Background: an optimization exercise with open tools, aiming at low power. Do not read the settings as production practice. In this exercise RTL edits were held to simulation tests only and were not proved equivalent to the original. The series may have gaps, and a smaller design here may also do less where the tests do not look.

--- flow/config.mk ---
export PLATFORM = sky130hd
export DESIGN_NAME = pipeline_md5
export DESIGN_NICKNAME = pipeline_md5
export VERILOG_FILES = /design/flow/design.v
export SDC_FILE = /design/flow/constraint.sdc
export NUM_CORES = 8
export LEC_CHECK = 0
export CAP_MARGIN = 20
export CORE_MARGIN = 2
export CORE_UTILIZATION = 40
export SLEW_MARGIN = 20
--- flow/constraint.sdc ---
create_clock -name core_clock -period 9.0 [get_ports {clk}]
set_input_delay 1.8000 -clock core_clock [delete_from_list [all_inputs] [get_ports {clk}]]
set_output_delay 1.8000 -clock core_clock [all_outputs]
set_load 0.01 [all_outputs]
--- flow/design.v ---
`timescale 1ns / 1ps
module pipeline_md5(
    input clk,
    input [63:0] num,
    output reg[127:0] answer,
    output reg [63:0] currnum
    );
reg [31:0] a,a0, a1, a2, a3, a4, a5, a6, a7, a8, a9,a10,a11,a12,a13,a14,a15,a16,
              a17,a18,a19,a20,a21,a22,a23,a24,a25,a26,a27,a28,a29,a30,a31,a32,
              a33,a34,a35,a36,a37,a38,a39,a40,a41,a42,a43,a44,a45,a46,a47,a48,
              a49,a50,a51,a52,a53,a54,a55,a56,a57,a58,a59,a60,a61,a62,a63,a64;
reg [31:0] b,b0, b1, b2, b3, b4, b5, b6, b7, b8, b9,b10,b11,b12,b13,b14,b15,b16,
              b17,b18,b19,b20,b21,b22,b23,b24,b25,b26,b27,b28,b29,b30,b31,b32,
              b33,b34,b35,b36,b37,b38,b39,b40,b41,b42,b43,b44,b45,b46,b47,b48,
              b49,b50,b51,b52,b53,b54,b55,b56,b57,b58,b59,b60,b61,b62,b63,b64;
reg [31:0] c,c0, c1, c2, c3, c4, c5, c6, c7, c8, c9,c10,c11,c12,c13,c14,c15,c16,
              c17,c18,c19,c20,c21,c22,c23,c24,c25,c26,c27,c28,c29,c30,c31,c32,
              c33,c34,c35,c36,c37,c38,c39,c40,c41,c42,c43,c44,c45,c46,c47,c48,
              c49,c50,c51,c52,c53,c54,c55,c56,c57,c58,c59,c60,c61,c62,c63,c64;
reg [31:0] d,d0, d1, d2, d3, d4, d5, d6, d7, d8, d9,d10,d11,d12,d13,d14,d15,d16,
              d17,d18,d19,d20,d21,d22,d23,d24,d25,d26,d27,d28,d29,d30,d31,d32,
              d33,d34,d35,d36,d37,d38,d39,d40,d41,d42,d43,d44,d45,d46,d47,d48,
              d49,d50,d51,d52,d53,d54,d55,d56,d57,d58,d59,d60,d61,d62,d63,d64;
reg [63:0] n,n0, n1, n2, n3, n4, n5, n6, n7, n8, n9,n10,n11,n12,n13,n14,n15,n16,
              n17,n18,n19,n20,n21,n22,n23,n24,n25,n26,n27,n28,n29,n30,n31,n32,
              n33,n34,n35,n36,n37,n38,n39,n40,n41,n42,n43,n44,n45,n46,n47,n48,
              n49,n50,n51,n52,n53,n54,n55,n56,n57,n58,n59,n60,n61,n62,n63,n64;
wire [31:0] e0 = 32'h00000080;        
wire [31:0] e1 = 32'h00000040;
always@(posedge clk) begin 
        answer <= {a64[7:0],a64[15:8],a64[23:16],a64[31:24],
                 b64[7:0],b64[15:8],b64[23:16],b64[31:24],
                 c64[7:0],c64[15:8],c64[23:16],c64[31:24],
                 d64[7:0],d64[15:8],d64[23:16],d64[31:24]};
        currnum <= {n64[39:32],n64[47:40],n64[55:48],n64[63:56],
                  n64[7:0],n64[15:8],n64[23:16],n64[31:24]};
        a <= 32'h67452301;
        b <= 32'hefcdab89;
        c <= 32'h98badcfe;
        d <= 32'h10325476;
        n <= {num[39:32],num[47:40],num[55:48],num[63:56],
              num[7:0],num[15:8],num[23:16],num[31:24]};
        a10 <= d9; a9 <= d8; a8 <= d7; a7 <= d6; a6 <= d5; a5 <= d4; a4 <= d3; a3 <= d2; a2 <= d1; a1 <= d0; a0 <= d;
        a20 <= d19; a19 <= d18; a18 <= d17; a17 <= d16; a16 <= d15; a15 <= d14; a14 <= d13; a13 <= d12; a12 <= d11; a11 <= d10;
        a30 <= d29; a29 <= d28; a28 <= d27; a27 <= d26; a26 <= d25; a25 <= d24; a24 <= d23; a23 <= d22; a22 <= d21; a21 <= d20;
        a40 <= d39; a39 <= d38; a38 <= d37; a37 <= d36; a36 <= d35; a35 <= d34; a34 <= d33; a33 <= d32; a32 <= d31; a31 <= d30;
        a50 <= d49; a49 <= d48; a48 <= d47; a47 <= d46; a46 <= d45; a45 <= d44; a44 <= d43; a43 <= d42; a42 <= d41; a41 <= d40;
        a60 <= d59; a59 <= d58; a58 <= d57; a57 <= d56; a56 <= d55; a55 <= d54; a54 <= d53; a53 <= d52; a52 <= d51; a51 <= d50;
        a63 <= d62; a62 <= d61; a61 <= d60;
        c10 <= b9; c9 <= b8; c8 <= b7; c7 <= b6; c6 <= b5; c5 <= b4; c4 <= b3; c3 <= b2; c2 <= b1; c1 <= b0; c0 <= b;
        c20 <= b19; c19 <= b18; c18 <= b17; c17 <= b16; c16 <= b15; c15 <= b14; c14 <= b13; c13 <= b12; c12 <= b11; c11 <= b10;
        c30 <= b29; c29 <= b28; c28 <= b27; c27 <= b26; c26 <= b25; c25 <= b24; c24 <= b23; c23 <= b22; c22 <= b21; c21 <= b20;
        c40 <= b39; c39 <= b38; c38 <= b37; c37 <= b36; c36 <= b35; c35 <= b34; c34 <= b33; c33 <= b32; c32 <= b31; c31 <= b30;
        c50 <= b49; c49 <= b48; c48 <= b47; c47 <= b46; c46 <= b45; c45 <= b44; c44 <= b43; c43 <= b42; c42 <= b41; c41 <= b40;
        c60 <= b59; c59 <= b58; c58 <= b57; c57 <= b56; c56 <= b55; c55 <= b54; c54 <= b53; c53 <= b52; c52 <= b51; c51 <= b50;
        c63 <= b62; c62 <= b61; c61 <= b60;
        d10 <= c9; d9 <= c8; d8 <= c7; d7 <= c6; d6 <= c5; d5 <= c4; d4 <= c3; d3 <= c2; d2 <= c1; d1 <= c0; d0 <= c;
        d20 <= c19; d19 <= c18; d18 <= c17; d17 <= c16; d16 <= c15; d15 <= c14; d14 <= c13; d13 <= c12; d12 <= c11; d11 <= c10;
        d30 <= c29; d29 <= c28; d28 <= c27; d27 <= c26; d26 <= c25; d25 <= c24; d24 <= c23; d23 <= c22; d22 <= c21; d21 <= c20;
        d40 <= c39; d39 <= c38; d38 <= c37; d37 <= c36; d36 <= c35; d35 <= c34; d34 <= c33; d33 <= c32; d32 <= c31; d31 <= c30;
        d50 <= c49; d49 <= c48; d48 <= c47; d47 <= c46; d46 <= c45; d45 <= c44; d44 <= c43; d43 <= c42; d42 <= c41; d41 <= c40;
        d60 <= c59; d59 <= c58; d58 <= c57; d57 <= c56; d56 <= c55; d55 <= c54; d54 <= c53; d53 <= c52; d52 <= c51; d51 <= c50;
        d63 <= c62; d62 <= c61; d61 <= c60;
        n0 <= n;
        n1 <= n0; n2 <= n1; n3 <= n2; n4 <= n3;
        n5 <= n4; n6 <= n5; n7 <= n6; n8 <= n7;
        n9 <= n8; n10 <= n9; n11 <= n10; n12 <= n11;
        n13 <= n12; n14 <= n13; n15 <= n14; n16 <= n15;
        n17 <= n16; n18 <= n17; n19 <= n18; n20 <= n19;
        n30 <= n29; n29 <= n28; n28 <= n27; n27 <= n26; n26 <= n25; n25 <= n24; n24 <= n23; n23 <= n22; n22 <= n21; n21 <= n20;
        n40 <= n39; n39 <= n38; n38 <= n37; n37 <= n36; n36 <= n35; n35 <= n34; n34 <= n33; n33 <= n32; n32 <= n31; n31 <= n30;
        n50 <= n49; n49 <= n48; n48 <= n47; n47 <= n46; n46 <= n45; n45 <= n44; n44 <= n43; n43 <= n42; n42 <= n41; n41 <= n40;
        n60 <= n59; n59 <= n58; n58 <= n57; n57 <= n56; n56 <= n55; n55 <= n54; n54 <= n53; n53 <= n52; n52 <= n51; n51 <= n50;
        n63 <= n62; n62 <= n61; n61 <= n60;
        n64 <= n63;
        b0 <= b + ((((a + ((b&c) | ((~b)&d)) + 32'hd76aa478 + n[63:32])) << 7) | (((a + ((b&c) | ((~b)&d)) + 32'hd76aa478 + n[63:32])) >> 32 - 7));
        b1 <= b0 + ((((a0 + ((b0&c0) | ((~b0)&d0)) + 32'he8c7b756 + n0[31:0])) << 12) | (((a0 + ((b0&c0) | ((~b0)&d0)) + 32'he8c7b756 + n0[31:0])) >> 32 - 12));
        b2 <= b1 + ((((a1 + ((b1&c1) | ((~b1)&d1)) + 32'h242070db + e0)) << 17) | (((a1 + ((b1&c1) | ((~b1)&d1)) + 32'h242070db + e0)) >> 32 - 17));
        b3 <= b2 + ((((a2 + ((b2&c2) | ((~b2)&d2)) + 32'hc1bdceee + 0)) << 22) | (((a2 + ((b2&c2) | ((~b2)&d2)) + 32'hc1bdceee + 0)) >> 32 - 22));
        b4 <= b3 + ((((a3 + ((b3&c3) | ((~b3)&d3)) + 32'hf57c0faf + 0)) << 7) | (((a3 + ((b3&c3) | ((~b3)&d3)) + 32'hf57c0faf + 0)) >> 32 - 7));
        b5 <= b4 + ((((a4 + ((b4&c4) | ((~b4)&d4)) + 32'h4787c62a + 0)) << 12) | (((a4 + ((b4&c4) | ((~b4)&d4)) + 32'h4787c62a + 0)) >> 32 - 12));
        b6 <= b5 + ((((a5 + ((b5&c5) | ((~b5)&d5)) + 32'ha8304613 + 0)) << 17) | (((a5 + ((b5&c5) | ((~b5)&d5)) + 32'ha8304613 + 0)) >> 32 - 17));
        b7 <= b6 + ((((a6 + ((b6&c6) | ((~b6)&d6)) + 32'hfd469501 + 0)) << 22) | (((a6 + ((b6&c6) | ((~b6)&d6)) + 32'hfd469501 + 0)) >> 32 - 22));
        b8 <= b7 + ((((a7 + ((b7&c7) | ((~b7)&d7)) + 32'h698098d8 + 0)) << 7) | (((a7 + ((b7&c7) | ((~b7)&d7)) + 32'h698098d8 + 0)) >> 32 - 7));
        b9 <= b8 + ((((a8 + ((b8&c8) | ((~b8)&d8)) + 32'h8b44f7af + 0)) << 12) | (((a8 + ((b8&c8) | ((~b8)&d8)) + 32'h8b44f7af + 0)) >> 32 - 12));
        b10 <= b9 + ((((a9 + ((b9&c9) | ((~b9)&d9)) + 32'hffff5bb1 + 0)) << 17) | (((a9 + ((b9&c9) | ((~b9)&d9)) + 32'hffff5bb1 + 0)) >> 32 - 17));
        b11 <= b10 + ((((a10 + ((b10&c10) | ((~b10)&d10)) + 32'h895cd7be + 0)) << 22) | (((a10 + ((b10&c10) | ((~b10)&d10)) + 32'h895cd7be + 0)) >> 32 - 22));
        b12 <= b11 + ((((a11 + ((b11&c11) | ((~b11)&d11)) + 32'h6b901122 + 0)) << 7) | (((a11 + ((b11&c11) | ((~b11)&d11)) + 32'h6b901122 + 0)) >> 32 - 7));
        b13 <= b12 + ((((a12 + ((b12&c12) | ((~b12)&d12)) + 32'hfd987193 + 0)) << 12) | (((a12 + ((b12&c12) | ((~b12)&d12)) + 32'hfd987193 + 0)) >> 32 - 12));
        b14 <= b13 + ((((a13 + ((b13&c13) | ((~b13)&d13)) + 32'ha679438e + e1)) << 17) | (((a13 + ((b13&c13) | ((~b13)&d13)) + 32'ha679438e + e1)) >> 32 - 17));
        b15 <= b14 + ((((a14 + ((b14&c14) | ((~b14)&d14)) + 32'h49b40821 + 0)) << 22) | (((a14 + ((b14&c14) | ((~b14)&d14)) + 32'h49b40821 + 0)) >> 32 - 22));
        b16 <= b15 + ((((a15 + ((d15 & b15) | ((~d15) & c15)) + 32'hf61e2562 + n15[31:0])) << 5) | (((a15 + ((d15 & b15) | ((~d15) & c15)) + 32'hf61e2562 + n15[31:0])) >> 32 - 5));  
        b17 <= b16 + ((((a16 + ((d16 & b16) | ((~d16) & c16)) + 32'hc040b340 + 0)) << 9) | (((a16 + ((d16 & b16) | ((~d16) & c16)) + 32'hc040b340 + 0)) >> 32 - 9));
        b18 <= b17 + ((((a17 + ((d17 & b17) | ((~d17) & c17)) + 32'h265e5a51 + 0)) << 14) | (((a17 + ((d17 & b17) | ((~d17) & c17)) + 32'h265e5a51 + 0)) >> 32 - 14));
        b19 <= b18 + ((((a18 + ((d18 & b18) | ((~d18) & c18)) + 32'he9b6c7aa + n18[63:32])) << 20) | (((a18 + ((d18 & b18) | ((~d18) & c18)) + 32'he9b6c7aa + n18[63:32])) >> 32 - 20));  
        b20 <= b19 + ((((a19 + ((d19 & b19) | ((~d19) & c19)) + 32'hd62f105d + 0)) << 5) | (((a19 + ((d19 & b19) | ((~d19) & c19)) + 32'hd62f105d + 0)) >> 32 - 5));
        b21 <= b20 + ((((a20 + ((d20 & b20) | ((~d20) & c20)) + 32'h02441453 + 0)) << 9) | (((a20 + ((d20 & b20) | ((~d20) & c20)) + 32'h02441453 + 0)) >> 32 - 9));
        b22 <= b21 + ((((a21 + ((d21 & b21) | ((~d21) & c21)) + 32'hd8a1e681 + 0)) << 14) | (((a21 + ((d21 & b21) | ((~d21) & c21)) + 32'hd8a1e681 + 0)) >> 32 - 14));
        b23 <= b22 + ((((a22 + ((d22 & b22) | ((~d22) & c22)) + 32'he7d3fbc8 + 0)) << 20) | (((a22 + ((d22 & b22) | ((~d22) & c22)) + 32'he7d3fbc8 + 0)) >> 32 - 20));
        b24 <= b23 + ((((a23 + ((d23 & b23) | ((~d23) & c23)) + 32'h21e1cde6 + 0)) << 5) | (((a23 + ((d23 & b23) | ((~d23) & c23)) + 32'h21e1cde6 + 0)) >> 32 - 5));
        b25 <= b24 + ((((a24 + ((d24 & b24) | ((~d24) & c24)) + 32'hc33707d6 + e1)) << 9) | (((a24 + ((d24 & b24) | ((~d24) & c24)) + 32'hc33707d6 + e1)) >> 32 - 9));
        b26 <= b25 + ((((a25 + ((d25 & b25) | ((~d25) & c25)) + 32'hf4d50d87 + 0)) << 14) | (((a25 + ((d25 & b25) | ((~d25) & c25)) + 32'hf4d50d87 + 0)) >> 32 - 14));
        b27 <= b26 + ((((a26 + ((d26 & b26) | ((~d26) & c26)) + 32'h455a14ed + 0)) << 20) | (((a26 + ((d26 & b26) | ((~d26) & c26)) + 32'h455a14ed + 0)) >> 32 - 20));
        b28 <= b27 + ((((a27 + ((d27 & b27) | ((~d27) & c27)) + 32'ha9e3e905 + 0)) << 5) | (((a27 + ((d27 & b27) | ((~d27) & c27)) + 32'ha9e3e905 + 0)) >> 32 - 5));
        b29 <= b28 + ((((a28 + ((d28 & b28) | ((~d28) & c28)) + 32'hfcefa3f8 + e0)) << 9) | (((a28 + ((d28 & b28) | ((~d28) & c28)) + 32'hfcefa3f8 + e0)) >> 32 - 9));
        b30 <= b29 + ((((a29 + ((d29 & b29) | ((~d29) & c29)) + 32'h676f02d9 + 0)) << 14) | (((a29 + ((d29 & b29) | ((~d29) & c29)) + 32'h676f02d9 + 0)) >> 32 - 14));
        b31 <= b30 + ((((a30 + ((d30 & b30) | ((~d30) & c30)) + 32'h8d2a4c8a + 0)) << 20) | (((a30 + ((d30 & b30) | ((~d30) & c30)) + 32'h8d2a4c8a + 0)) >> 32 - 20));
        b32 <= b31 + ((((a31 + (b31 ^ c31 ^ d31) + 32'hfffa3942 + 0)) << 4) | (((a31 + (b31 ^ c31 ^ d31) + 32'hfffa3942 + 0)) >> 32 - 4)); 
        b33 <= b32 + ((((a32 + (b32 ^ c32 ^ d32) + 32'h8771f681 + 0)) << 11) | (((a32 + (b32 ^ c32 ^ d32) + 32'h8771f681 + 0)) >> 32 - 11));
        b34 <= b33 + ((((a33 + (b33 ^ c33 ^ d33) + 32'h6d9d6122 + 0)) << 16) | (((a33 + (b33 ^ c33 ^ d33) + 32'h6d9d6122 + 0)) >> 32 - 16));
        b35 <= b34 + ((((a34 + (b34 ^ c34 ^ d34) + 32'hfde5380c + e1)) << 23) | (((a34 + (b34 ^ c34 ^ d34) + 32'hfde5380c + e1)) >> 32 - 23));
        b36 <= b35 + ((((a35 + (b35 ^ c35 ^ d35) + 32'ha4beea44 + n35[31:0])) << 4) | (((a35 + (b35 ^ c35 ^ d35) + 32'ha4beea44 + n35[31:0])) >> 32 - 4));   
        b37 <= b36 + ((((a36 + (b36 ^ c36 ^ d36) + 32'h4bdecfa9 + 0)) << 11) | (((a36 + (b36 ^ c36 ^ d36) + 32'h4bdecfa9 + 0)) >> 32 - 11));
        b38 <= b37 + ((((a37 + (b37 ^ c37 ^ d37) + 32'hf6bb4b60 + 0)) << 16) | (((a37 + (b37 ^ c37 ^ d37) + 32'hf6bb4b60 + 0)) >> 32 - 16));
        b39 <= b38 + ((((a38 + (b38 ^ c38 ^ d38) + 32'hbebfbc70 + 0)) << 23) | (((a38 + (b38 ^ c38 ^ d38) + 32'hbebfbc70 + 0)) >> 32 - 23));
        b40 <= b39 + ((((a39 + (b39 ^ c39 ^ d39) + 32'h289b7ec6 + 0)) << 4) | (((a39 + (b39 ^ c39 ^ d39) + 32'h289b7ec6 + 0)) >> 32 - 4));
        b41 <= b40 + ((((a40 + (b40 ^ c40 ^ d40) + 32'heaa127fa + n40[63:32])) << 11) | (((a40 + (b40 ^ c40 ^ d40) + 32'heaa127fa + n40[63:32])) >> 32 - 11));  
        b42 <= b41 + ((((a41 + (b41 ^ c41 ^ d41) + 32'hd4ef3085 + 0)) << 16) | (((a41 + (b41 ^ c41 ^ d41) + 32'hd4ef3085 + 0)) >> 32 - 16));
        b43 <= b42 + ((((a42 + (b42 ^ c42 ^ d42) + 32'h04881d05 + 0)) << 23) | (((a42 + (b42 ^ c42 ^ d42) + 32'h04881d05 + 0)) >> 32 - 23));
        b44 <= b43 + ((((a43 + (b43 ^ c43 ^ d43) + 32'hd9d4d039 + 0)) << 4) | (((a43 + (b43 ^ c43 ^ d43) + 32'hd9d4d039 + 0)) >> 32 - 4));
        b45 <= b44 + ((((a44 + (b44 ^ c44 ^ d44) + 32'he6db99e5 + 0)) << 11) | (((a44 + (b44 ^ c44 ^ d44) + 32'he6db99e5 + 0)) >> 32 - 11)); 
        b46 <= b45 + ((((a45 + (b45 ^ c45 ^ d45) + 32'h1fa27cf8 + 0)) << 16) | (((a45 + (b45 ^ c45 ^ d45) + 32'h1fa27cf8 + 0)) >> 32 - 16));
        b47 <= b46 + ((((a46 + (b46 ^ c46 ^ d46) + 32'hc4ac5665 + e0)) << 23) | (((a46 + (b46 ^ c46 ^ d46) + 32'hc4ac5665 + e0)) >> 32 - 23));
        b48 <= b47 + ((((a47 + (c47 ^ (b47 | (~d47))) + 32'hf4292244 + n47[63:32])) << 6) | (((a47 + (c47 ^ (b47 | (~d47))) + 32'hf4292244 + n47[63:32])) >> 32 - 6));  
        b49 <= b48 + ((((a48 + (c48 ^ (b48 | (~d48))) + 32'h432aff97 + 0)) << 10) | (((a48 + (c48 ^ (b48 | (~d48))) + 32'h432aff97 + 0)) >> 32 - 10));
        b50 <= b49 + ((((a49 + (c49 ^ (b49 | (~d49))) + 32'hab9423a7 + e1)) << 15) | (((a49 + (c49 ^ (b49 | (~d49))) + 32'hab9423a7 + e1)) >> 32 - 15));
        b51 <= b50 + ((((a50 + (c50 ^ (b50 | (~d50))) + 32'hfc93a039 + 0)) << 21) | (((a50 + (c50 ^ (b50 | (~d50))) + 32'hfc93a039 + 0)) >> 32 - 21));
        b52 <= b51 + ((((a51 + (c51 ^ (b51 | (~d51))) + 32'h655b59c3 + 0)) << 6) | (((a51 + (c51 ^ (b51 | (~d51))) + 32'h655b59c3 + 0)) >> 32 - 6)); 
        b53 <= b52 + ((((a52 + (c52 ^ (b52 | (~d52))) + 32'h8f0ccc92 + 0)) << 10) | (((a52 + (c52 ^ (b52 | (~d52))) + 32'h8f0ccc92 + 0)) >> 32 - 10));
        b54 <= b53 + ((((a53 + (c53 ^ (b53 | (~d53))) + 32'hffeff47d + 0)) << 15) | (((a53 + (c53 ^ (b53 | (~d53))) + 32'hffeff47d + 0)) >> 32 - 15));
        b55 <= b54 + ((((a54 + (c54 ^ (b54 | (~d54))) + 32'h85845dd1 + n54[31:0])) << 21) | (((a54 + (c54 ^ (b54 | (~d54))) + 32'h85845dd1 + n54[31:0])) >> 32 - 21));  
        b56 <= b55 + ((((a55 + (c55 ^ (b55 | (~d55))) + 32'h6fa87e4f + 0)) << 6) | (((a55 + (c55 ^ (b55 | (~d55))) + 32'h6fa87e4f + 0)) >> 32 - 6)); 
        b57 <= b56 + ((((a56 + (c56 ^ (b56 | (~d56))) + 32'hfe2ce6e0 + 0)) << 10) | (((a56 + (c56 ^ (b56 | (~d56))) + 32'hfe2ce6e0 + 0)) >> 32 - 10));
        b58 <= b57 + ((((a57 + (c57 ^ (b57 | (~d57))) + 32'ha3014314 + 0)) << 15) | (((a57 + (c57 ^ (b57 | (~d57))) + 32'ha3014314 + 0)) >> 32 - 15));
        b59 <= b58 + ((((a58 + (c58 ^ (b58 | (~d58))) + 32'h4e0811a1 + 0)) << 21) | (((a58 + (c58 ^ (b58 | (~d58))) + 32'h4e0811a1 + 0)) >> 32 - 21)); 
        b60 <= b59 + ((((a59 + (c59 ^ (b59 | (~d59))) + 32'hf7537e82 + 0)) << 6) | (((a59 + (c59 ^ (b59 | (~d59))) + 32'hf7537e82 + 0)) >> 32 - 6)); 
        b61 <= b60 + ((((a60 + (c60 ^ (b60 | (~d60))) + 32'hbd3af235 + 0)) << 10) | (((a60 + (c60 ^ (b60 | (~d60))) + 32'hbd3af235 + 0)) >> 32 - 10));
        b62 <= b61 + ((((a61 + (c61 ^ (b61 | (~d61))) + 32'h2ad7d2bb + e0)) << 15) | (((a61 + (c61 ^ (b61 | (~d61))) + 32'h2ad7d2bb + e0)) >> 32 - 15));
        b63 <= b62 + ((((a62 + (c62 ^ (b62 | (~d62))) + 32'heb86d391 + 0)) << 21) | (((a62 + (c62 ^ (b62 | (~d62))) + 32'heb86d391 + 0)) >> 32 - 21)); 
        a64 <= 32'h67452301 + a63;
        b64 <= 32'hefcdab89 + b63;
        c64 <= 32'h98badcfe + c63;
        d64 <= 32'h10325476 + d63;
end
endmodule
--- flow/run.sh ---
#!/bin/bash
# synth_recipe.tcl (not shown) runs the flow's synth.tcl, then flattens the netlist and writes it again
# the make line also repeats each setting of config.mk as NAME=value (left out here)
make -C /OpenROAD-flow-scripts/flow DESIGN_CONFIG=/design/flow/config.mk WORK_HOME=/design/flow/orfs CLKGATE_MAP_FILE= SYNTH_SCRIPT=/design/flow/synth_recipe.tcl finish
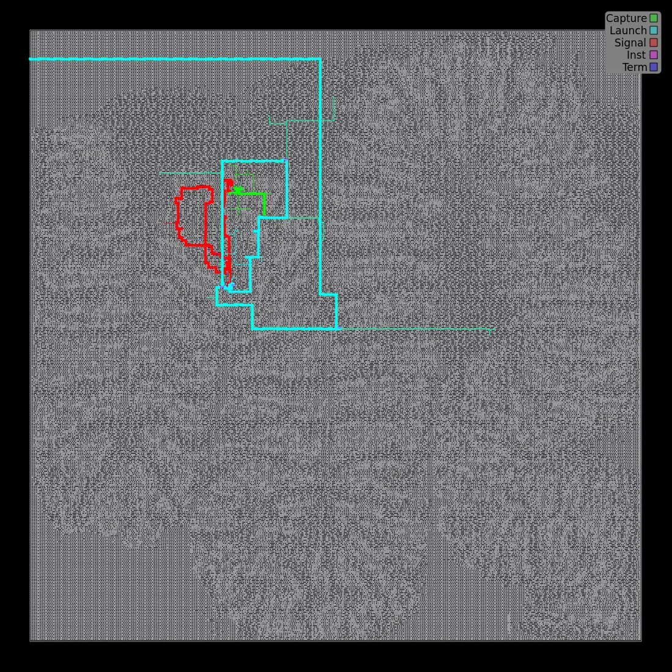
*Critical path on the layout, run 1*
Layout Cells excl Fill: 63500
Period minus WS final: 8.53 ns
total negative slack: 0 ns
setup ws final: 0.472 ns
final core occ: 45.8%

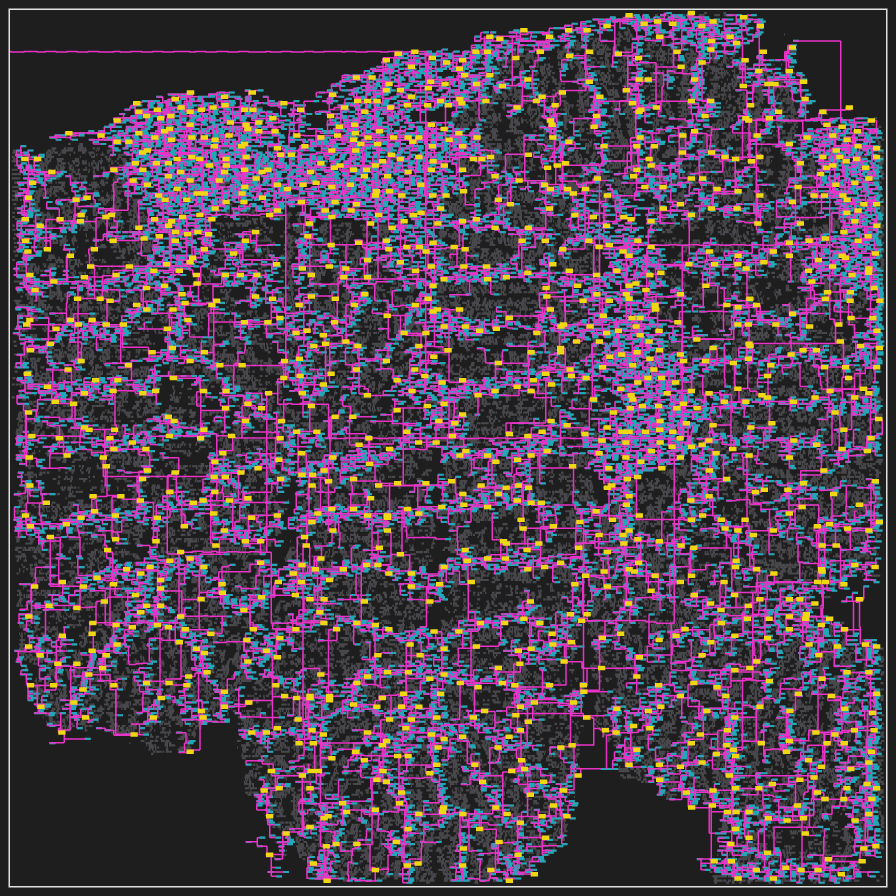
*Clock wires, drivers and flops, run 1*
legend:
  magenta:
    item: clock wires
    length: 148 mm
  cyan:
    item: flip-flops
    count: 12544
  yellow:
    item: clock-net drivers
    count: 1365
flops lie: widely spread
Worst Skew: 0.145 ns

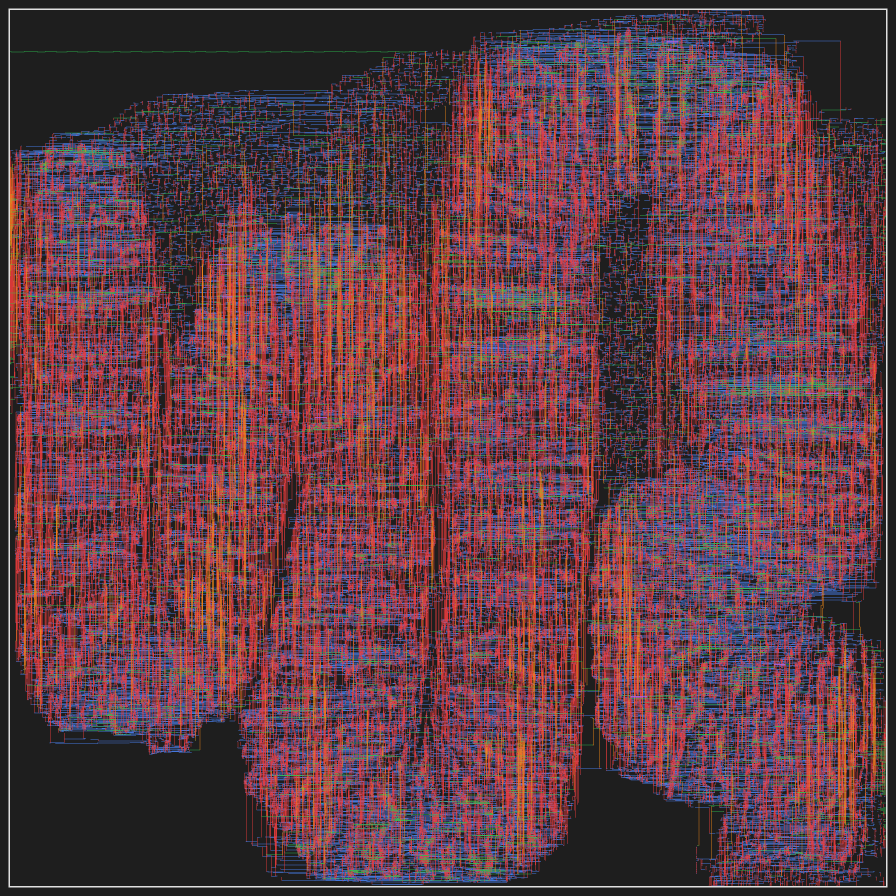
*Metal layers overlaid, run 1*
legend:
  purple:
    layer: M5
    wire_length: 159 um
  green:
    layer: M3
    wire_length: 61.2 mm
  red:
    layer: M2
    wire_length: 712 mm
  blue:
    layer: M1
    wire_length: 611 mm
  orange:
    layer: M4
    wire_length: 81.2 mm
via count: 316000
total wire length: 1470 mm
All-Layer GR Usage: 23.0%
Avg WL per Cell: 23.1 um

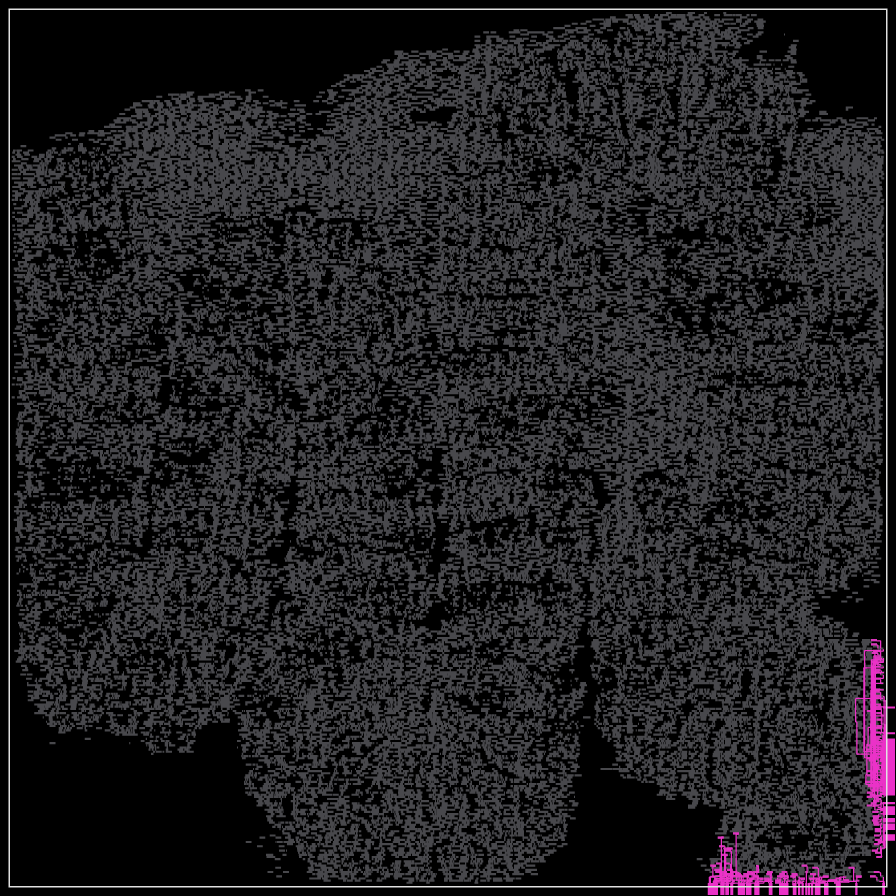
*Wires at chosen ports, followed through buffers, run 1*
legend:
  magenta:
    port: answer
    bits: 128
    direction: output
    end_cells: 128
    buffers: 128
    wire: 5480 um
IO Count: 257
IO buf count: 256

==> results.yml, run 1 <==
outcome:
  outcome: "complete, no violations"
timing:
  hold_viol_final: 0
  grt_setup_unrepaired: "no"
  whs_ns: 0.247
  maxSlewHeadroom_pct: 23.8
  maxSlewViolCount: 0
  period_share_pct: 94.8
  fmax_ghz: 0.117
  setup_viol: 0
  worst_slew_pin_slew_ns: 1.13
setup_path:
  crit_path_end: "b16[31]"
  reg2reg_from: "d15[0]"
  crit_start: "d15[0]"
  cp-end-kind: "flip-flop"
  path_class: "flip-flop to flip-flop"
  r2r_slack_ns: 0.47
  cp-start-kind: "flip-flop"
  critPathArrivalTime_ns: 9.66
  slowest_delay_ns: 0.49
  critPathSlowestCell: "fa_1"
  r2r_cells: 32
  r2r-end: "b16[31]"
  cp_top_family: "compound AO/OA/AOI/OAI gates"
  path_depth: 32
  cp_data_required_time_ns: 10.13
  cp_max_fo: 4
  critPathBufInv: 3
layout:
  largest_register_ffs: 128
  largest_class: "registers"
  nMultiInputCombCells: 27700
  multi_input_area_share_pct: 39.8
  fillers: 113000
  nonClockBufferCount: 312
  nFlopsAndLatches: 12500
  multi_input_area_um2: 222000
  clk_share_pct: 8.28
  layout_common_cells: "12500 x dfxtp_1, 5663 x ha_1, 4109 x inv_1, 3937 x xnor2_1, 2750 x a21oi_1"
  drive_above_1_share_pct: 6.35
  final-seq-area_um2: 251000
  diodes: 143
  n_all_inverters: 4109
  bufAreaShareNonClock_pct: 0.534
  final_common_cell: "dfxtp_1"
  clock_buffers: 1774
  seq-cell-share_pct: 44.9
  top_register: "answer"
  syn2layout_area_growth_pct: 14.3
  final_area_um2: 559000
  nNetsFinal: 52000
routing:
  top_layer_used: "met5"
  vias_per_cell: 4.98
  met1_length_mm: 611
  first_iter_violations: 20000
  wl_met2_mm: 712
  drcViolationCount: 0
  postRouteAntennaNets: 0
  wl_met3_mm: 61.2
  dr.pass1.iters: 9
synth:
  netlist.area_leader.share_pct: 51.4
  synth_area_per_cell_um2: 11.0
  synth_mux_area_share_pct: 2.05
  synth_cell_type_count: 92
  yosys_warnings: 1
  synth_common_cells: "12500 x dfxtp_1, 5663 x ha_1, 4109 x inv_1, 3938 x xnor2_1, 2750 x a21oi_1"
  synth_top_family_by_area: "adder cells"
  ys_ff_latch: 12500
  syn-num-nets: 50400
  async_flop_share_pct: 0
  synth_compound_area_share_pct: 11.1
  yosys.area_share.adder_pct: 15.8
  ys.flop_type: "dfxtp_1"
  seq_area_frac_synth_pct: 51.4
  syn_area_um2: 489000
  synth_edf_count: 0
  synth_area_leader_cell: "dfxtp_1"
  synthTopCellsByArea: "dfxtp_1 51%, ha_1 14%, xnor2_1 7.1%, inv_1 3.2%, a21oi_1 2.8%"
  yosysMostFrequentCell: "dfxtp_1"
  yosys.area_share.simple_pct: 7.15
  netlist_instances: 44400
  synthXorXnorAreaFrac_pct: 9.38
floorplan:
  row_count: 406
  nWellTaps: 16300
  die_h_mm: 1.11
  coreArea_um2: 1220000
  start_util_pct: 40.1
  die_x_mm: 1.11
  die-area_um2: 1230000
grt:
  grt_pass1_wl_mm: 2100
  antenna_found_initial: 144
  grt_max_degree: 17
  groute.layer.met1.usage_pct: 28.0
  use_met3_pct: 2.56
  grt-ovfl-total: 0
  use_met2_pct: 40.8
  grt-busiest-layer: "met2"
  grt_pass1_vias: 313000
placement:
  place_ws_ns: 0.666
  gp_congestion: 0.966
  post-place-cells: 61000
  hpwl_mm: 1230
  dpl_cell_area_um2: 512000
min_path:
  min_from: "n16[32]"
  hold-path-endpoint: "n17[32]"
  worstHoldPathCells: 0
  hold_class: "flip-flop to flip-flop"
clock_tree:
  clock-sinks: 12500
  ctsHoldBuffers: 0
  cts_tree: "yes"
  cts_buffer_depth: 6
  cts-htree-levels: 7
  clk_latency_ns: 1.28
  cts_root_buf: "clkbuf_16"
  ctsResizeCount: 0
  postCtsSetupRepairBufs: 0
  cts_buffers: 1365
  path_clk_slew_ns: 0.06
run:
  maxCapViolations: 0
--- run 2 (changed files replaced; the others as in run 1) ---
==> flow/design.v <==
module pipeline_md5(
    input clk,
    input [63:0] num,
    output reg [127:0] answer,
    output reg [63:0] currnum
    );
function [31:0] add_bk(input [31:0] a, input [31:0] b);
  reg [31:0] G, P, p0; integer i, s;
  begin
    p0 = a ^ b; G = a & b; P = p0;
    for (s = 1; s < 32; s = s * 2)
      for (i = 2 * s - 1; i < 32; i = i + 2 * s) begin
        G[i] = G[i] | (P[i] & G[i - s]); P[i] = P[i] & P[i - s];
      end
    for (s = 8; s >= 1; s = s / 2)
      for (i = 3 * s - 1; i < 32; i = i + 2 * s) begin
        G[i] = G[i] | (P[i] & G[i - s]); P[i] = P[i] & P[i - s];
      end
    add_bk = p0 ^ {G[30:0], 1'b0};
  end
endfunction
function [31:0] add_rc(input [31:0] a, input [31:0] b);
  reg c; integer i; reg [31:0] y;
  begin
    c = 1'b0;
    for (i = 0; i < 32; i = i + 1) begin
      y[i] = a[i] ^ b[i] ^ c;
      c = (a[i] & b[i]) | (a[i] & c) | (b[i] & c);
    end
    add_rc = y;
  end
endfunction
function [31:0] add3_bk(input [31:0] a, input [31:0] b, input [31:0] k);
  begin
    add3_bk = add_bk(a ^ b ^ k, {(a[30:0] & b[30:0]) | (a[30:0] & k[30:0]) | (b[30:0] & k[30:0]), 1'b0});
  end
endfunction
function [31:0] add3_ks(input [31:0] a, input [31:0] b, input [31:0] k);
  begin
    add3_ks = a + b + k;
  end
endfunction
reg [31:0] b0;
reg [31:0] u0;
reg [63:0] n0;
reg [31:0] b1;
reg [31:0] c1;
reg [31:0] u1;
reg [63:0] n1;
reg [31:0] b2;
reg [31:0] c2;
reg [31:0] d2;
reg [31:0] u2;
reg [63:0] n2;
reg [31:0] b3;
reg [31:0] c3;
reg [31:0] d3;
reg [31:0] u3;
reg [63:0] n3;
reg [31:0] b4;
reg [31:0] c4;
reg [31:0] d4;
reg [31:0] u4;
reg [63:0] n4;
reg [31:0] b5;
reg [31:0] c5;
reg [31:0] d5;
reg [31:0] u5;
reg [63:0] n5;
reg [31:0] b6;
reg [31:0] c6;
reg [31:0] d6;
reg [31:0] u6;
reg [63:0] n6;
reg [31:0] b7;
reg [31:0] c7;
reg [31:0] d7;
reg [31:0] u7;
reg [63:0] n7;
reg [31:0] b8;
reg [31:0] c8;
reg [31:0] d8;
reg [31:0] u8;
reg [63:0] n8;
reg [31:0] b9;
reg [31:0] c9;
reg [31:0] d9;
reg [31:0] u9;
reg [63:0] n9;
reg [31:0] b10;
reg [31:0] c10;
reg [31:0] d10;
reg [31:0] u10;
reg [63:0] n10;
reg [31:0] b11;
reg [31:0] c11;
reg [31:0] d11;
reg [31:0] u11;
reg [63:0] n11;
reg [31:0] b12;
reg [31:0] c12;
reg [31:0] d12;
reg [31:0] u12;
reg [63:0] n12;
reg [31:0] b13;
reg [31:0] c13;
reg [31:0] d13;
reg [31:0] u13;
reg [63:0] n13;
reg [31:0] b14;
reg [31:0] c14;
reg [31:0] d14;
reg [31:0] u14;
reg [63:0] n14;
reg [31:0] b15;
reg [31:0] c15;
reg [31:0] d15;
reg [31:0] u15;
reg [63:0] n15;
reg [31:0] b16;
reg [31:0] c16;
reg [31:0] d16;
reg [31:0] u16;
reg [63:0] n16;
reg [31:0] b17;
reg [31:0] c17;
reg [31:0] d17;
reg [31:0] u17;
reg [63:0] n17;
reg [31:0] b18;
reg [31:0] c18;
reg [31:0] d18;
reg [31:0] u18;
reg [63:0] n18;
reg [31:0] b19;
reg [31:0] c19;
reg [31:0] d19;
reg [31:0] u19;
reg [63:0] n19;
reg [31:0] b20;
reg [31:0] c20;
reg [31:0] d20;
reg [31:0] u20;
reg [63:0] n20;
reg [31:0] b21;
reg [31:0] c21;
reg [31:0] d21;
reg [31:0] u21;
reg [63:0] n21;
reg [31:0] b22;
reg [31:0] c22;
reg [31:0] d22;
reg [31:0] u22;
reg [63:0] n22;
reg [31:0] b23;
reg [31:0] c23;
reg [31:0] d23;
reg [31:0] u23;
reg [63:0] n23;
reg [31:0] b24;
reg [31:0] c24;
reg [31:0] d24;
reg [31:0] u24;
reg [63:0] n24;
reg [31:0] b25;
reg [31:0] c25;
reg [31:0] d25;
reg [31:0] u25;
reg [63:0] n25;
reg [31:0] b26;
reg [31:0] c26;
reg [31:0] d26;
reg [31:0] u26;
reg [63:0] n26;
reg [31:0] b27;
reg [31:0] c27;
reg [31:0] d27;
reg [31:0] u27;
reg [63:0] n27;
reg [31:0] b28;
reg [31:0] c28;
reg [31:0] d28;
reg [31:0] u28;
reg [63:0] n28;
reg [31:0] b29;
reg [31:0] c29;
reg [31:0] d29;
reg [31:0] u29;
reg [63:0] n29;
reg [31:0] b30;
reg [31:0] c30;
reg [31:0] d30;
reg [31:0] u30;
reg [63:0] n30;
reg [31:0] b31;
reg [31:0] c31;
reg [31:0] d31;
reg [31:0] u31;
reg [63:0] n31;
reg [31:0] b32;
reg [31:0] c32;
reg [31:0] d32;
reg [31:0] u32;
reg [63:0] n32;
reg [31:0] b33;
reg [31:0] c33;
reg [31:0] d33;
reg [31:0] u33;
reg [63:0] n33;
reg [31:0] b34;
reg [31:0] c34;
reg [31:0] d34;
reg [31:0] u34;
reg [63:0] n34;
reg [31:0] b35;
reg [31:0] c35;
reg [31:0] d35;
reg [31:0] u35;
reg [63:0] n35;
reg [31:0] b36;
reg [31:0] c36;
reg [31:0] d36;
reg [31:0] u36;
reg [63:0] n36;
reg [31:0] b37;
reg [31:0] c37;
reg [31:0] d37;
reg [31:0] u37;
reg [63:0] n37;
reg [31:0] b38;
reg [31:0] c38;
reg [31:0] d38;
reg [31:0] u38;
reg [63:0] n38;
reg [31:0] b39;
reg [31:0] c39;
reg [31:0] d39;
reg [31:0] u39;
reg [63:0] n39;
reg [31:0] b40;
reg [31:0] c40;
reg [31:0] d40;
reg [31:0] u40;
reg [63:0] n40;
reg [31:0] b41;
reg [31:0] c41;
reg [31:0] d41;
reg [31:0] u41;
reg [63:0] n41;
reg [31:0] b42;
reg [31:0] c42;
reg [31:0] d42;
reg [31:0] u42;
reg [63:0] n42;
reg [31:0] b43;
reg [31:0] c43;
reg [31:0] d43;
reg [31:0] u43;
reg [63:0] n43;
reg [31:0] b44;
reg [31:0] c44;
reg [31:0] d44;
reg [31:0] u44;
reg [63:0] n44;
reg [31:0] b45;
reg [31:0] c45;
reg [31:0] d45;
reg [31:0] u45;
reg [63:0] n45;
reg [31:0] b46;
reg [31:0] c46;
reg [31:0] d46;
reg [31:0] u46;
reg [63:0] n46;
reg [31:0] b47;
reg [31:0] c47;
reg [31:0] d47;
reg [31:0] u47;
reg [63:0] n47;
reg [31:0] b48;
reg [31:0] c48;
reg [31:0] d48;
reg [31:0] u48;
reg [63:0] n48;
reg [31:0] b49;
reg [31:0] c49;
reg [31:0] d49;
reg [31:0] u49;
reg [63:0] n49;
reg [31:0] b50;
reg [31:0] c50;
reg [31:0] d50;
reg [31:0] u50;
reg [63:0] n50;
reg [31:0] b51;
reg [31:0] c51;
reg [31:0] d51;
reg [31:0] u51;
reg [63:0] n51;
reg [31:0] b52;
reg [31:0] c52;
reg [31:0] d52;
reg [31:0] u52;
reg [63:0] n52;
reg [31:0] b53;
reg [31:0] c53;
reg [31:0] d53;
reg [31:0] u53;
reg [63:0] n53;
reg [31:0] b54;
reg [31:0] c54;
reg [31:0] d54;
reg [31:0] u54;
reg [63:0] n54;
reg [31:0] b55;
reg [31:0] c55;
reg [31:0] d55;
reg [31:0] u55;
reg [63:0] n55;
reg [31:0] b56;
reg [31:0] c56;
reg [31:0] d56;
reg [31:0] u56;
reg [63:0] n56;
reg [31:0] b57;
reg [31:0] c57;
reg [31:0] d57;
reg [31:0] u57;
reg [63:0] n57;
reg [31:0] b58;
reg [31:0] c58;
reg [31:0] d58;
reg [31:0] u58;
reg [63:0] n58;
reg [31:0] b59;
reg [31:0] c59;
reg [31:0] d59;
reg [31:0] u59;
reg [63:0] n59;
reg [31:0] b60;
reg [31:0] c60;
reg [31:0] d60;
reg [31:0] u60;
reg [63:0] n60;
reg [31:0] b61;
reg [31:0] c61;
reg [31:0] d61;
reg [31:0] u61;
reg [63:0] n61;
reg [31:0] b62;
reg [31:0] c62;
reg [31:0] d62;
reg [31:0] u62;
reg [63:0] n62;
wire [31:0] u0in = add_bk({num[39:32], num[47:40], num[55:48], num[63:56]}, 32'hd76aa477);
wire [31:0] y0 = add_bk(32'hefcdab89, {u0in[24:0], u0in[31:25]});
always @(posedge clk) begin
  b0 <= y0;
  u0 <= add3_bk(32'h10325476, {num[7:0], num[15:8], num[23:16], num[31:24]}, 32'he8c7b756);
  n0 <= num;
end
wire [31:0] f1 = ((b0 & 32'hefcdab89) | (~b0 & 32'h98badcfe));
wire [31:0] t1 = add_bk(u0, f1);
wire [31:0] y1 = add_bk(b0, {t1[19:0], t1[31:20]});
always @(posedge clk) begin
  b1 <= y1;
  c1 <= b0;
  u1 <= add_rc(32'h98badcfe, 32'h2420715b);
  n1 <= n0;
end
wire [31:0] f2 = ((b1 & c1) | (~b1 & 32'hefcdab89));
wire [31:0] t2 = add_bk(u1, f2);
wire [31:0] y2 = add_bk(b1, {t2[14:0], t2[31:15]});
always @(posedge clk) begin
  b2 <= y2;
  c2 <= b1;
  d2 <= c1;
  u2 <= add_rc(32'hefcdab89, 32'hc1bdceee);
  n2 <= n1;
end
wire [31:0] f3 = ((b2 & c2) | (~b2 & d2));
wire [31:0] t3 = add_bk(u2, f3);
wire [31:0] y3 = add_bk(b2, {t3[9:0], t3[31:10]});
always @(posedge clk) begin
  b3 <= y3;
  c3 <= b2;
  d3 <= c2;
  u3 <= add_rc(d2, 32'hf57c0faf);
  n3 <= n2;
end
wire [31:0] f4 = ((b3 & c3) | (~b3 & d3));
wire [31:0] t4 = add_bk(u3, f4);
wire [31:0] y4 = add_bk(b3, {t4[24:0], t4[31:25]});
always @(posedge clk) begin
  b4 <= y4;
  c4 <= b3;
  d4 <= c3;
  u4 <= add_rc(d3, 32'h4787c62a);
  n4 <= n3;
end
wire [31:0] f5 = ((b4 & c4) | (~b4 & d4));
wire [31:0] t5 = add_bk(u4, f5);
wire [31:0] y5 = add_bk(b4, {t5[19:0], t5[31:20]});
always @(posedge clk) begin
  b5 <= y5;
  c5 <= b4;
  d5 <= c4;
  u5 <= add_rc(d4, 32'ha8304613);
  n5 <= n4;
end
wire [31:0] f6 = ((b5 & c5) | (~b5 & d5));
wire [31:0] t6 = add_bk(u5, f6);
wire [31:0] y6 = add_bk(b5, {t6[14:0], t6[31:15]});
always @(posedge clk) begin
  b6 <= y6;
  c6 <= b5;
  d6 <= c5;
  u6 <= add_rc(d5, 32'hfd469501);
  n6 <= n5;
end
wire [31:0] f7 = ((b6 & c6) | (~b6 & d6));
wire [31:0] t7 = add_bk(u6, f7);
wire [31:0] y7 = add_bk(b6, {t7[9:0], t7[31:10]});
always @(posedge clk) begin
  b7 <= y7;
  c7 <= b6;
  d7 <= c6;
  u7 <= add_rc(d6, 32'h698098d8);
  n7 <= n6;
end
wire [31:0] f8 = ((b7 & c7) | (~b7 & d7));
wire [31:0] t8 = add_bk(u7, f8);
wire [31:0] y8 = add_bk(b7, {t8[24:0], t8[31:25]});
always @(posedge clk) begin
  b8 <= y8;
  c8 <= b7;
  d8 <= c7;
  u8 <= add_rc(d7, 32'h8b44f7af);
  n8 <= n7;
end
wire [31:0] f9 = ((b8 & c8) | (~b8 & d8));
wire [31:0] t9 = add_bk(u8, f9);
wire [31:0] y9 = add_bk(b8, {t9[19:0], t9[31:20]});
always @(posedge clk) begin
  b9 <= y9;
  c9 <= b8;
  d9 <= c8;
  u9 <= add_rc(d8, 32'hffff5bb1);
  n9 <= n8;
end
wire [31:0] f10 = ((b9 & c9) | (~b9 & d9));
wire [31:0] t10 = add_bk(u9, f10);
wire [31:0] y10 = add_bk(b9, {t10[14:0], t10[31:15]});
always @(posedge clk) begin
  b10 <= y10;
  c10 <= b9;
  d10 <= c9;
  u10 <= add_rc(d9, 32'h895cd7be);
  n10 <= n9;
end
wire [31:0] f11 = ((b10 & c10) | (~b10 & d10));
wire [31:0] t11 = add_bk(u10, f11);
wire [31:0] y11 = add_bk(b10, {t11[9:0], t11[31:10]});
always @(posedge clk) begin
  b11 <= y11;
  c11 <= b10;
  d11 <= c10;
  u11 <= add_rc(d10, 32'h6b901122);
  n11 <= n10;
end
wire [31:0] f12 = ((b11 & c11) | (~b11 & d11));
wire [31:0] t12 = add_bk(u11, f12);
wire [31:0] y12 = add_bk(b11, {t12[24:0], t12[31:25]});
always @(posedge clk) begin
  b12 <= y12;
  c12 <= b11;
  d12 <= c11;
  u12 <= add_rc(d11, 32'hfd987193);
  n12 <= n11;
end
wire [31:0] f13 = ((b12 & c12) | (~b12 & d12));
wire [31:0] t13 = add_bk(u12, f13);
wire [31:0] y13 = add_bk(b12, {t13[19:0], t13[31:20]});
always @(posedge clk) begin
  b13 <= y13;
  c13 <= b12;
  d13 <= c12;
  u13 <= add_rc(d12, 32'ha67943ce);
  n13 <= n12;
end
wire [31:0] f14 = ((b13 & c13) | (~b13 & d13));
wire [31:0] t14 = add_bk(u13, f14);
wire [31:0] y14 = add_bk(b13, {t14[14:0], t14[31:15]});
always @(posedge clk) begin
  b14 <= y14;
  c14 <= b13;
  d14 <= c13;
  u14 <= add_rc(d13, 32'h49b40821);
  n14 <= n13;
end
wire [31:0] f15 = ((b14 & c14) | (~b14 & d14));
wire [31:0] t15 = add_bk(u14, f15);
wire [31:0] y15 = add_bk(b14, {t15[9:0], t15[31:10]});
always @(posedge clk) begin
  b15 <= y15;
  c15 <= b14;
  d15 <= c14;
  u15 <= add3_bk(d14, {n14[7:0], n14[15:8], n14[23:16], n14[31:24]}, 32'hf61e2562);
  n15 <= n14;
end
wire [31:0] f16 = ((d15 & b15) | (~d15 & c15));
wire [31:0] t16 = add_bk(u15, f16);
wire [31:0] y16 = add_bk(b15, {t16[26:0], t16[31:27]});
always @(posedge clk) begin
  b16 <= y16;
  c16 <= b15;
  d16 <= c15;
  u16 <= add_rc(d15, 32'hc040b340);
  n16 <= n15;
end
wire [31:0] f17 = ((d16 & b16) | (~d16 & c16));
wire [31:0] t17 = add_bk(u16, f17);
wire [31:0] y17 = add_bk(b16, {t17[22:0], t17[31:23]});
always @(posedge clk) begin
  b17 <= y17;
  c17 <= b16;
  d17 <= c16;
  u17 <= add_rc(d16, 32'h265e5a51);
  n17 <= n16;
end
wire [31:0] f18 = ((d17 & b17) | (~d17 & c17));
wire [31:0] t18 = add_bk(u17, f18);
wire [31:0] y18 = add_bk(b17, {t18[17:0], t18[31:18]});
always @(posedge clk) begin
  b18 <= y18;
  c18 <= b17;
  d18 <= c17;
  u18 <= add3_bk(d17, {n17[39:32], n17[47:40], n17[55:48], n17[63:56]}, 32'he9b6c7aa);
  n18 <= n17;
end
wire [31:0] f19 = ((d18 & b18) | (~d18 & c18));
wire [31:0] t19 = add_bk(u18, f19);
wire [31:0] y19 = add_bk(b18, {t19[11:0], t19[31:12]});
always @(posedge clk) begin
  b19 <= y19;
  c19 <= b18;
  d19 <= c18;
  u19 <= add_rc(d18, 32'hd62f105d);
  n19 <= n18;
end
wire [31:0] f20 = ((d19 & b19) | (~d19 & c19));
wire [31:0] t20 = add_bk(u19, f20);
wire [31:0] y20 = add_bk(b19, {t20[26:0], t20[31:27]});
always @(posedge clk) begin
  b20 <= y20;
  c20 <= b19;
  d20 <= c19;
  u20 <= add_rc(d19, 32'h02441453);
  n20 <= n19;
end
wire [31:0] f21 = ((d20 & b20) | (~d20 & c20));
wire [31:0] t21 = add_bk(u20, f21);
wire [31:0] y21 = add_bk(b20, {t21[22:0], t21[31:23]});
always @(posedge clk) begin
  b21 <= y21;
  c21 <= b20;
  d21 <= c20;
  u21 <= add_rc(d20, 32'hd8a1e681);
  n21 <= n20;
end
wire [31:0] f22 = ((d21 & b21) | (~d21 & c21));
wire [31:0] t22 = add_bk(u21, f22);
wire [31:0] y22 = add_bk(b21, {t22[17:0], t22[31:18]});
always @(posedge clk) begin
  b22 <= y22;
  c22 <= b21;
  d22 <= c21;
  u22 <= add_rc(d21, 32'he7d3fbc8);
  n22 <= n21;
end
wire [31:0] f23 = ((d22 & b22) | (~d22 & c22));
wire [31:0] t23 = add_bk(u22, f23);
wire [31:0] y23 = add_bk(b22, {t23[11:0], t23[31:12]});
always @(posedge clk) begin
  b23 <= y23;
  c23 <= b22;
  d23 <= c22;
  u23 <= add_rc(d22, 32'h21e1cde6);
  n23 <= n22;
end
wire [31:0] f24 = ((d23 & b23) | (~d23 & c23));
wire [31:0] t24 = add_bk(u23, f24);
wire [31:0] y24 = add_bk(b23, {t24[26:0], t24[31:27]});
always @(posedge clk) begin
  b24 <= y24;
  c24 <= b23;
  d24 <= c23;
  u24 <= add_rc(d23, 32'hc3370816);
  n24 <= n23;
end
wire [31:0] f25 = ((d24 & b24) | (~d24 & c24));
wire [31:0] t25 = add_bk(u24, f25);
wire [31:0] y25 = add_bk(b24, {t25[22:0], t25[31:23]});
always @(posedge clk) begin
  b25 <= y25;
  c25 <= b24;
  d25 <= c24;
  u25 <= add_rc(d24, 32'hf4d50d87);
  n25 <= n24;
end
wire [31:0] f26 = ((d25 & b25) | (~d25 & c25));
wire [31:0] t26 = add_bk(u25, f26);
wire [31:0] y26 = add_bk(b25, {t26[17:0], t26[31:18]});
always @(posedge clk) begin
  b26 <= y26;
  c26 <= b25;
  d26 <= c25;
  u26 <= add_rc(d25, 32'h455a14ed);
  n26 <= n25;
end
wire [31:0] f27 = ((d26 & b26) | (~d26 & c26));
wire [31:0] t27 = add_bk(u26, f27);
wire [31:0] y27 = add_bk(b26, {t27[11:0], t27[31:12]});
always @(posedge clk) begin
  b27 <= y27;
  c27 <= b26;
  d27 <= c26;
  u27 <= add_rc(d26, 32'ha9e3e905);
  n27 <= n26;
end
wire [31:0] f28 = ((d27 & b27) | (~d27 & c27));
wire [31:0] t28 = add_bk(u27, f28);
wire [31:0] y28 = add_bk(b27, {t28[26:0], t28[31:27]});
always @(posedge clk) begin
  b28 <= y28;
  c28 <= b27;
  d28 <= c27;
  u28 <= add_rc(d27, 32'hfcefa478);
  n28 <= n27;
end
wire [31:0] f29 = ((d28 & b28) | (~d28 & c28));
wire [31:0] t29 = add_bk(u28, f29);
wire [31:0] y29 = add_bk(b28, {t29[22:0], t29[31:23]});
always @(posedge clk) begin
  b29 <= y29;
  c29 <= b28;
  d29 <= c28;
  u29 <= add_rc(d28, 32'h676f02d9);
  n29 <= n28;
end
wire [31:0] f30 = ((d29 & b29) | (~d29 & c29));
wire [31:0] t30 = add_bk(u29, f30);
wire [31:0] y30 = add_bk(b29, {t30[17:0], t30[31:18]});
always @(posedge clk) begin
  b30 <= y30;
  c30 <= b29;
  d30 <= c29;
  u30 <= add_rc(d29, 32'h8d2a4c8a);
  n30 <= n29;
end
wire [31:0] f31 = ((d30 & b30) | (~d30 & c30));
wire [31:0] t31 = add_bk(u30, f31);
wire [31:0] y31 = add_bk(b30, {t31[11:0], t31[31:12]});
always @(posedge clk) begin
  b31 <= y31;
  c31 <= b30;
  d31 <= c30;
  u31 <= add_rc(d30, 32'hfffa3942);
  n31 <= n30;
end
wire [31:0] f32 = (b31 ^ c31 ^ d31);
wire [31:0] t32 = add_bk(u31, f32);
wire [31:0] y32 = add_bk(b31, {t32[27:0], t32[31:28]});
always @(posedge clk) begin
  b32 <= y32;
  c32 <= b31;
  d32 <= c31;
  u32 <= add_rc(d31, 32'h8771f681);
  n32 <= n31;
end
wire [31:0] f33 = (b32 ^ c32 ^ d32);
wire [31:0] t33 = add_bk(u32, f33);
wire [31:0] y33 = add_bk(b32, {t33[20:0], t33[31:21]});
always @(posedge clk) begin
  b33 <= y33;
  c33 <= b32;
  d33 <= c32;
  u33 <= add_rc(d32, 32'h6d9d6122);
  n33 <= n32;
end
wire [31:0] f34 = (b33 ^ c33 ^ d33);
wire [31:0] t34 = add_bk(u33, f34);
wire [31:0] y34 = add_bk(b33, {t34[15:0], t34[31:16]});
always @(posedge clk) begin
  b34 <= y34;
  c34 <= b33;
  d34 <= c33;
  u34 <= add_rc(d33, 32'hfde5384c);
  n34 <= n33;
end
wire [31:0] f35 = (b34 ^ c34 ^ d34);
wire [31:0] t35 = add_bk(u34, f35);
wire [31:0] y35 = add_bk(b34, {t35[8:0], t35[31:9]});
always @(posedge clk) begin
  b35 <= y35;
  c35 <= b34;
  d35 <= c34;
  u35 <= add3_bk(d34, {n34[7:0], n34[15:8], n34[23:16], n34[31:24]}, 32'ha4beea44);
  n35 <= n34;
end
wire [31:0] f36 = (b35 ^ c35 ^ d35);
wire [31:0] t36 = add_bk(u35, f36);
wire [31:0] y36 = add_bk(b35, {t36[27:0], t36[31:28]});
always @(posedge clk) begin
  b36 <= y36;
  c36 <= b35;
  d36 <= c35;
  u36 <= add_rc(d35, 32'h4bdecfa9);
  n36 <= n35;
end
wire [31:0] f37 = (b36 ^ c36 ^ d36);
wire [31:0] t37 = add_bk(u36, f37);
wire [31:0] y37 = add_bk(b36, {t37[20:0], t37[31:21]});
always @(posedge clk) begin
  b37 <= y37;
  c37 <= b36;
  d37 <= c36;
  u37 <= add_rc(d36, 32'hf6bb4b60);
  n37 <= n36;
end
wire [31:0] f38 = (b37 ^ c37 ^ d37);
wire [31:0] t38 = add_bk(u37, f38);
wire [31:0] y38 = add_bk(b37, {t38[15:0], t38[31:16]});
always @(posedge clk) begin
  b38 <= y38;
  c38 <= b37;
  d38 <= c37;
  u38 <= add_rc(d37, 32'hbebfbc70);
  n38 <= n37;
end
wire [31:0] f39 = (b38 ^ c38 ^ d38);
wire [31:0] t39 = add_bk(u38, f39);
wire [31:0] y39 = add_bk(b38, {t39[8:0], t39[31:9]});
always @(posedge clk) begin
  b39 <= y39;
  c39 <= b38;
  d39 <= c38;
  u39 <= add_rc(d38, 32'h289b7ec6);
  n39 <= n38;
end
wire [31:0] f40 = (b39 ^ c39 ^ d39);
wire [31:0] t40 = add_bk(u39, f40);
wire [31:0] y40 = add_bk(b39, {t40[27:0], t40[31:28]});
always @(posedge clk) begin
  b40 <= y40;
  c40 <= b39;
  d40 <= c39;
  u40 <= add3_bk(d39, {n39[39:32], n39[47:40], n39[55:48], n39[63:56]}, 32'heaa127fa);
  n40 <= n39;
end
wire [31:0] f41 = (b40 ^ c40 ^ d40);
wire [31:0] t41 = add_bk(u40, f41);
wire [31:0] y41 = add_bk(b40, {t41[20:0], t41[31:21]});
always @(posedge clk) begin
  b41 <= y41;
  c41 <= b40;
  d41 <= c40;
  u41 <= add_rc(d40, 32'hd4ef3085);
  n41 <= n40;
end
wire [31:0] f42 = (b41 ^ c41 ^ d41);
wire [31:0] t42 = add_bk(u41, f42);
wire [31:0] y42 = add_bk(b41, {t42[15:0], t42[31:16]});
always @(posedge clk) begin
  b42 <= y42;
  c42 <= b41;
  d42 <= c41;
  u42 <= add_rc(d41, 32'h04881d05);
  n42 <= n41;
end
wire [31:0] f43 = (b42 ^ c42 ^ d42);
wire [31:0] t43 = add_bk(u42, f43);
wire [31:0] y43 = add_bk(b42, {t43[8:0], t43[31:9]});
always @(posedge clk) begin
  b43 <= y43;
  c43 <= b42;
  d43 <= c42;
  u43 <= add_rc(d42, 32'hd9d4d039);
  n43 <= n42;
end
wire [31:0] f44 = (b43 ^ c43 ^ d43);
wire [31:0] t44 = add_bk(u43, f44);
wire [31:0] y44 = add_bk(b43, {t44[27:0], t44[31:28]});
always @(posedge clk) begin
  b44 <= y44;
  c44 <= b43;
  d44 <= c43;
  u44 <= add_rc(d43, 32'he6db99e5);
  n44 <= n43;
end
wire [31:0] f45 = (b44 ^ c44 ^ d44);
wire [31:0] t45 = add_bk(u44, f45);
wire [31:0] y45 = add_bk(b44, {t45[20:0], t45[31:21]});
always @(posedge clk) begin
  b45 <= y45;
  c45 <= b44;
  d45 <= c44;
  u45 <= add_rc(d44, 32'h1fa27cf8);
  n45 <= n44;
end
wire [31:0] f46 = (b45 ^ c45 ^ d45);
wire [31:0] t46 = add_bk(u45, f46);
wire [31:0] y46 = add_bk(b45, {t46[15:0], t46[31:16]});
always @(posedge clk) begin
  b46 <= y46;
  c46 <= b45;
  d46 <= c45;
  u46 <= add_rc(d45, 32'hc4ac56e5);
  n46 <= n45;
end
wire [31:0] f47 = (b46 ^ c46 ^ d46);
wire [31:0] t47 = add_bk(u46, f47);
wire [31:0] y47 = add_bk(b46, {t47[8:0], t47[31:9]});
always @(posedge clk) begin
  b47 <= y47;
  c47 <= b46;
  d47 <= c46;
  u47 <= add3_bk(d46, {n46[39:32], n46[47:40], n46[55:48], n46[63:56]}, 32'hf4292244);
  n47 <= n46;
end
wire [31:0] f48 = (c47 ^ (b47 | ~d47));
wire [31:0] t48 = add_bk(u47, f48);
wire [31:0] y48 = add_bk(b47, {t48[25:0], t48[31:26]});
always @(posedge clk) begin
  b48 <= y48;
  c48 <= b47;
  d48 <= c47;
  u48 <= add_rc(d47, 32'h432aff97);
  n48 <= n47;
end
wire [31:0] f49 = (c48 ^ (b48 | ~d48));
wire [31:0] t49 = add_bk(u48, f49);
wire [31:0] y49 = add_bk(b48, {t49[21:0], t49[31:22]});
always @(posedge clk) begin
  b49 <= y49;
  c49 <= b48;
  d49 <= c48;
  u49 <= add_rc(d48, 32'hab9423e7);
  n49 <= n48;
end
wire [31:0] f50 = (c49 ^ (b49 | ~d49));
wire [31:0] t50 = add_bk(u49, f50);
wire [31:0] y50 = add_bk(b49, {t50[16:0], t50[31:17]});
always @(posedge clk) begin
  b50 <= y50;
  c50 <= b49;
  d50 <= c49;
  u50 <= add_rc(d49, 32'hfc93a039);
  n50 <= n49;
end
wire [31:0] f51 = (c50 ^ (b50 | ~d50));
wire [31:0] t51 = add_bk(u50, f51);
wire [31:0] y51 = add_bk(b50, {t51[10:0], t51[31:11]});
always @(posedge clk) begin
  b51 <= y51;
  c51 <= b50;
  d51 <= c50;
  u51 <= add_rc(d50, 32'h655b59c3);
  n51 <= n50;
end
wire [31:0] f52 = (c51 ^ (b51 | ~d51));
wire [31:0] t52 = add_bk(u51, f52);
wire [31:0] y52 = add_bk(b51, {t52[25:0], t52[31:26]});
always @(posedge clk) begin
  b52 <= y52;
  c52 <= b51;
  d52 <= c51;
  u52 <= add_rc(d51, 32'h8f0ccc92);
  n52 <= n51;
end
wire [31:0] f53 = (c52 ^ (b52 | ~d52));
wire [31:0] t53 = add_bk(u52, f53);
wire [31:0] y53 = add_bk(b52, {t53[21:0], t53[31:22]});
always @(posedge clk) begin
  b53 <= y53;
  c53 <= b52;
  d53 <= c52;
  u53 <= add_rc(d52, 32'hffeff47d);
  n53 <= n52;
end
wire [31:0] f54 = (c53 ^ (b53 | ~d53));
wire [31:0] t54 = add_bk(u53, f54);
wire [31:0] y54 = add_bk(b53, {t54[16:0], t54[31:17]});
always @(posedge clk) begin
  b54 <= y54;
  c54 <= b53;
  d54 <= c53;
  u54 <= add3_bk(d53, {n53[7:0], n53[15:8], n53[23:16], n53[31:24]}, 32'h85845dd1);
  n54 <= n53;
end
wire [31:0] f55 = (c54 ^ (b54 | ~d54));
wire [31:0] t55 = add_bk(u54, f55);
wire [31:0] y55 = add_bk(b54, {t55[10:0], t55[31:11]});
always @(posedge clk) begin
  b55 <= y55;
  c55 <= b54;
  d55 <= c54;
  u55 <= add_rc(d54, 32'h6fa87e4f);
  n55 <= n54;
end
wire [31:0] f56 = (c55 ^ (b55 | ~d55));
wire [31:0] t56 = add_bk(u55, f56);
wire [31:0] y56 = add_bk(b55, {t56[25:0], t56[31:26]});
always @(posedge clk) begin
  b56 <= y56;
  c56 <= b55;
  d56 <= c55;
  u56 <= add_rc(d55, 32'hfe2ce6e0);
  n56 <= n55;
end
wire [31:0] f57 = (c56 ^ (b56 | ~d56));
wire [31:0] t57 = add_bk(u56, f57);
wire [31:0] y57 = add_bk(b56, {t57[21:0], t57[31:22]});
always @(posedge clk) begin
  b57 <= y57;
  c57 <= b56;
  d57 <= c56;
  u57 <= add_rc(d56, 32'ha3014314);
  n57 <= n56;
end
wire [31:0] f58 = (c57 ^ (b57 | ~d57));
wire [31:0] t58 = add_bk(u57, f58);
wire [31:0] y58 = add_bk(b57, {t58[16:0], t58[31:17]});
always @(posedge clk) begin
  b58 <= y58;
  c58 <= b57;
  d58 <= c57;
  u58 <= add_rc(d57, 32'h4e0811a1);
  n58 <= n57;
end
wire [31:0] f59 = (c58 ^ (b58 | ~d58));
wire [31:0] t59 = add_bk(u58, f59);
wire [31:0] y59 = add_bk(b58, {t59[10:0], t59[31:11]});
always @(posedge clk) begin
  b59 <= y59;
  c59 <= b58;
  d59 <= c58;
  u59 <= add_rc(d58, 32'hf7537e82);
  n59 <= n58;
end
wire [31:0] f60 = (c59 ^ (b59 | ~d59));
wire [31:0] t60 = add_bk(u59, f60);
wire [31:0] y60 = add_bk(b59, {t60[25:0], t60[31:26]});
always @(posedge clk) begin
  b60 <= y60;
  c60 <= b59;
  d60 <= c59;
  u60 <= add_rc(d59, 32'hbd3af235);
  n60 <= n59;
end
wire [31:0] f61 = (c60 ^ (b60 | ~d60));
wire [31:0] t61 = add_bk(u60, f61);
wire [31:0] y61 = add_bk(b60, {t61[21:0], t61[31:22]});
always @(posedge clk) begin
  b61 <= y61;
  c61 <= b60;
  d61 <= c60;
  u61 <= add_rc(d60, 32'h2ad7d33b);
  n61 <= n60;
end
wire [31:0] f62 = (c61 ^ (b61 | ~d61));
wire [31:0] t62 = add_bk(u61, f62);
wire [31:0] y62 = add_bk(b61, {t62[16:0], t62[31:17]});
always @(posedge clk) begin
  b62 <= y62;
  c62 <= b61;
  d62 <= c61;
  u62 <= add_rc(d61, 32'heb86d391);
  n62 <= n61;
end
wire [31:0] f63 = (c62 ^ (b62 | ~d62));
wire [31:0] t63 = add_bk(u62, f63);
wire [31:0] y63 = add3_bk(b62, {t63[10:0], t63[31:11]}, 32'hefcdab89);
wire [31:0] fa = add_rc(d62, 32'h67452301);
wire [31:0] fc = add_rc(b62, 32'h98badcfe);
wire [31:0] fd = add_rc(c62, 32'h10325476);
always @(posedge clk) begin
  answer <= {fa[7:0], fa[15:8], fa[23:16], fa[31:24],
             y63[7:0], y63[15:8], y63[23:16], y63[31:24],
             fc[7:0], fc[15:8], fc[23:16], fc[31:24],
             fd[7:0], fd[15:8], fd[23:16], fd[31:24]};
  currnum <= n62;
end
endmodule
==> flow/config.mk <==
export PLATFORM = sky130hd
export DESIGN_NAME = pipeline_md5
export DESIGN_NICKNAME = pipeline_md5
export VERILOG_FILES = /design/flow/design.v
export SDC_FILE = /design/flow/constraint.sdc
export NUM_CORES = 8
export LEC_CHECK = 0
export CAP_MARGIN = 20
export CORE_MARGIN = 2
export CORE_UTILIZATION = 65
export PLACE_DENSITY = 0.75
export SLEW_MARGIN = 20
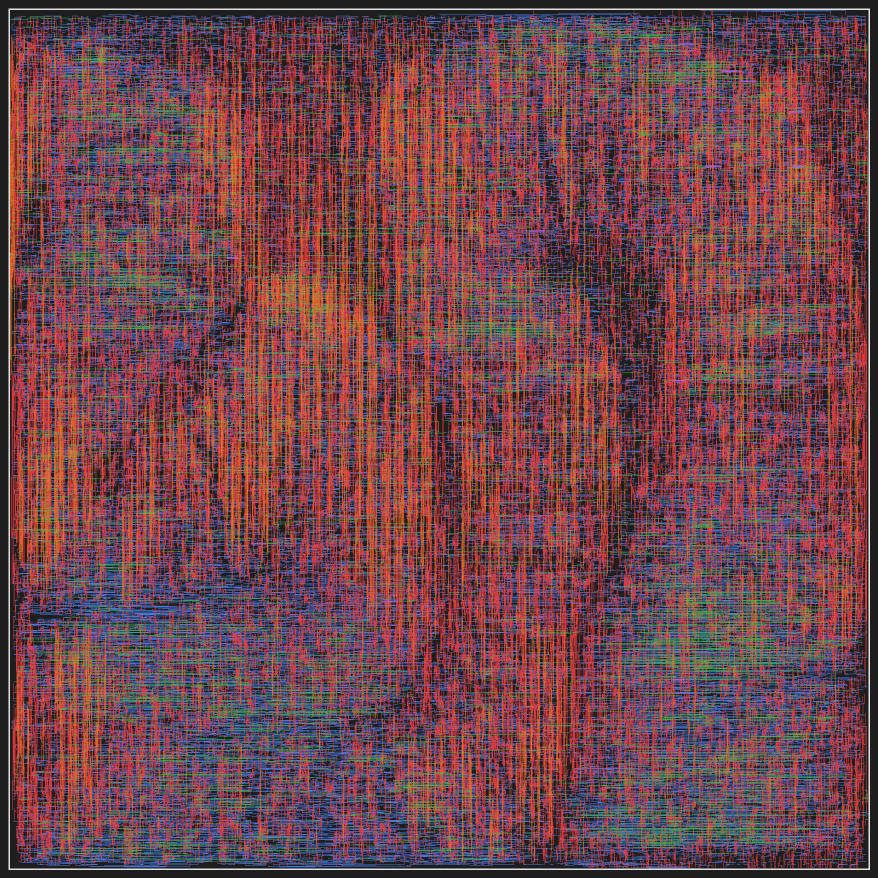
*Metal layers overlaid, run 2*
Drawn at 1 px/um.
legend:
  red:
    layer: M2
    wire_length: 620 mm
  blue:
    layer: M1
    wire_length: 538 mm
  purple:
    layer: M5
    wire_length: 209 um
  green:
    layer: M3
    wire_length: 92.7 mm
  orange:
    layer: M4
    wire_length: 86.4 mm
total wire length: 1340 mm
Avg WL per Cell: 25.5 um
via count: 287000

==> results.yml, run 2 <==
layout:
  multi_input_area_um2: 204000
  clk_share_pct: 7.70
  n_all_inverters: 7298
  largest_register_ffs: 128
  drive_above_1_share_pct: 5.75
  final_common_cell: "dfxtp_1"
  fillers: 49200
  syn2layout_area_growth_pct: 11.7
  bufAreaShareNonClock_pct: 0.507
  nNetsFinal: 49900
  layout_common_cells: "12100 x dfxtp_1, 7298 x inv_1, 5729 x ha_1, 2966 x xnor2_1, 2081 x fa_1"
  nMultiInputCombCells: 21100
  final_area_um2: 530000
  largest_class: "registers"
  final-seq-area_um2: 243000
  nonClockBufferCount: 273
  diodes: 55
synth:
  async_flop_share_pct: 0
  yosys_warnings: 1
  netlist.area_leader.share_pct: 51.2
  ys.flop_type: "dfxtp_1"
  synth_edf_count: 0
  syn-num-nets: 48400
  synth_common_cells: "12100 x dfxtp_1, 7298 x inv_1, 5729 x ha_1, 2967 x xnor2_1, 2081 x fa_1"
  yosysMostFrequentCell: "dfxtp_1"
  yosys.area_share.simple_pct: 3.97
  synth_area_per_cell_um2: 11.7
  synthXorXnorAreaFrac_pct: 6.93
  synth_cell_type_count: 72
  synth_area_leader_cell: "dfxtp_1"
  syn_area_um2: 475000
  synthTopCellsByArea: "dfxtp_1 51%, ha_1 15%, fa_1 8.8%, inv_1 5.8%, xnor2_1 5.5%"
  synth_compound_area_share_pct: 6.57
  ys_ff_latch: 12100
floorplan:
  die-area_um2: 737000
  die_x_um: 858
  row_count: 313
  start_util_pct: 65.3
  nWellTaps: 9607
  coreArea_um2: 727000
setup_path:
  critPathSlowestCell: "xnor2_1"
  critPathArrivalTime_ns: 9.13
  critPathBufInv: 1
  crit_path_end: "b23[31]"
  cp_data_required_time_ns: 10.11
  cp_max_fo: 3
  reg2reg_from: "c22[0]"
  path_class: "flip-flop to flip-flop"
  crit_start: "c22[0]"
  r2r-end: "b23[31]"
  r2r_slack_ns: 0.99
grt:
  antenna_found_initial: 119
  use_met2_pct: 58.5
  grt_pass1_wl_mm: 1920
  grt_max_degree: 18
  grt_pass1_vias: 297000
  grt-busiest-layer: "met2"
  grt_use_total_pct: 35.7
  use_met3_pct: 6.67
  grt-ovfl-total: 0
timing:
  maxSlewViolCount: 0
  tns_ns: 0
  grt_setup_unrepaired: "no"
  worst_slew_pin_slew_ns: 1.31
  clock_skew_ns: 0.0957
  maxSlewHeadroom_pct: 12.3
routing:
  met1_length_mm: 538
  wl_met2_mm: 620
  vias_per_cell: 5.47
  top_layer_used: "met5"
  drcViolationCount: 0
  wl_met3_mm: 92.7
outcome:
  outcome: "complete, no violations"
min_path:
  hold-path-endpoint: "n57[22]"
  hold_class: "flip-flop to flip-flop"
  worstHoldPathCells: 0
  min_from: "n56[22]"
placement:
  dpl_cell_area_um2: 489000
  post-place-cells: 50400
  placement.io_buffers: 256
run:
  maxCapViolations: 0
clock_tree:
  cts_root_buf: "clkbuf_16"
  cts_tree: "yes"
  clock-sinks: 12100
  cts-htree-levels: 7
  path_clk_slew_ns: 0.06
  ctsHoldBuffers: 0
  clk_latency_ns: 1.27
  postCtsSetupRepairBufs: 0
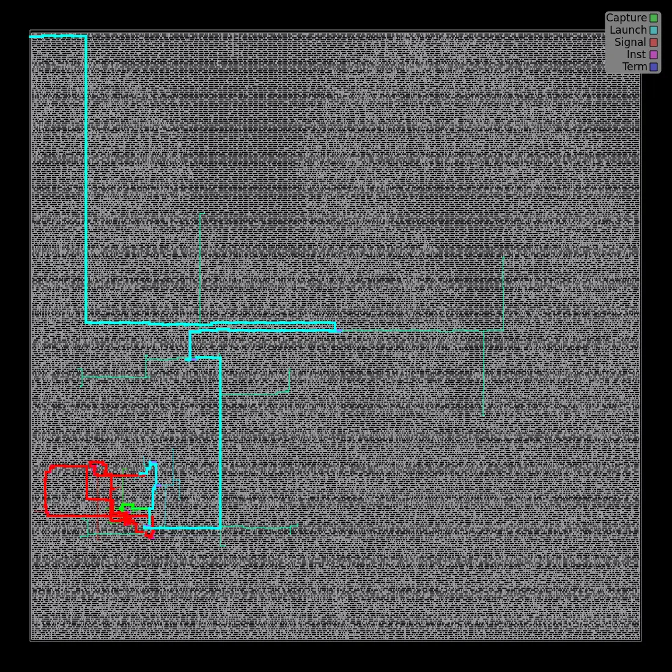
*Critical path on the layout, run 2*
final core occ: 72.9%
Period minus WS final: 8.01 ns
Layout Cells excl Fill: 52500
setup ws final: 0.988 ns

### Clock wires, drivers and flops, run 2

Drawn at 1 px/um.
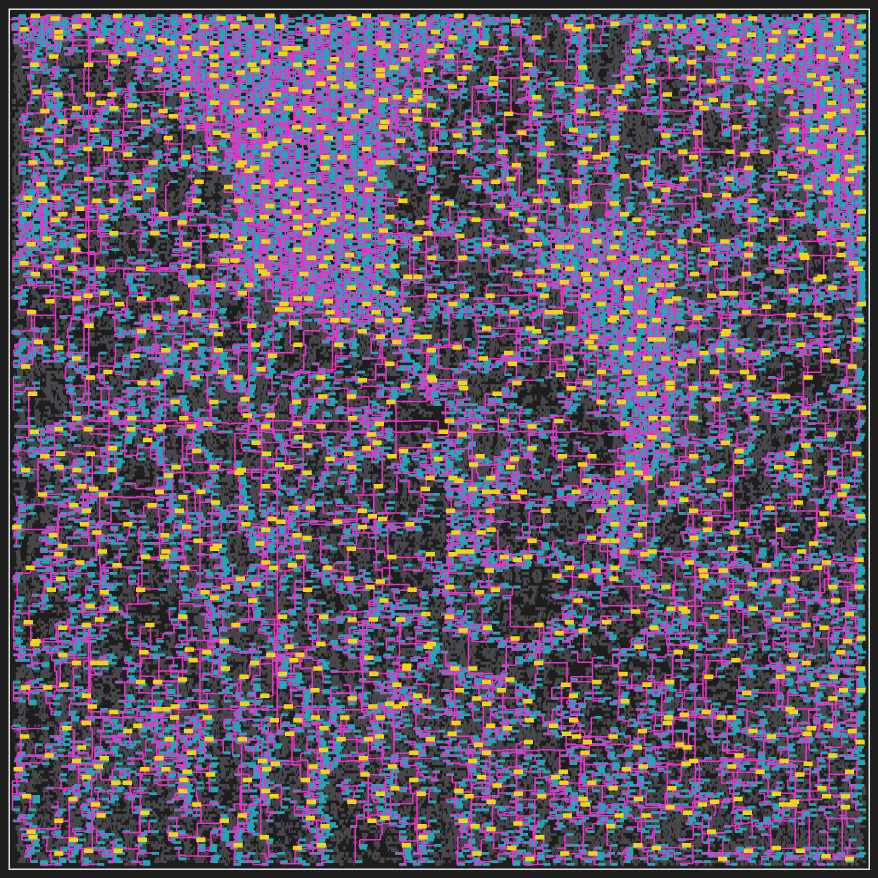

--- run 3 (diff from run 2) ---
--- a/flow/config.mk
+++ b/flow/config.mk
@@ -7,6 +7,5 @@
 export LEC_CHECK = 0
 export CAP_MARGIN = 20
 export CORE_MARGIN = 2
-export CORE_UTILIZATION = 65
-export PLACE_DENSITY = 0.75
+export CORE_UTILIZATION = 40
 export SLEW_MARGIN = 20
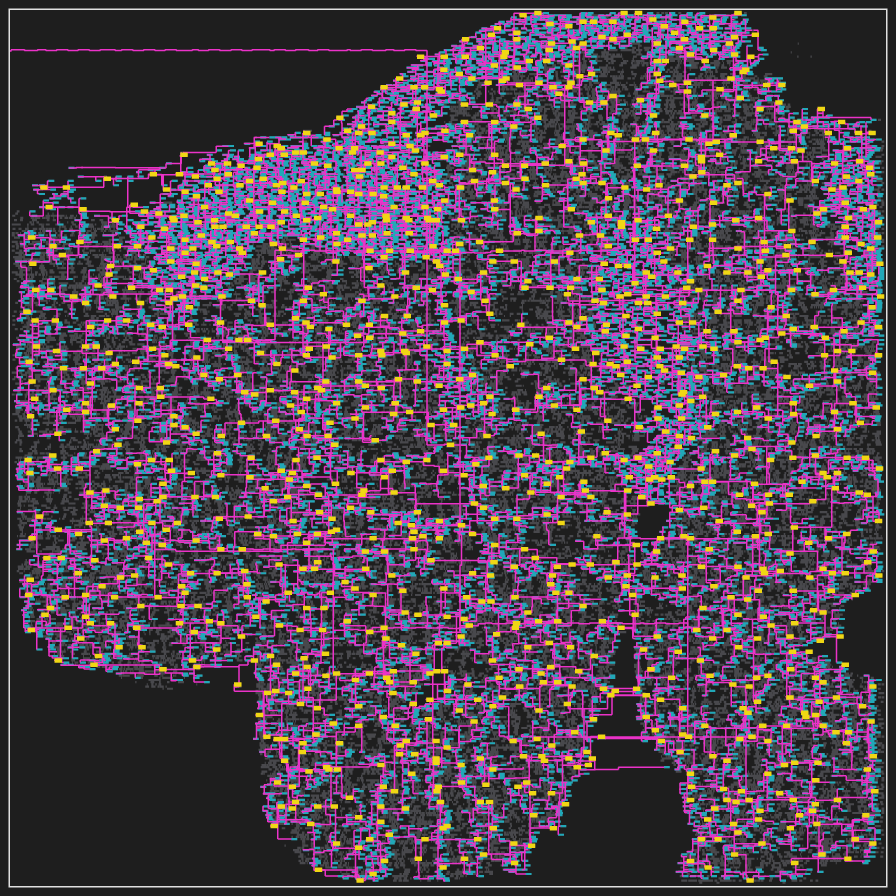
*Clock wires, drivers and flops, run 3*
legend:
  yellow:
    item: clock-net drivers
    count: 1323
  cyan:
    item: flip-flops
    count: 12126
  magenta:
    item: clock wires
    length: 142 mm
routed clock nets: 1324
flops lie: widely spread

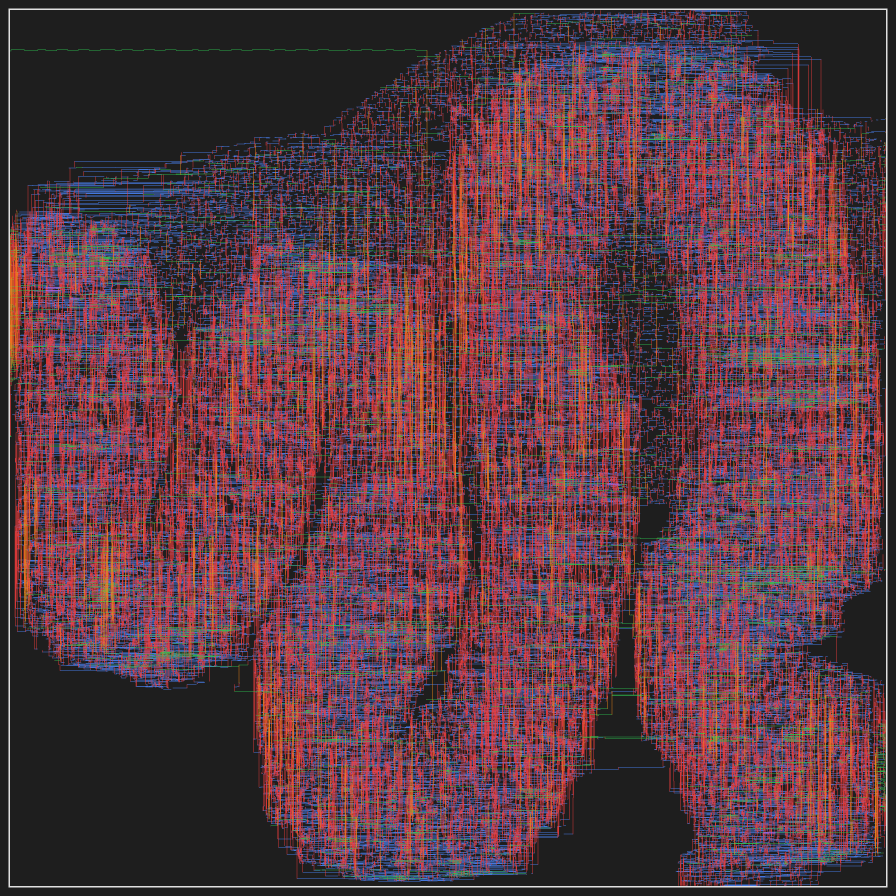
*Metal layers overlaid, run 3*
legend:
  purple:
    layer: M5
    wire_length: 123 um
  green:
    layer: M3
    wire_length: 57.9 mm
  blue:
    layer: M1
    wire_length: 565 mm
  orange:
    layer: M4
    wire_length: 56.9 mm
  red:
    layer: M2
    wire_length: 647 mm
total wire length: 1330 mm
via count: 277000
Avg WL per Cell: 22.6 um
All-Layer GR Usage: 21.8%

==> results.yml, run 3 <==
outcome:
  outcome: "complete, no violations"
synth:
  synth_cell_type_count: 72
  yosys.area_share.simple_pct: 3.97
  synth_area_leader_cell: "dfxtp_1"
  ys.flop_type: "dfxtp_1"
  synthXorXnorAreaFrac_pct: 6.93
  yosys_warnings: 1
  async_flop_share_pct: 0
  syn-num-nets: 48400
  synth_area_per_cell_um2: 11.7
  syn_area_um2: 475000
  ys_ff_latch: 12100
  synth_top_family_by_area: "adder cells"
  seq_area_frac_synth_pct: 51.2
  yosysMostFrequentCell: "dfxtp_1"
  yosys.area_share.adder_pct: 23.9
  synth_compound_area_share_pct: 6.57
  synth_common_cells: "12100 x dfxtp_1, 7298 x inv_1, 5729 x ha_1, 2967 x xnor2_1, 2081 x fa_1"
  netlist.area_leader.share_pct: 51.2
  netlist_instances: 40500
  synthTopCellsByArea: "dfxtp_1 51%, ha_1 15%, fa_1 8.8%, inv_1 5.8%, xnor2_1 5.5%"
  synth_edf_count: 0
  synth_mux_area_share_pct: 1.72
floorplan:
  row_count: 400
  die-area_um2: 1200000
  nWellTaps: 15700
  die_x_mm: 1.09
  start_util_pct: 40.1
  coreArea_um2: 1180000
  die_h_mm: 1.09
  io_pins: 257
timing:
  period_share_pct: 91.0
  whs_ns: 0.203
  maxSlewHeadroom_pct: 18.8
  maxSlewViolCount: 0
  worst_slew_pin_slew_ns: 1.21
  setup_ws_ns: 0.810
  period_minus_slack_ns: 8.19
  grt_setup_unrepaired: "no"
  hold_viol_final: 0
  clock_skew_ns: 0.140
  setup_viol: 0
  tns_ns: 0
  fmax_ghz: 0.122
grt:
  grt-busiest-layer: "met2"
  grt_pass1_wl_mm: 1920
  use_met2_pct: 38.3
  grt_max_degree: 17
  antenna_found_initial: 101
  use_met3_pct: 2.83
  grt-ovfl-total: 0
  groute.layer.met1.usage_pct: 27.3
  grt_pass1_vias: 290000
clock_tree:
  ctsHoldBuffers: 0
  cts_buffers: 1323
  cts_tree: "yes"
  clock-sinks: 12100
  cts_root_buf: "clkbuf_16"
  cts-htree-levels: 7
  path_clk_slew_ns: 0.06
  clk_latency_ns: 1.30
  postCtsSetupRepairBufs: 0
  ctsResizeCount: 0
  cts_buffer_depth: 6
run:
  maxCapViolations: 0
routing:
  top_layer_used: "met5"
  vias_per_cell: 4.72
  dr.pass1.iters: 9
  wl_met3_mm: 57.9
  drcViolationCount: 0
  first_iter_violations: 15500
  wl_met2_mm: 647
  postRouteAntennaNets: 0
  met1_length_mm: 565
layout:
  nFlopsAndLatches: 12100
  top_register: "answer"
  n_all_inverters: 7298
  multi_input_area_um2: 204000
  clock_buffers: 1770
  bufAreaShareNonClock_pct: 0.511
  clk_share_pct: 8.22
  fillers: 108000
  final_area_um2: 542000
  nNetsFinal: 50000
  layoutNonFillerInstCount: 58800
  nonClockBufferCount: 283
  multi_input_area_share_pct: 37.7
  diodes: 59
  syn2layout_area_growth_pct: 14.1
  seq-cell-share_pct: 44.8
  nMultiInputCombCells: 21100
  final_core_util_pct: 45.7
  largest_register_ffs: 128
  layout_common_cells: "12100 x dfxtp_1, 7298 x inv_1, 5729 x ha_1, 2965 x xnor2_1, 2081 x fa_1"
  largest_class: "registers"
  final_common_cell: "dfxtp_1"
  drive_above_1_share_pct: 6.20
  final-seq-area_um2: 243000
setup_path:
  crit_path_end: "answer[71]"
  cp_data_required_time_ns: 10.13
  slowest_delay_ns: 0.64
  path_class: "flip-flop to flip-flop"
  reg2reg_from: "b62[0]"
  cp-end-kind: "flip-flop"
  critPathArrivalTime_ns: 9.32
  critPathBufInv: 0
  r2r_cells: 26
  cp-start-kind: "flip-flop"
  cp_max_fo: 3
  crit_path_frequent_cell: "xnor2_1"
  r2r-end: "answer[71]"
  crit_start: "b62[0]"
  r2r_slack_ns: 0.81
  cp_top_family: "compound AO/OA/AOI/OAI gates"
  path_depth: 26
  critPathSlowestCell: "o21ai_0"
placement:
  placement.io_buffers: 256
  hpwl_mm: 1120
  place_ws_ns: 0.982
  post-place-cells: 56400
  gp_congestion: 0.954
  dpl_cell_area_um2: 497000
min_path:
  min_from: "n7[20]"
  worstHoldPathCells: 0
  hold-path-endpoint: "n8[20]"
  hold_class: "flip-flop to flip-flop"
### Wires at chosen ports, followed through buffers, run 3

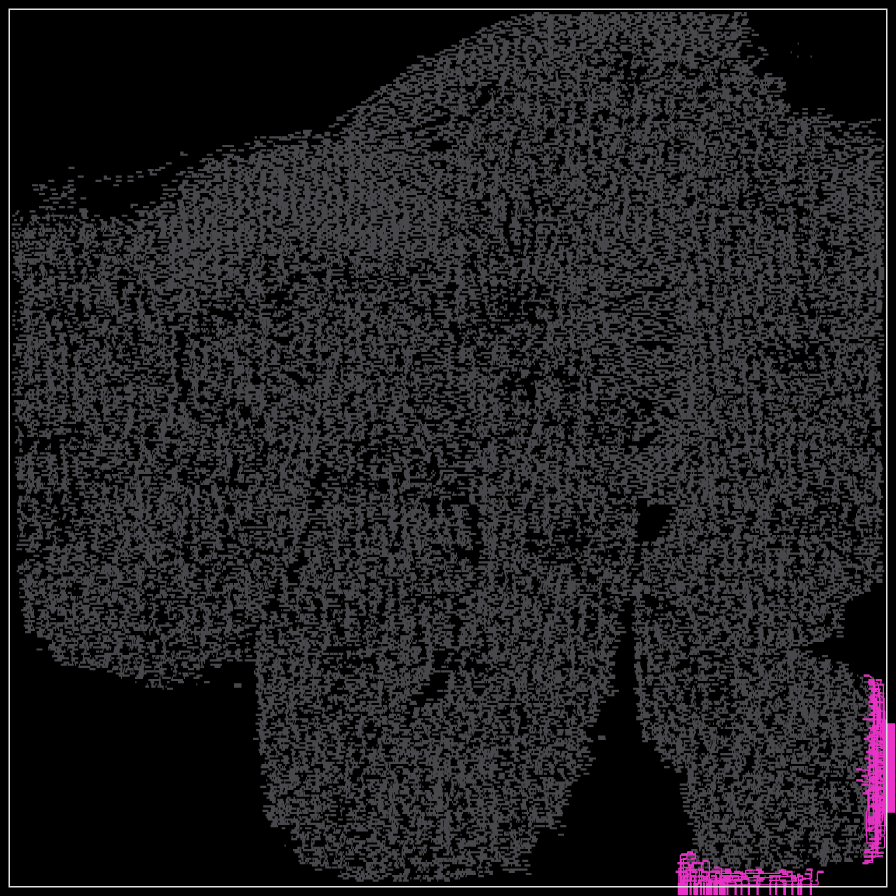

--- run 4 (diff from run 3) ---
--- a/flow/config.mk
+++ b/flow/config.mk
@@ -8,4 +8,5 @@
 export CAP_MARGIN = 20
 export CORE_MARGIN = 2
 export CORE_UTILIZATION = 40
+export CTS_BUF_LIST = sky130_fd_sc_hd__clkbuf_4 sky130_fd_sc_hd__clkbuf_8
 export SLEW_MARGIN = 20
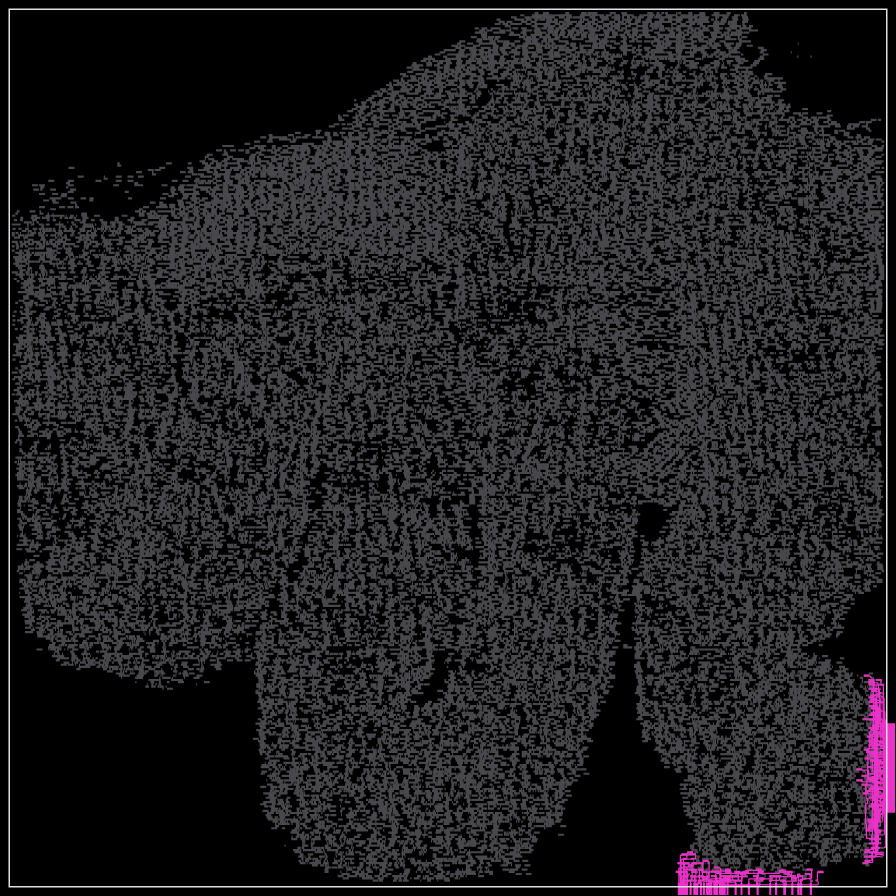
*Wires at chosen ports, followed through buffers, run 4*
legend:
  magenta:
    port: answer
    bits: 128
    direction: output
    end_cells: 128
    buffers: 128
    wire: 5620 um

==> results.yml, run 4 <==
outcome:
  outcome: "complete, no violations"
grt:
  groute.layer.met1.usage_pct: 27.1
  grt_max_degree: 25
  use_met3_pct: 2.94
  grt-ovfl-total: 0
  grt_pass1_wl_mm: 1930
  use_met2_pct: 38.4
  grt_pass1_vias: 294000
  grt-busiest-layer: "met2"
  antenna_found_initial: 115
setup_path:
  crit_path_end: "answer[71]"
  r2r_cells: 27
  cp-end-kind: "flip-flop"
  reg2reg_from: "d62[0]"
  cp_data_required_time_ns: 10.37
  critPathSlowestCell: "o21ai_0"
  critPathBufInv: 1
  crit_path_frequent_cell: "xnor2_1"
  cp_max_fo: 3
  slowest_delay_ns: 0.66
  r2r_slack_ns: 0.84
  path_class: "flip-flop to flip-flop"
  crit_start: "d62[0]"
  r2r-end: "answer[71]"
  cp-start-kind: "flip-flop"
  path_depth: 27
  critPathArrivalTime_ns: 9.53
  cp_top_family: "compound AO/OA/AOI/OAI gates"
clock_tree:
  cts_tree: "yes"
  clock-sinks: 12100
  clk_latency_ns: 1.52
  postCtsSetupRepairBufs: 0
  ctsResizeCount: 0
  cts_buffers: 1962
  ctsHoldBuffers: 0
  cts_root_buf: "clkbuf_8"
  cts_buffer_depth: 6
  cts-htree-levels: 7
  path_clk_slew_ns: 0.06
synth:
  synth_compound_area_share_pct: 6.57
  yosysMostFrequentCell: "dfxtp_1"
  synth_mux_area_share_pct: 1.72
  netlist.area_leader.share_pct: 51.2
  synth_top_family_by_area: "adder cells"
  ys_ff_latch: 12100
  synth_area_per_cell_um2: 11.7
  synth_cell_type_count: 72
  yosys.area_share.adder_pct: 23.9
  synthTopCellsByArea: "dfxtp_1 51%, ha_1 15%, fa_1 8.8%, inv_1 5.8%, xnor2_1 5.5%"
  yosys_warnings: 1
  async_flop_share_pct: 0
  ys.flop_type: "dfxtp_1"
  synthXorXnorAreaFrac_pct: 6.93
  netlist_instances: 40500
  syn-num-nets: 48400
  yosys.area_share.simple_pct: 3.97
  synth_area_leader_cell: "dfxtp_1"
  synth_edf_count: 0
  syn_area_um2: 475000
  seq_area_frac_synth_pct: 51.2
  synth_common_cells: "12100 x dfxtp_1, 7298 x inv_1, 5729 x ha_1, 2967 x xnor2_1, 2081 x fa_1"
layout:
  final-seq-area_um2: 243000
  layoutNonFillerInstCount: 60000
  clock_buffers: 2970
  largest_register_ffs: 128
  n_all_inverters: 7298
  nFlopsAndLatches: 12100
  bufAreaShareNonClock_pct: 0.511
  nNetsFinal: 50600
  final_core_util_pct: 45.7
  syn2layout_area_growth_pct: 14.0
  diodes: 71
  multi_input_area_um2: 204000
  final_area_um2: 541000
  clk_share_pct: 8.08
  largest_class: "registers"
  nMultiInputCombCells: 21100
  final_common_cell: "dfxtp_1"
  fillers: 109000
  top_register: "answer"
  multi_input_area_share_pct: 37.8
  layout_common_cells: "12100 x dfxtp_1, 7298 x inv_1, 5729 x ha_1, 2965 x xnor2_1, 2458 x clkbuf_8"
  drive_above_1_share_pct: 9.23
  seq-cell-share_pct: 44.9
  nonClockBufferCount: 283
timing:
  hold_viol_final: 0
  grt_setup_unrepaired: "no"
  maxSlewHeadroom_pct: 19.1
  fmax_ghz: 0.123
  setup_viol: 0
  tns_ns: 0
  worst_slew_pin_slew_ns: 1.21
  whs_ns: 0.204
  setup_ws_ns: 0.840
  clock_skew_ns: 0.219
  maxSlewViolCount: 0
  period_share_pct: 90.7
  period_minus_slack_ns: 8.16
run:
  maxCapViolations: 0
routing:
  wl_met3_mm: 54.1
  vias_per_cell: 4.68
  met1_length_mm: 568
  postRouteAntennaNets: 0
  wire_per_inst_um: 22.2
  wl_met2_mm: 652
  drt-total-wl_mm: 1330
  top_layer_used: "met5"
  drcViolationCount: 0
  dr.pass1.iters: 9
  first_iter_violations: 15000
placement:
  post-place-cells: 56400
  dpl_cell_area_um2: 497000
  placement.io_buffers: 256
  hpwl_mm: 1120
  place_ws_ns: 0.982
  gp_congestion: 0.954
floorplan:
  die_h_mm: 1.09
  row_count: 400
  start_util_pct: 40.1
  die-area_um2: 1200000
  io_pins: 257
  coreArea_um2: 1180000
  nWellTaps: 15700
  die_x_mm: 1.09
min_path:
  worstHoldPathCells: 0
  hold_class: "flip-flop to flip-flop"
  hold-path-endpoint: "n36[33]"
  min_from: "n35[33]"
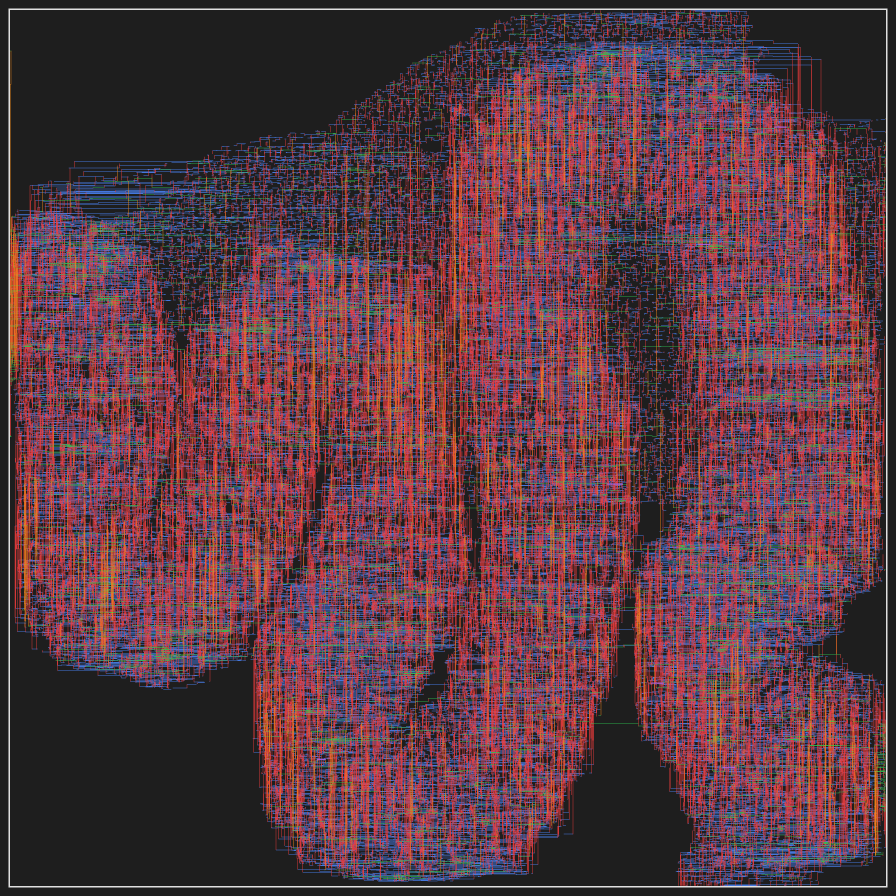
*Metal layers overlaid, run 4*
legend:
  green:
    layer: M3
    wire_length: 54.1 mm
  purple:
    layer: M5
    wire_length: 149 um
  blue:
    layer: M1
    wire_length: 568 mm
  red:
    layer: M2
    wire_length: 652 mm
  orange:
    layer: M4
    wire_length: 58.6 mm
via count: 281000
All-Layer GR Usage: 21.9%

### Critical path on the layout, run 4

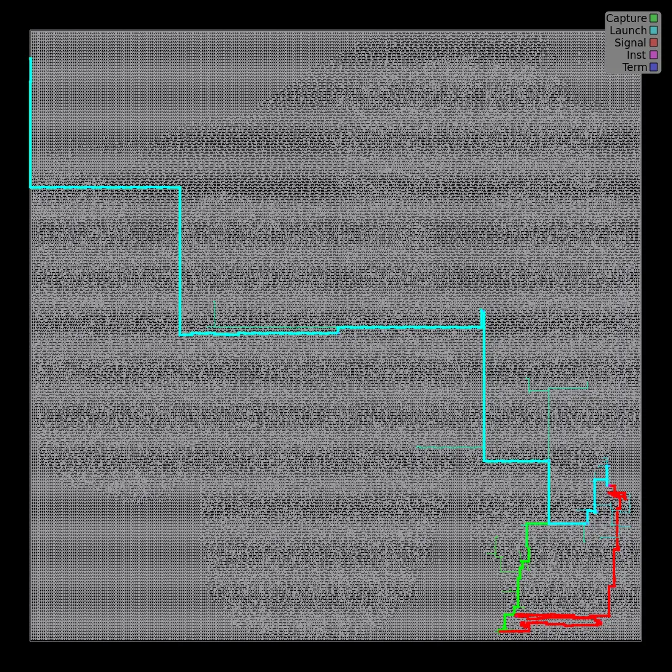

## Run 5: large edit since run 4, in outline
flow/design.v: 994 -> 1062 lines; modules unchanged: 0
  pipeline_md5: edited, 994 -> 1062 lines
==> flow/flow/run.sh (new file) <==
#!/bin/bash
# The standard layout, with clock tree synthesis told not to add dummy loads
# (the loads only balance the tree, and each one draws clock power).
set -euo pipefail
export CTS_ARGS="-sink_clustering_enable -repair_clock_nets -dont_use_dummy_load -buf_list {sky130_fd_sc_hd__clkbuf_4 sky130_fd_sc_hd__clkbuf_8}"
bash standard.sh > standard.log 2>&1
==> flow/standard.sh (new file) <==
#!/bin/bash
# synth_recipe.tcl (not shown) runs the flow's synth.tcl, then flattens the netlist and writes it again
# the make line also repeats each setting of config.mk as NAME=value (left out here)
make -C /OpenROAD-flow-scripts/flow DESIGN_CONFIG=/design/flow/config.mk WORK_HOME=/design/flow/orfs CLKGATE_MAP_FILE= SYNTH_SCRIPT=/design/flow/synth_recipe.tcl "${@:-finish}"
removed: flow/run.sh
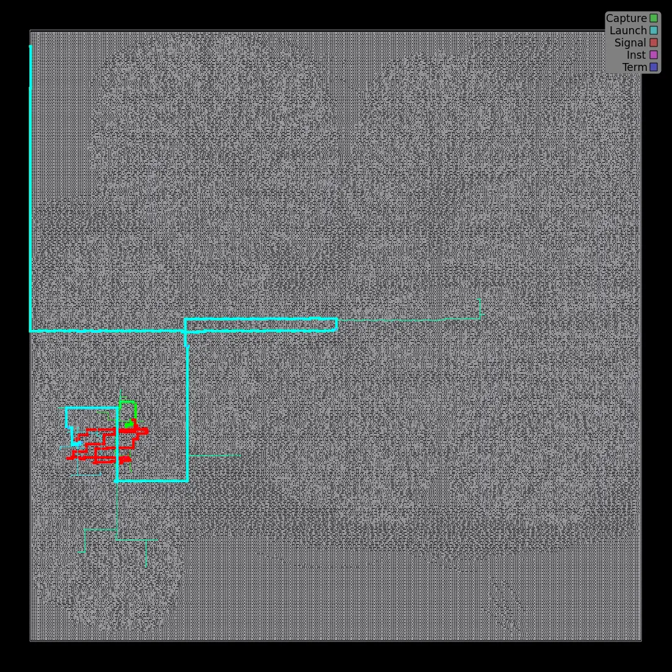
*Critical path on the layout, run 5*
final core occ: 44.3%
Layout Cells excl Fill: 60100
setup ws final: 1.23 ns
Period minus WS final: 7.77 ns

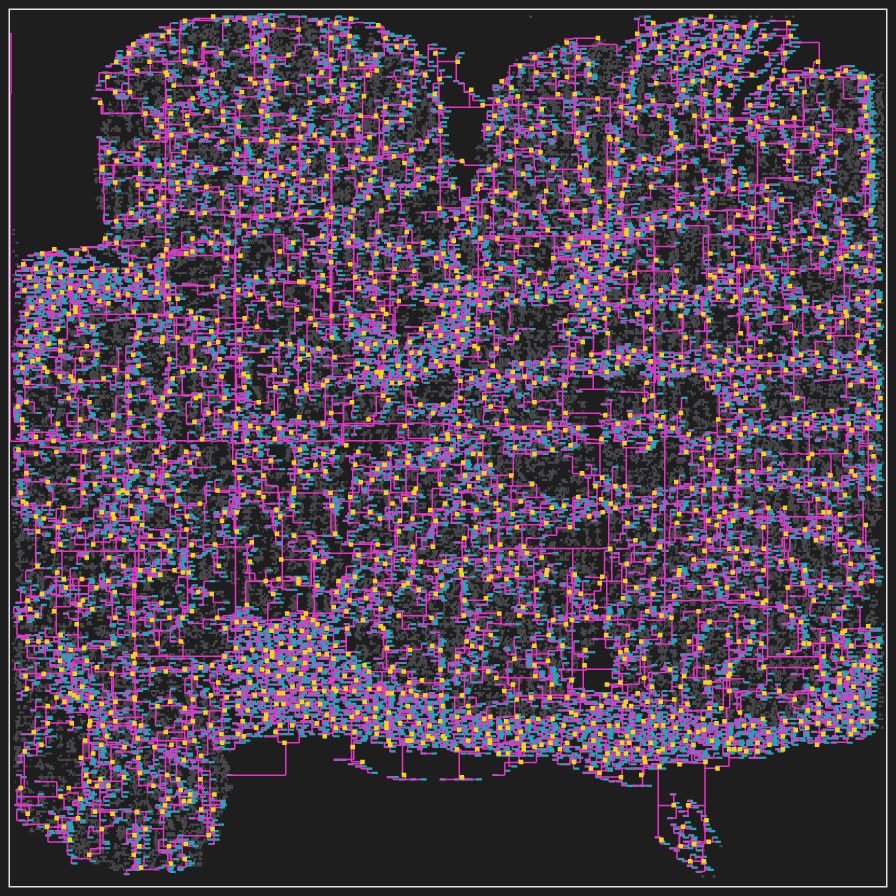
*Clock wires, drivers and flops, run 5*
legend:
  yellow:
    item: clock-net drivers
    count: 1981
  magenta:
    item: clock wires
    length: 149 mm
  cyan:
    item: flip-flops
    count: 12126
routed clock nets: 1982
flops lie: widely spread

==> results.yml, run 5 <==
outcome:
  outcome: "complete, no violations"
layout:
  n_all_inverters: 6882
  final_area_um2: 536000
  layout_common_cells: "12100 x dfxtp_1, 6872 x inv_1, 5729 x ha_1, 2539 x xnor2_1, 2239 x xor2_1"
  final_common_cell: "dfxtp_1"
  clock_buffers: 1981
  multi_input_area_share_pct: 40.5
  final-seq-area_um2: 243000
  seq-cell-share_pct: 45.3
  largest_class: "registers"
min_path:
  hold_class: "flip-flop to flip-flop"
  min_from: "n19[47]"
setup_path:
  crit_start: "b6[6]"
  cp_top_family: "compound AO/OA/AOI/OAI gates"
  path_depth: 24
  reg2reg_from: "b6[6]"
  r2r-end: "b7[30]"
  critPathArrivalTime_ns: 9.19
  critPathSlowestCell: "a21boi_0"
  cp_data_required_time_ns: 10.42
  cp_max_fo: 4
  r2r_slack_ns: 1.23
  cp-start-kind: "flip-flop"
run:
  maxCapViolations: 0
timing:
  period_share_pct: 86.3
  maxSlewHeadroom_pct: 25.5
  maxSlewViolCount: 0
  grt_setup_unrepaired: "no"
  clock_skew_ns: 0.174
  hold_viol_final: 0
grt:
  grt_pass1_wl_mm: 2110
  groute.layer.met1.usage_pct: 25.8
  grt_max_degree: 22
  use_met3_pct: 3.11
  use_met2_pct: 44.0
synth:
  seq_area_frac_synth_pct: 50.0
  synth_area_per_cell_um2: 11.6
  synth_edf_count: 0
  synth_mux_area_share_pct: 1.94
  synthTopCellsByArea: "dfxtp_1 50%, ha_1 15%, fa_1 8.6%, inv_1 5.3%, xnor2_1 4.6%"
  async_flop_share_pct: 0
  netlist_instances: 41700
routing:
  met1_length_mm: 556
  vias: 290000
  drcViolationCount: 0
  top_layer_used: "met5"
  drt-total-wl_mm: 1480
floorplan:
  nWellTaps: 16000
  die_x_mm: 1.11
  die-area_um2: 1220000
  coreArea_um2: 1210000
clock_tree:
  postCtsSetupRepairBufs: 0
  cts_root_buf: "clkbuf_8"
  cts_buffer_depth: 6
### Wires at chosen ports, followed through buffers, run 5

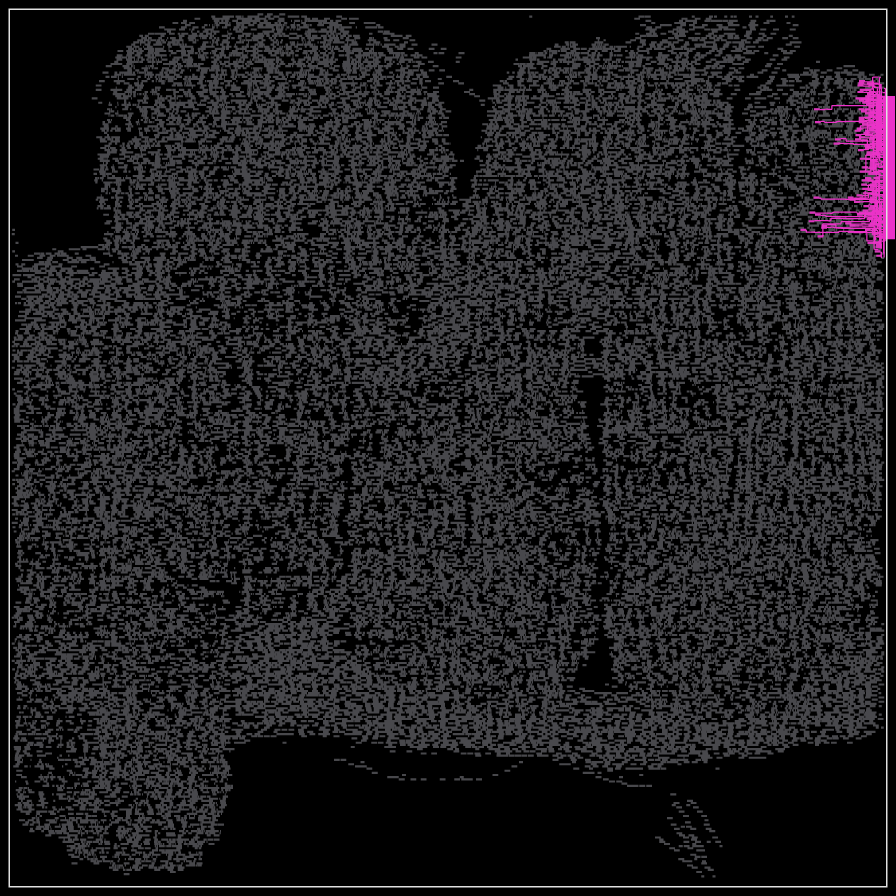

--- run 6 (diff from run 5) ---
==> flow/run.sh (new file) <==
#!/bin/bash
# synth_recipe.tcl (not shown) runs the flow's synth.tcl, then flattens the netlist and writes it again
# the make line also repeats each setting of config.mk as NAME=value (left out here)
make -C /OpenROAD-flow-scripts/flow DESIGN_CONFIG=/design/flow/config.mk WORK_HOME=/design/flow/orfs CLKGATE_MAP_FILE= SYNTH_SCRIPT=/design/flow/synth_recipe.tcl finish
removed: flow/flow/run.sh
removed: flow/standard.sh
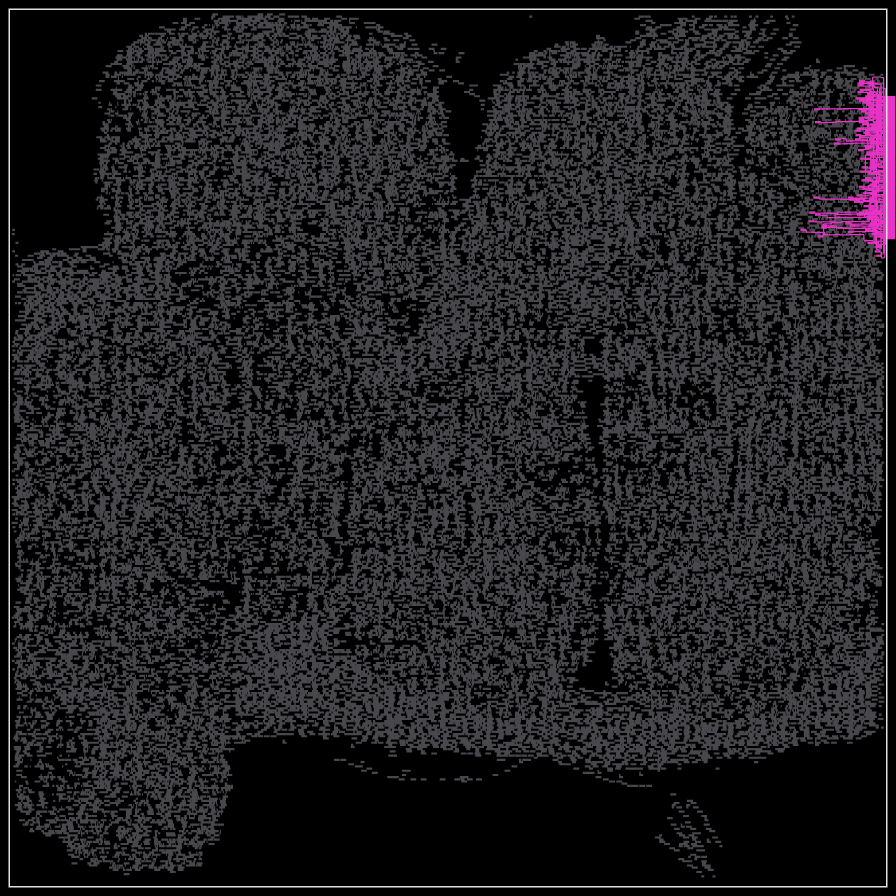
*Wires at chosen ports, followed through buffers, run 6*
legend:
  magenta:
    port: answer
    bits: 128
    direction: output
    end_cells: 128
    buffers: 128
    wire: 5030 um

==> results.yml, run 6 <==
routing:
  top_layer_used: "met5"
  postRouteAntennaNets: 0
  drt-total-wl_mm: 1490
  vias: 293000
  first_iter_violations: 15000
  met1_length_mm: 560
  wl_met3_mm: 58.4
  wl_met2_mm: 761
  vias_per_cell: 4.75
clock_tree:
  cts_root_buf: "clkbuf_8"
  ctsResizeCount: 0
  cts_tree: "yes"
  path_clk_slew_ns: 0.06
  ctsHoldBuffers: 0
  cts-htree-levels: 7
  cts_buffers: 1981
  postCtsSetupRepairBufs: 0
  clk_latency_ns: 1.57
grt:
  grt_pass1_wl_mm: 2130
  grt-ovfl-total: 0
  use_met3_pct: 3.18
  use_met2_pct: 44.1
  grt-busiest-layer: "met2"
  grt_max_degree: 22
  grt_pass1_vias: 313000
floorplan:
  nWellTaps: 16000
  die_h_mm: 1.11
  start_util_pct: 40.1
  coreArea_um2: 1210000
  die_x_mm: 1.11
  io_pins: 257
  die-area_um2: 1220000
layout:
  diodes: 74
  syn2layout_area_growth_pct: 13.8
  n_all_inverters: 6882
  clock_buffers: 3015
  nFlopsAndLatches: 12100
  layout_common_cells: "12100 x dfxtp_1, 6872 x inv_1, 5729 x ha_1, 2539 x xnor2_1, 2520 x clkbuf_8"
  multi_input_area_um2: 217000
  clk_share_pct: 7.97
  multi_input_area_share_pct: 39.3
  drive_above_1_share_pct: 9.13
  top_register: "answer"
  final_area_um2: 553000
  largest_register_ffs: 128
synth:
  async_flop_share_pct: 0
  syn_area_um2: 486000
  synth_cell_type_count: 85
  seq_area_frac_synth_pct: 50.0
  synth_common_cells: "12100 x dfxtp_1, 6872 x inv_1, 5729 x ha_1, 2539 x xnor2_1, 2239 x xor2_1"
  yosys.area_share.adder_pct: 23.3
  synthTopCellsByArea: "dfxtp_1 50%, ha_1 15%, fa_1 8.6%, inv_1 5.3%, xnor2_1 4.6%"
  synth_mux_area_share_pct: 1.94
  syn-num-nets: 49600
  synth_area_per_cell_um2: 11.6
placement:
  place_ws_ns: 1.42
  dpl_cell_area_um2: 508000
  gp_congestion: 0.960
  hpwl_mm: 1260
  post-place-cells: 58000
timing:
  period_share_pct: 87.5
  fmax_ghz: 0.127
  grt_setup_unrepaired: "no"
  setup_viol: 0
  hold_viol_final: 0
  maxSlewHeadroom_pct: 20.9
  worst_slew_pin_slew_ns: 1.18
  clock_skew_ns: 0.144
  maxSlewViolCount: 0
outcome:
  outcome: "complete, no violations"
setup_path:
  crit_start: "b6[6]"
  path_depth: 24
  cp-end-kind: "flip-flop"
  cp-start-kind: "flip-flop"
  critPathSlowestCell: "a21boi_0"
  r2r_slack_ns: 1.13
  critPathBufInv: 3
  reg2reg_from: "b6[6]"
  path_class: "flip-flop to flip-flop"
  r2r_cells: 24
  cp_top_family: "compound AO/OA/AOI/OAI gates"
  critPathArrivalTime_ns: 9.33
  crit_path_frequent_cell: "inv_1"
  r2r-end: "b7[30]"
  crit_path_end: "b7[30]"
  cp_max_fo: 4
run:
  maxCapViolations: 0
min_path:
  worstHoldPathCells: 0
  hold_class: "flip-flop to flip-flop"
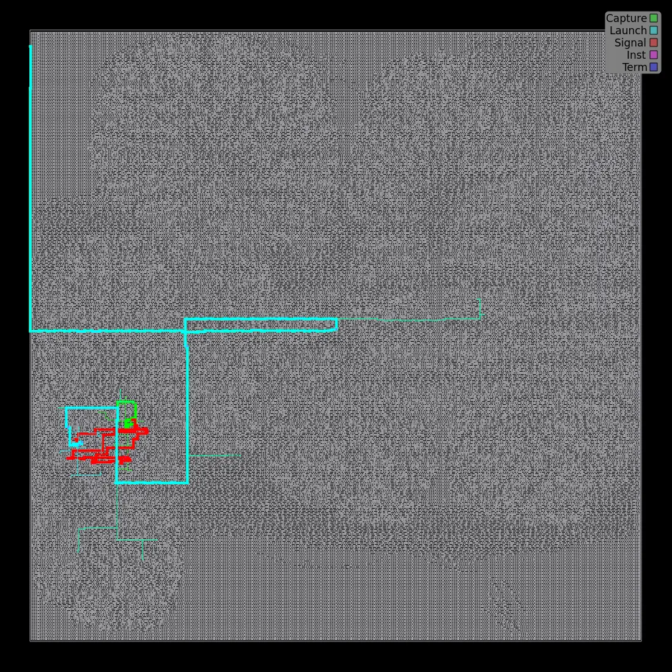
*Critical path on the layout, run 6*
Layout Cells excl Fill: 61600
Period minus WS final: 7.87 ns
setup ws final: 1.13 ns
final core occ: 45.7%

-- separate check: timing with driven ports --
How much do the figures lean on ideal ports? The routed layouts below were timed once more, with nothing changed but the port constraints.
Step 1 (the two cells are an assumption about what drives the block):
set clk [get_ports {clk}]
set_driving_cell -lib_cell sky130_fd_sc_hd__clkbuf_16 $clk
set_driving_cell -lib_cell sky130_fd_sc_hd__buf_2 [delete_from_list [all_inputs] $clk]
Step 2 moves the port delays by t, midway between the first and last clock arrival at a register: inputs arrive t later, outputs are due t later. That takes back most of the time a late clock gives input paths.
a / b / c = ideal ports / drivers / drivers and shift; a / b = the first two.
run	t (ns)	setup slack, ns	slew at the worst register clock pin (ns)	worst slew at a driven data input, ns	pins driven straight from the clock port
run 1	1.380	0.472 / 0.472 / 0.472	0.07 / 0.07	0.19	1
run 2	1.389	0.988 / 0.988 / 0.988	0.09 / 0.09	0.21	1
run 3	1.391	0.810 / 0.810 / 0.810	0.07 / 0.07	0.18	1
run 4	1.589	0.840 / 0.840 / 0.840	0.07 / 0.07	0.19	1
run 5	1.643	1.233 / 1.233 / 1.233	0.07 / 0.07	0.36	1
run 6	1.670	1.127 / 1.127 / 1.127	0.08 / 0.08	0.36	1
After both steps setup and hold are still met in every run listed.
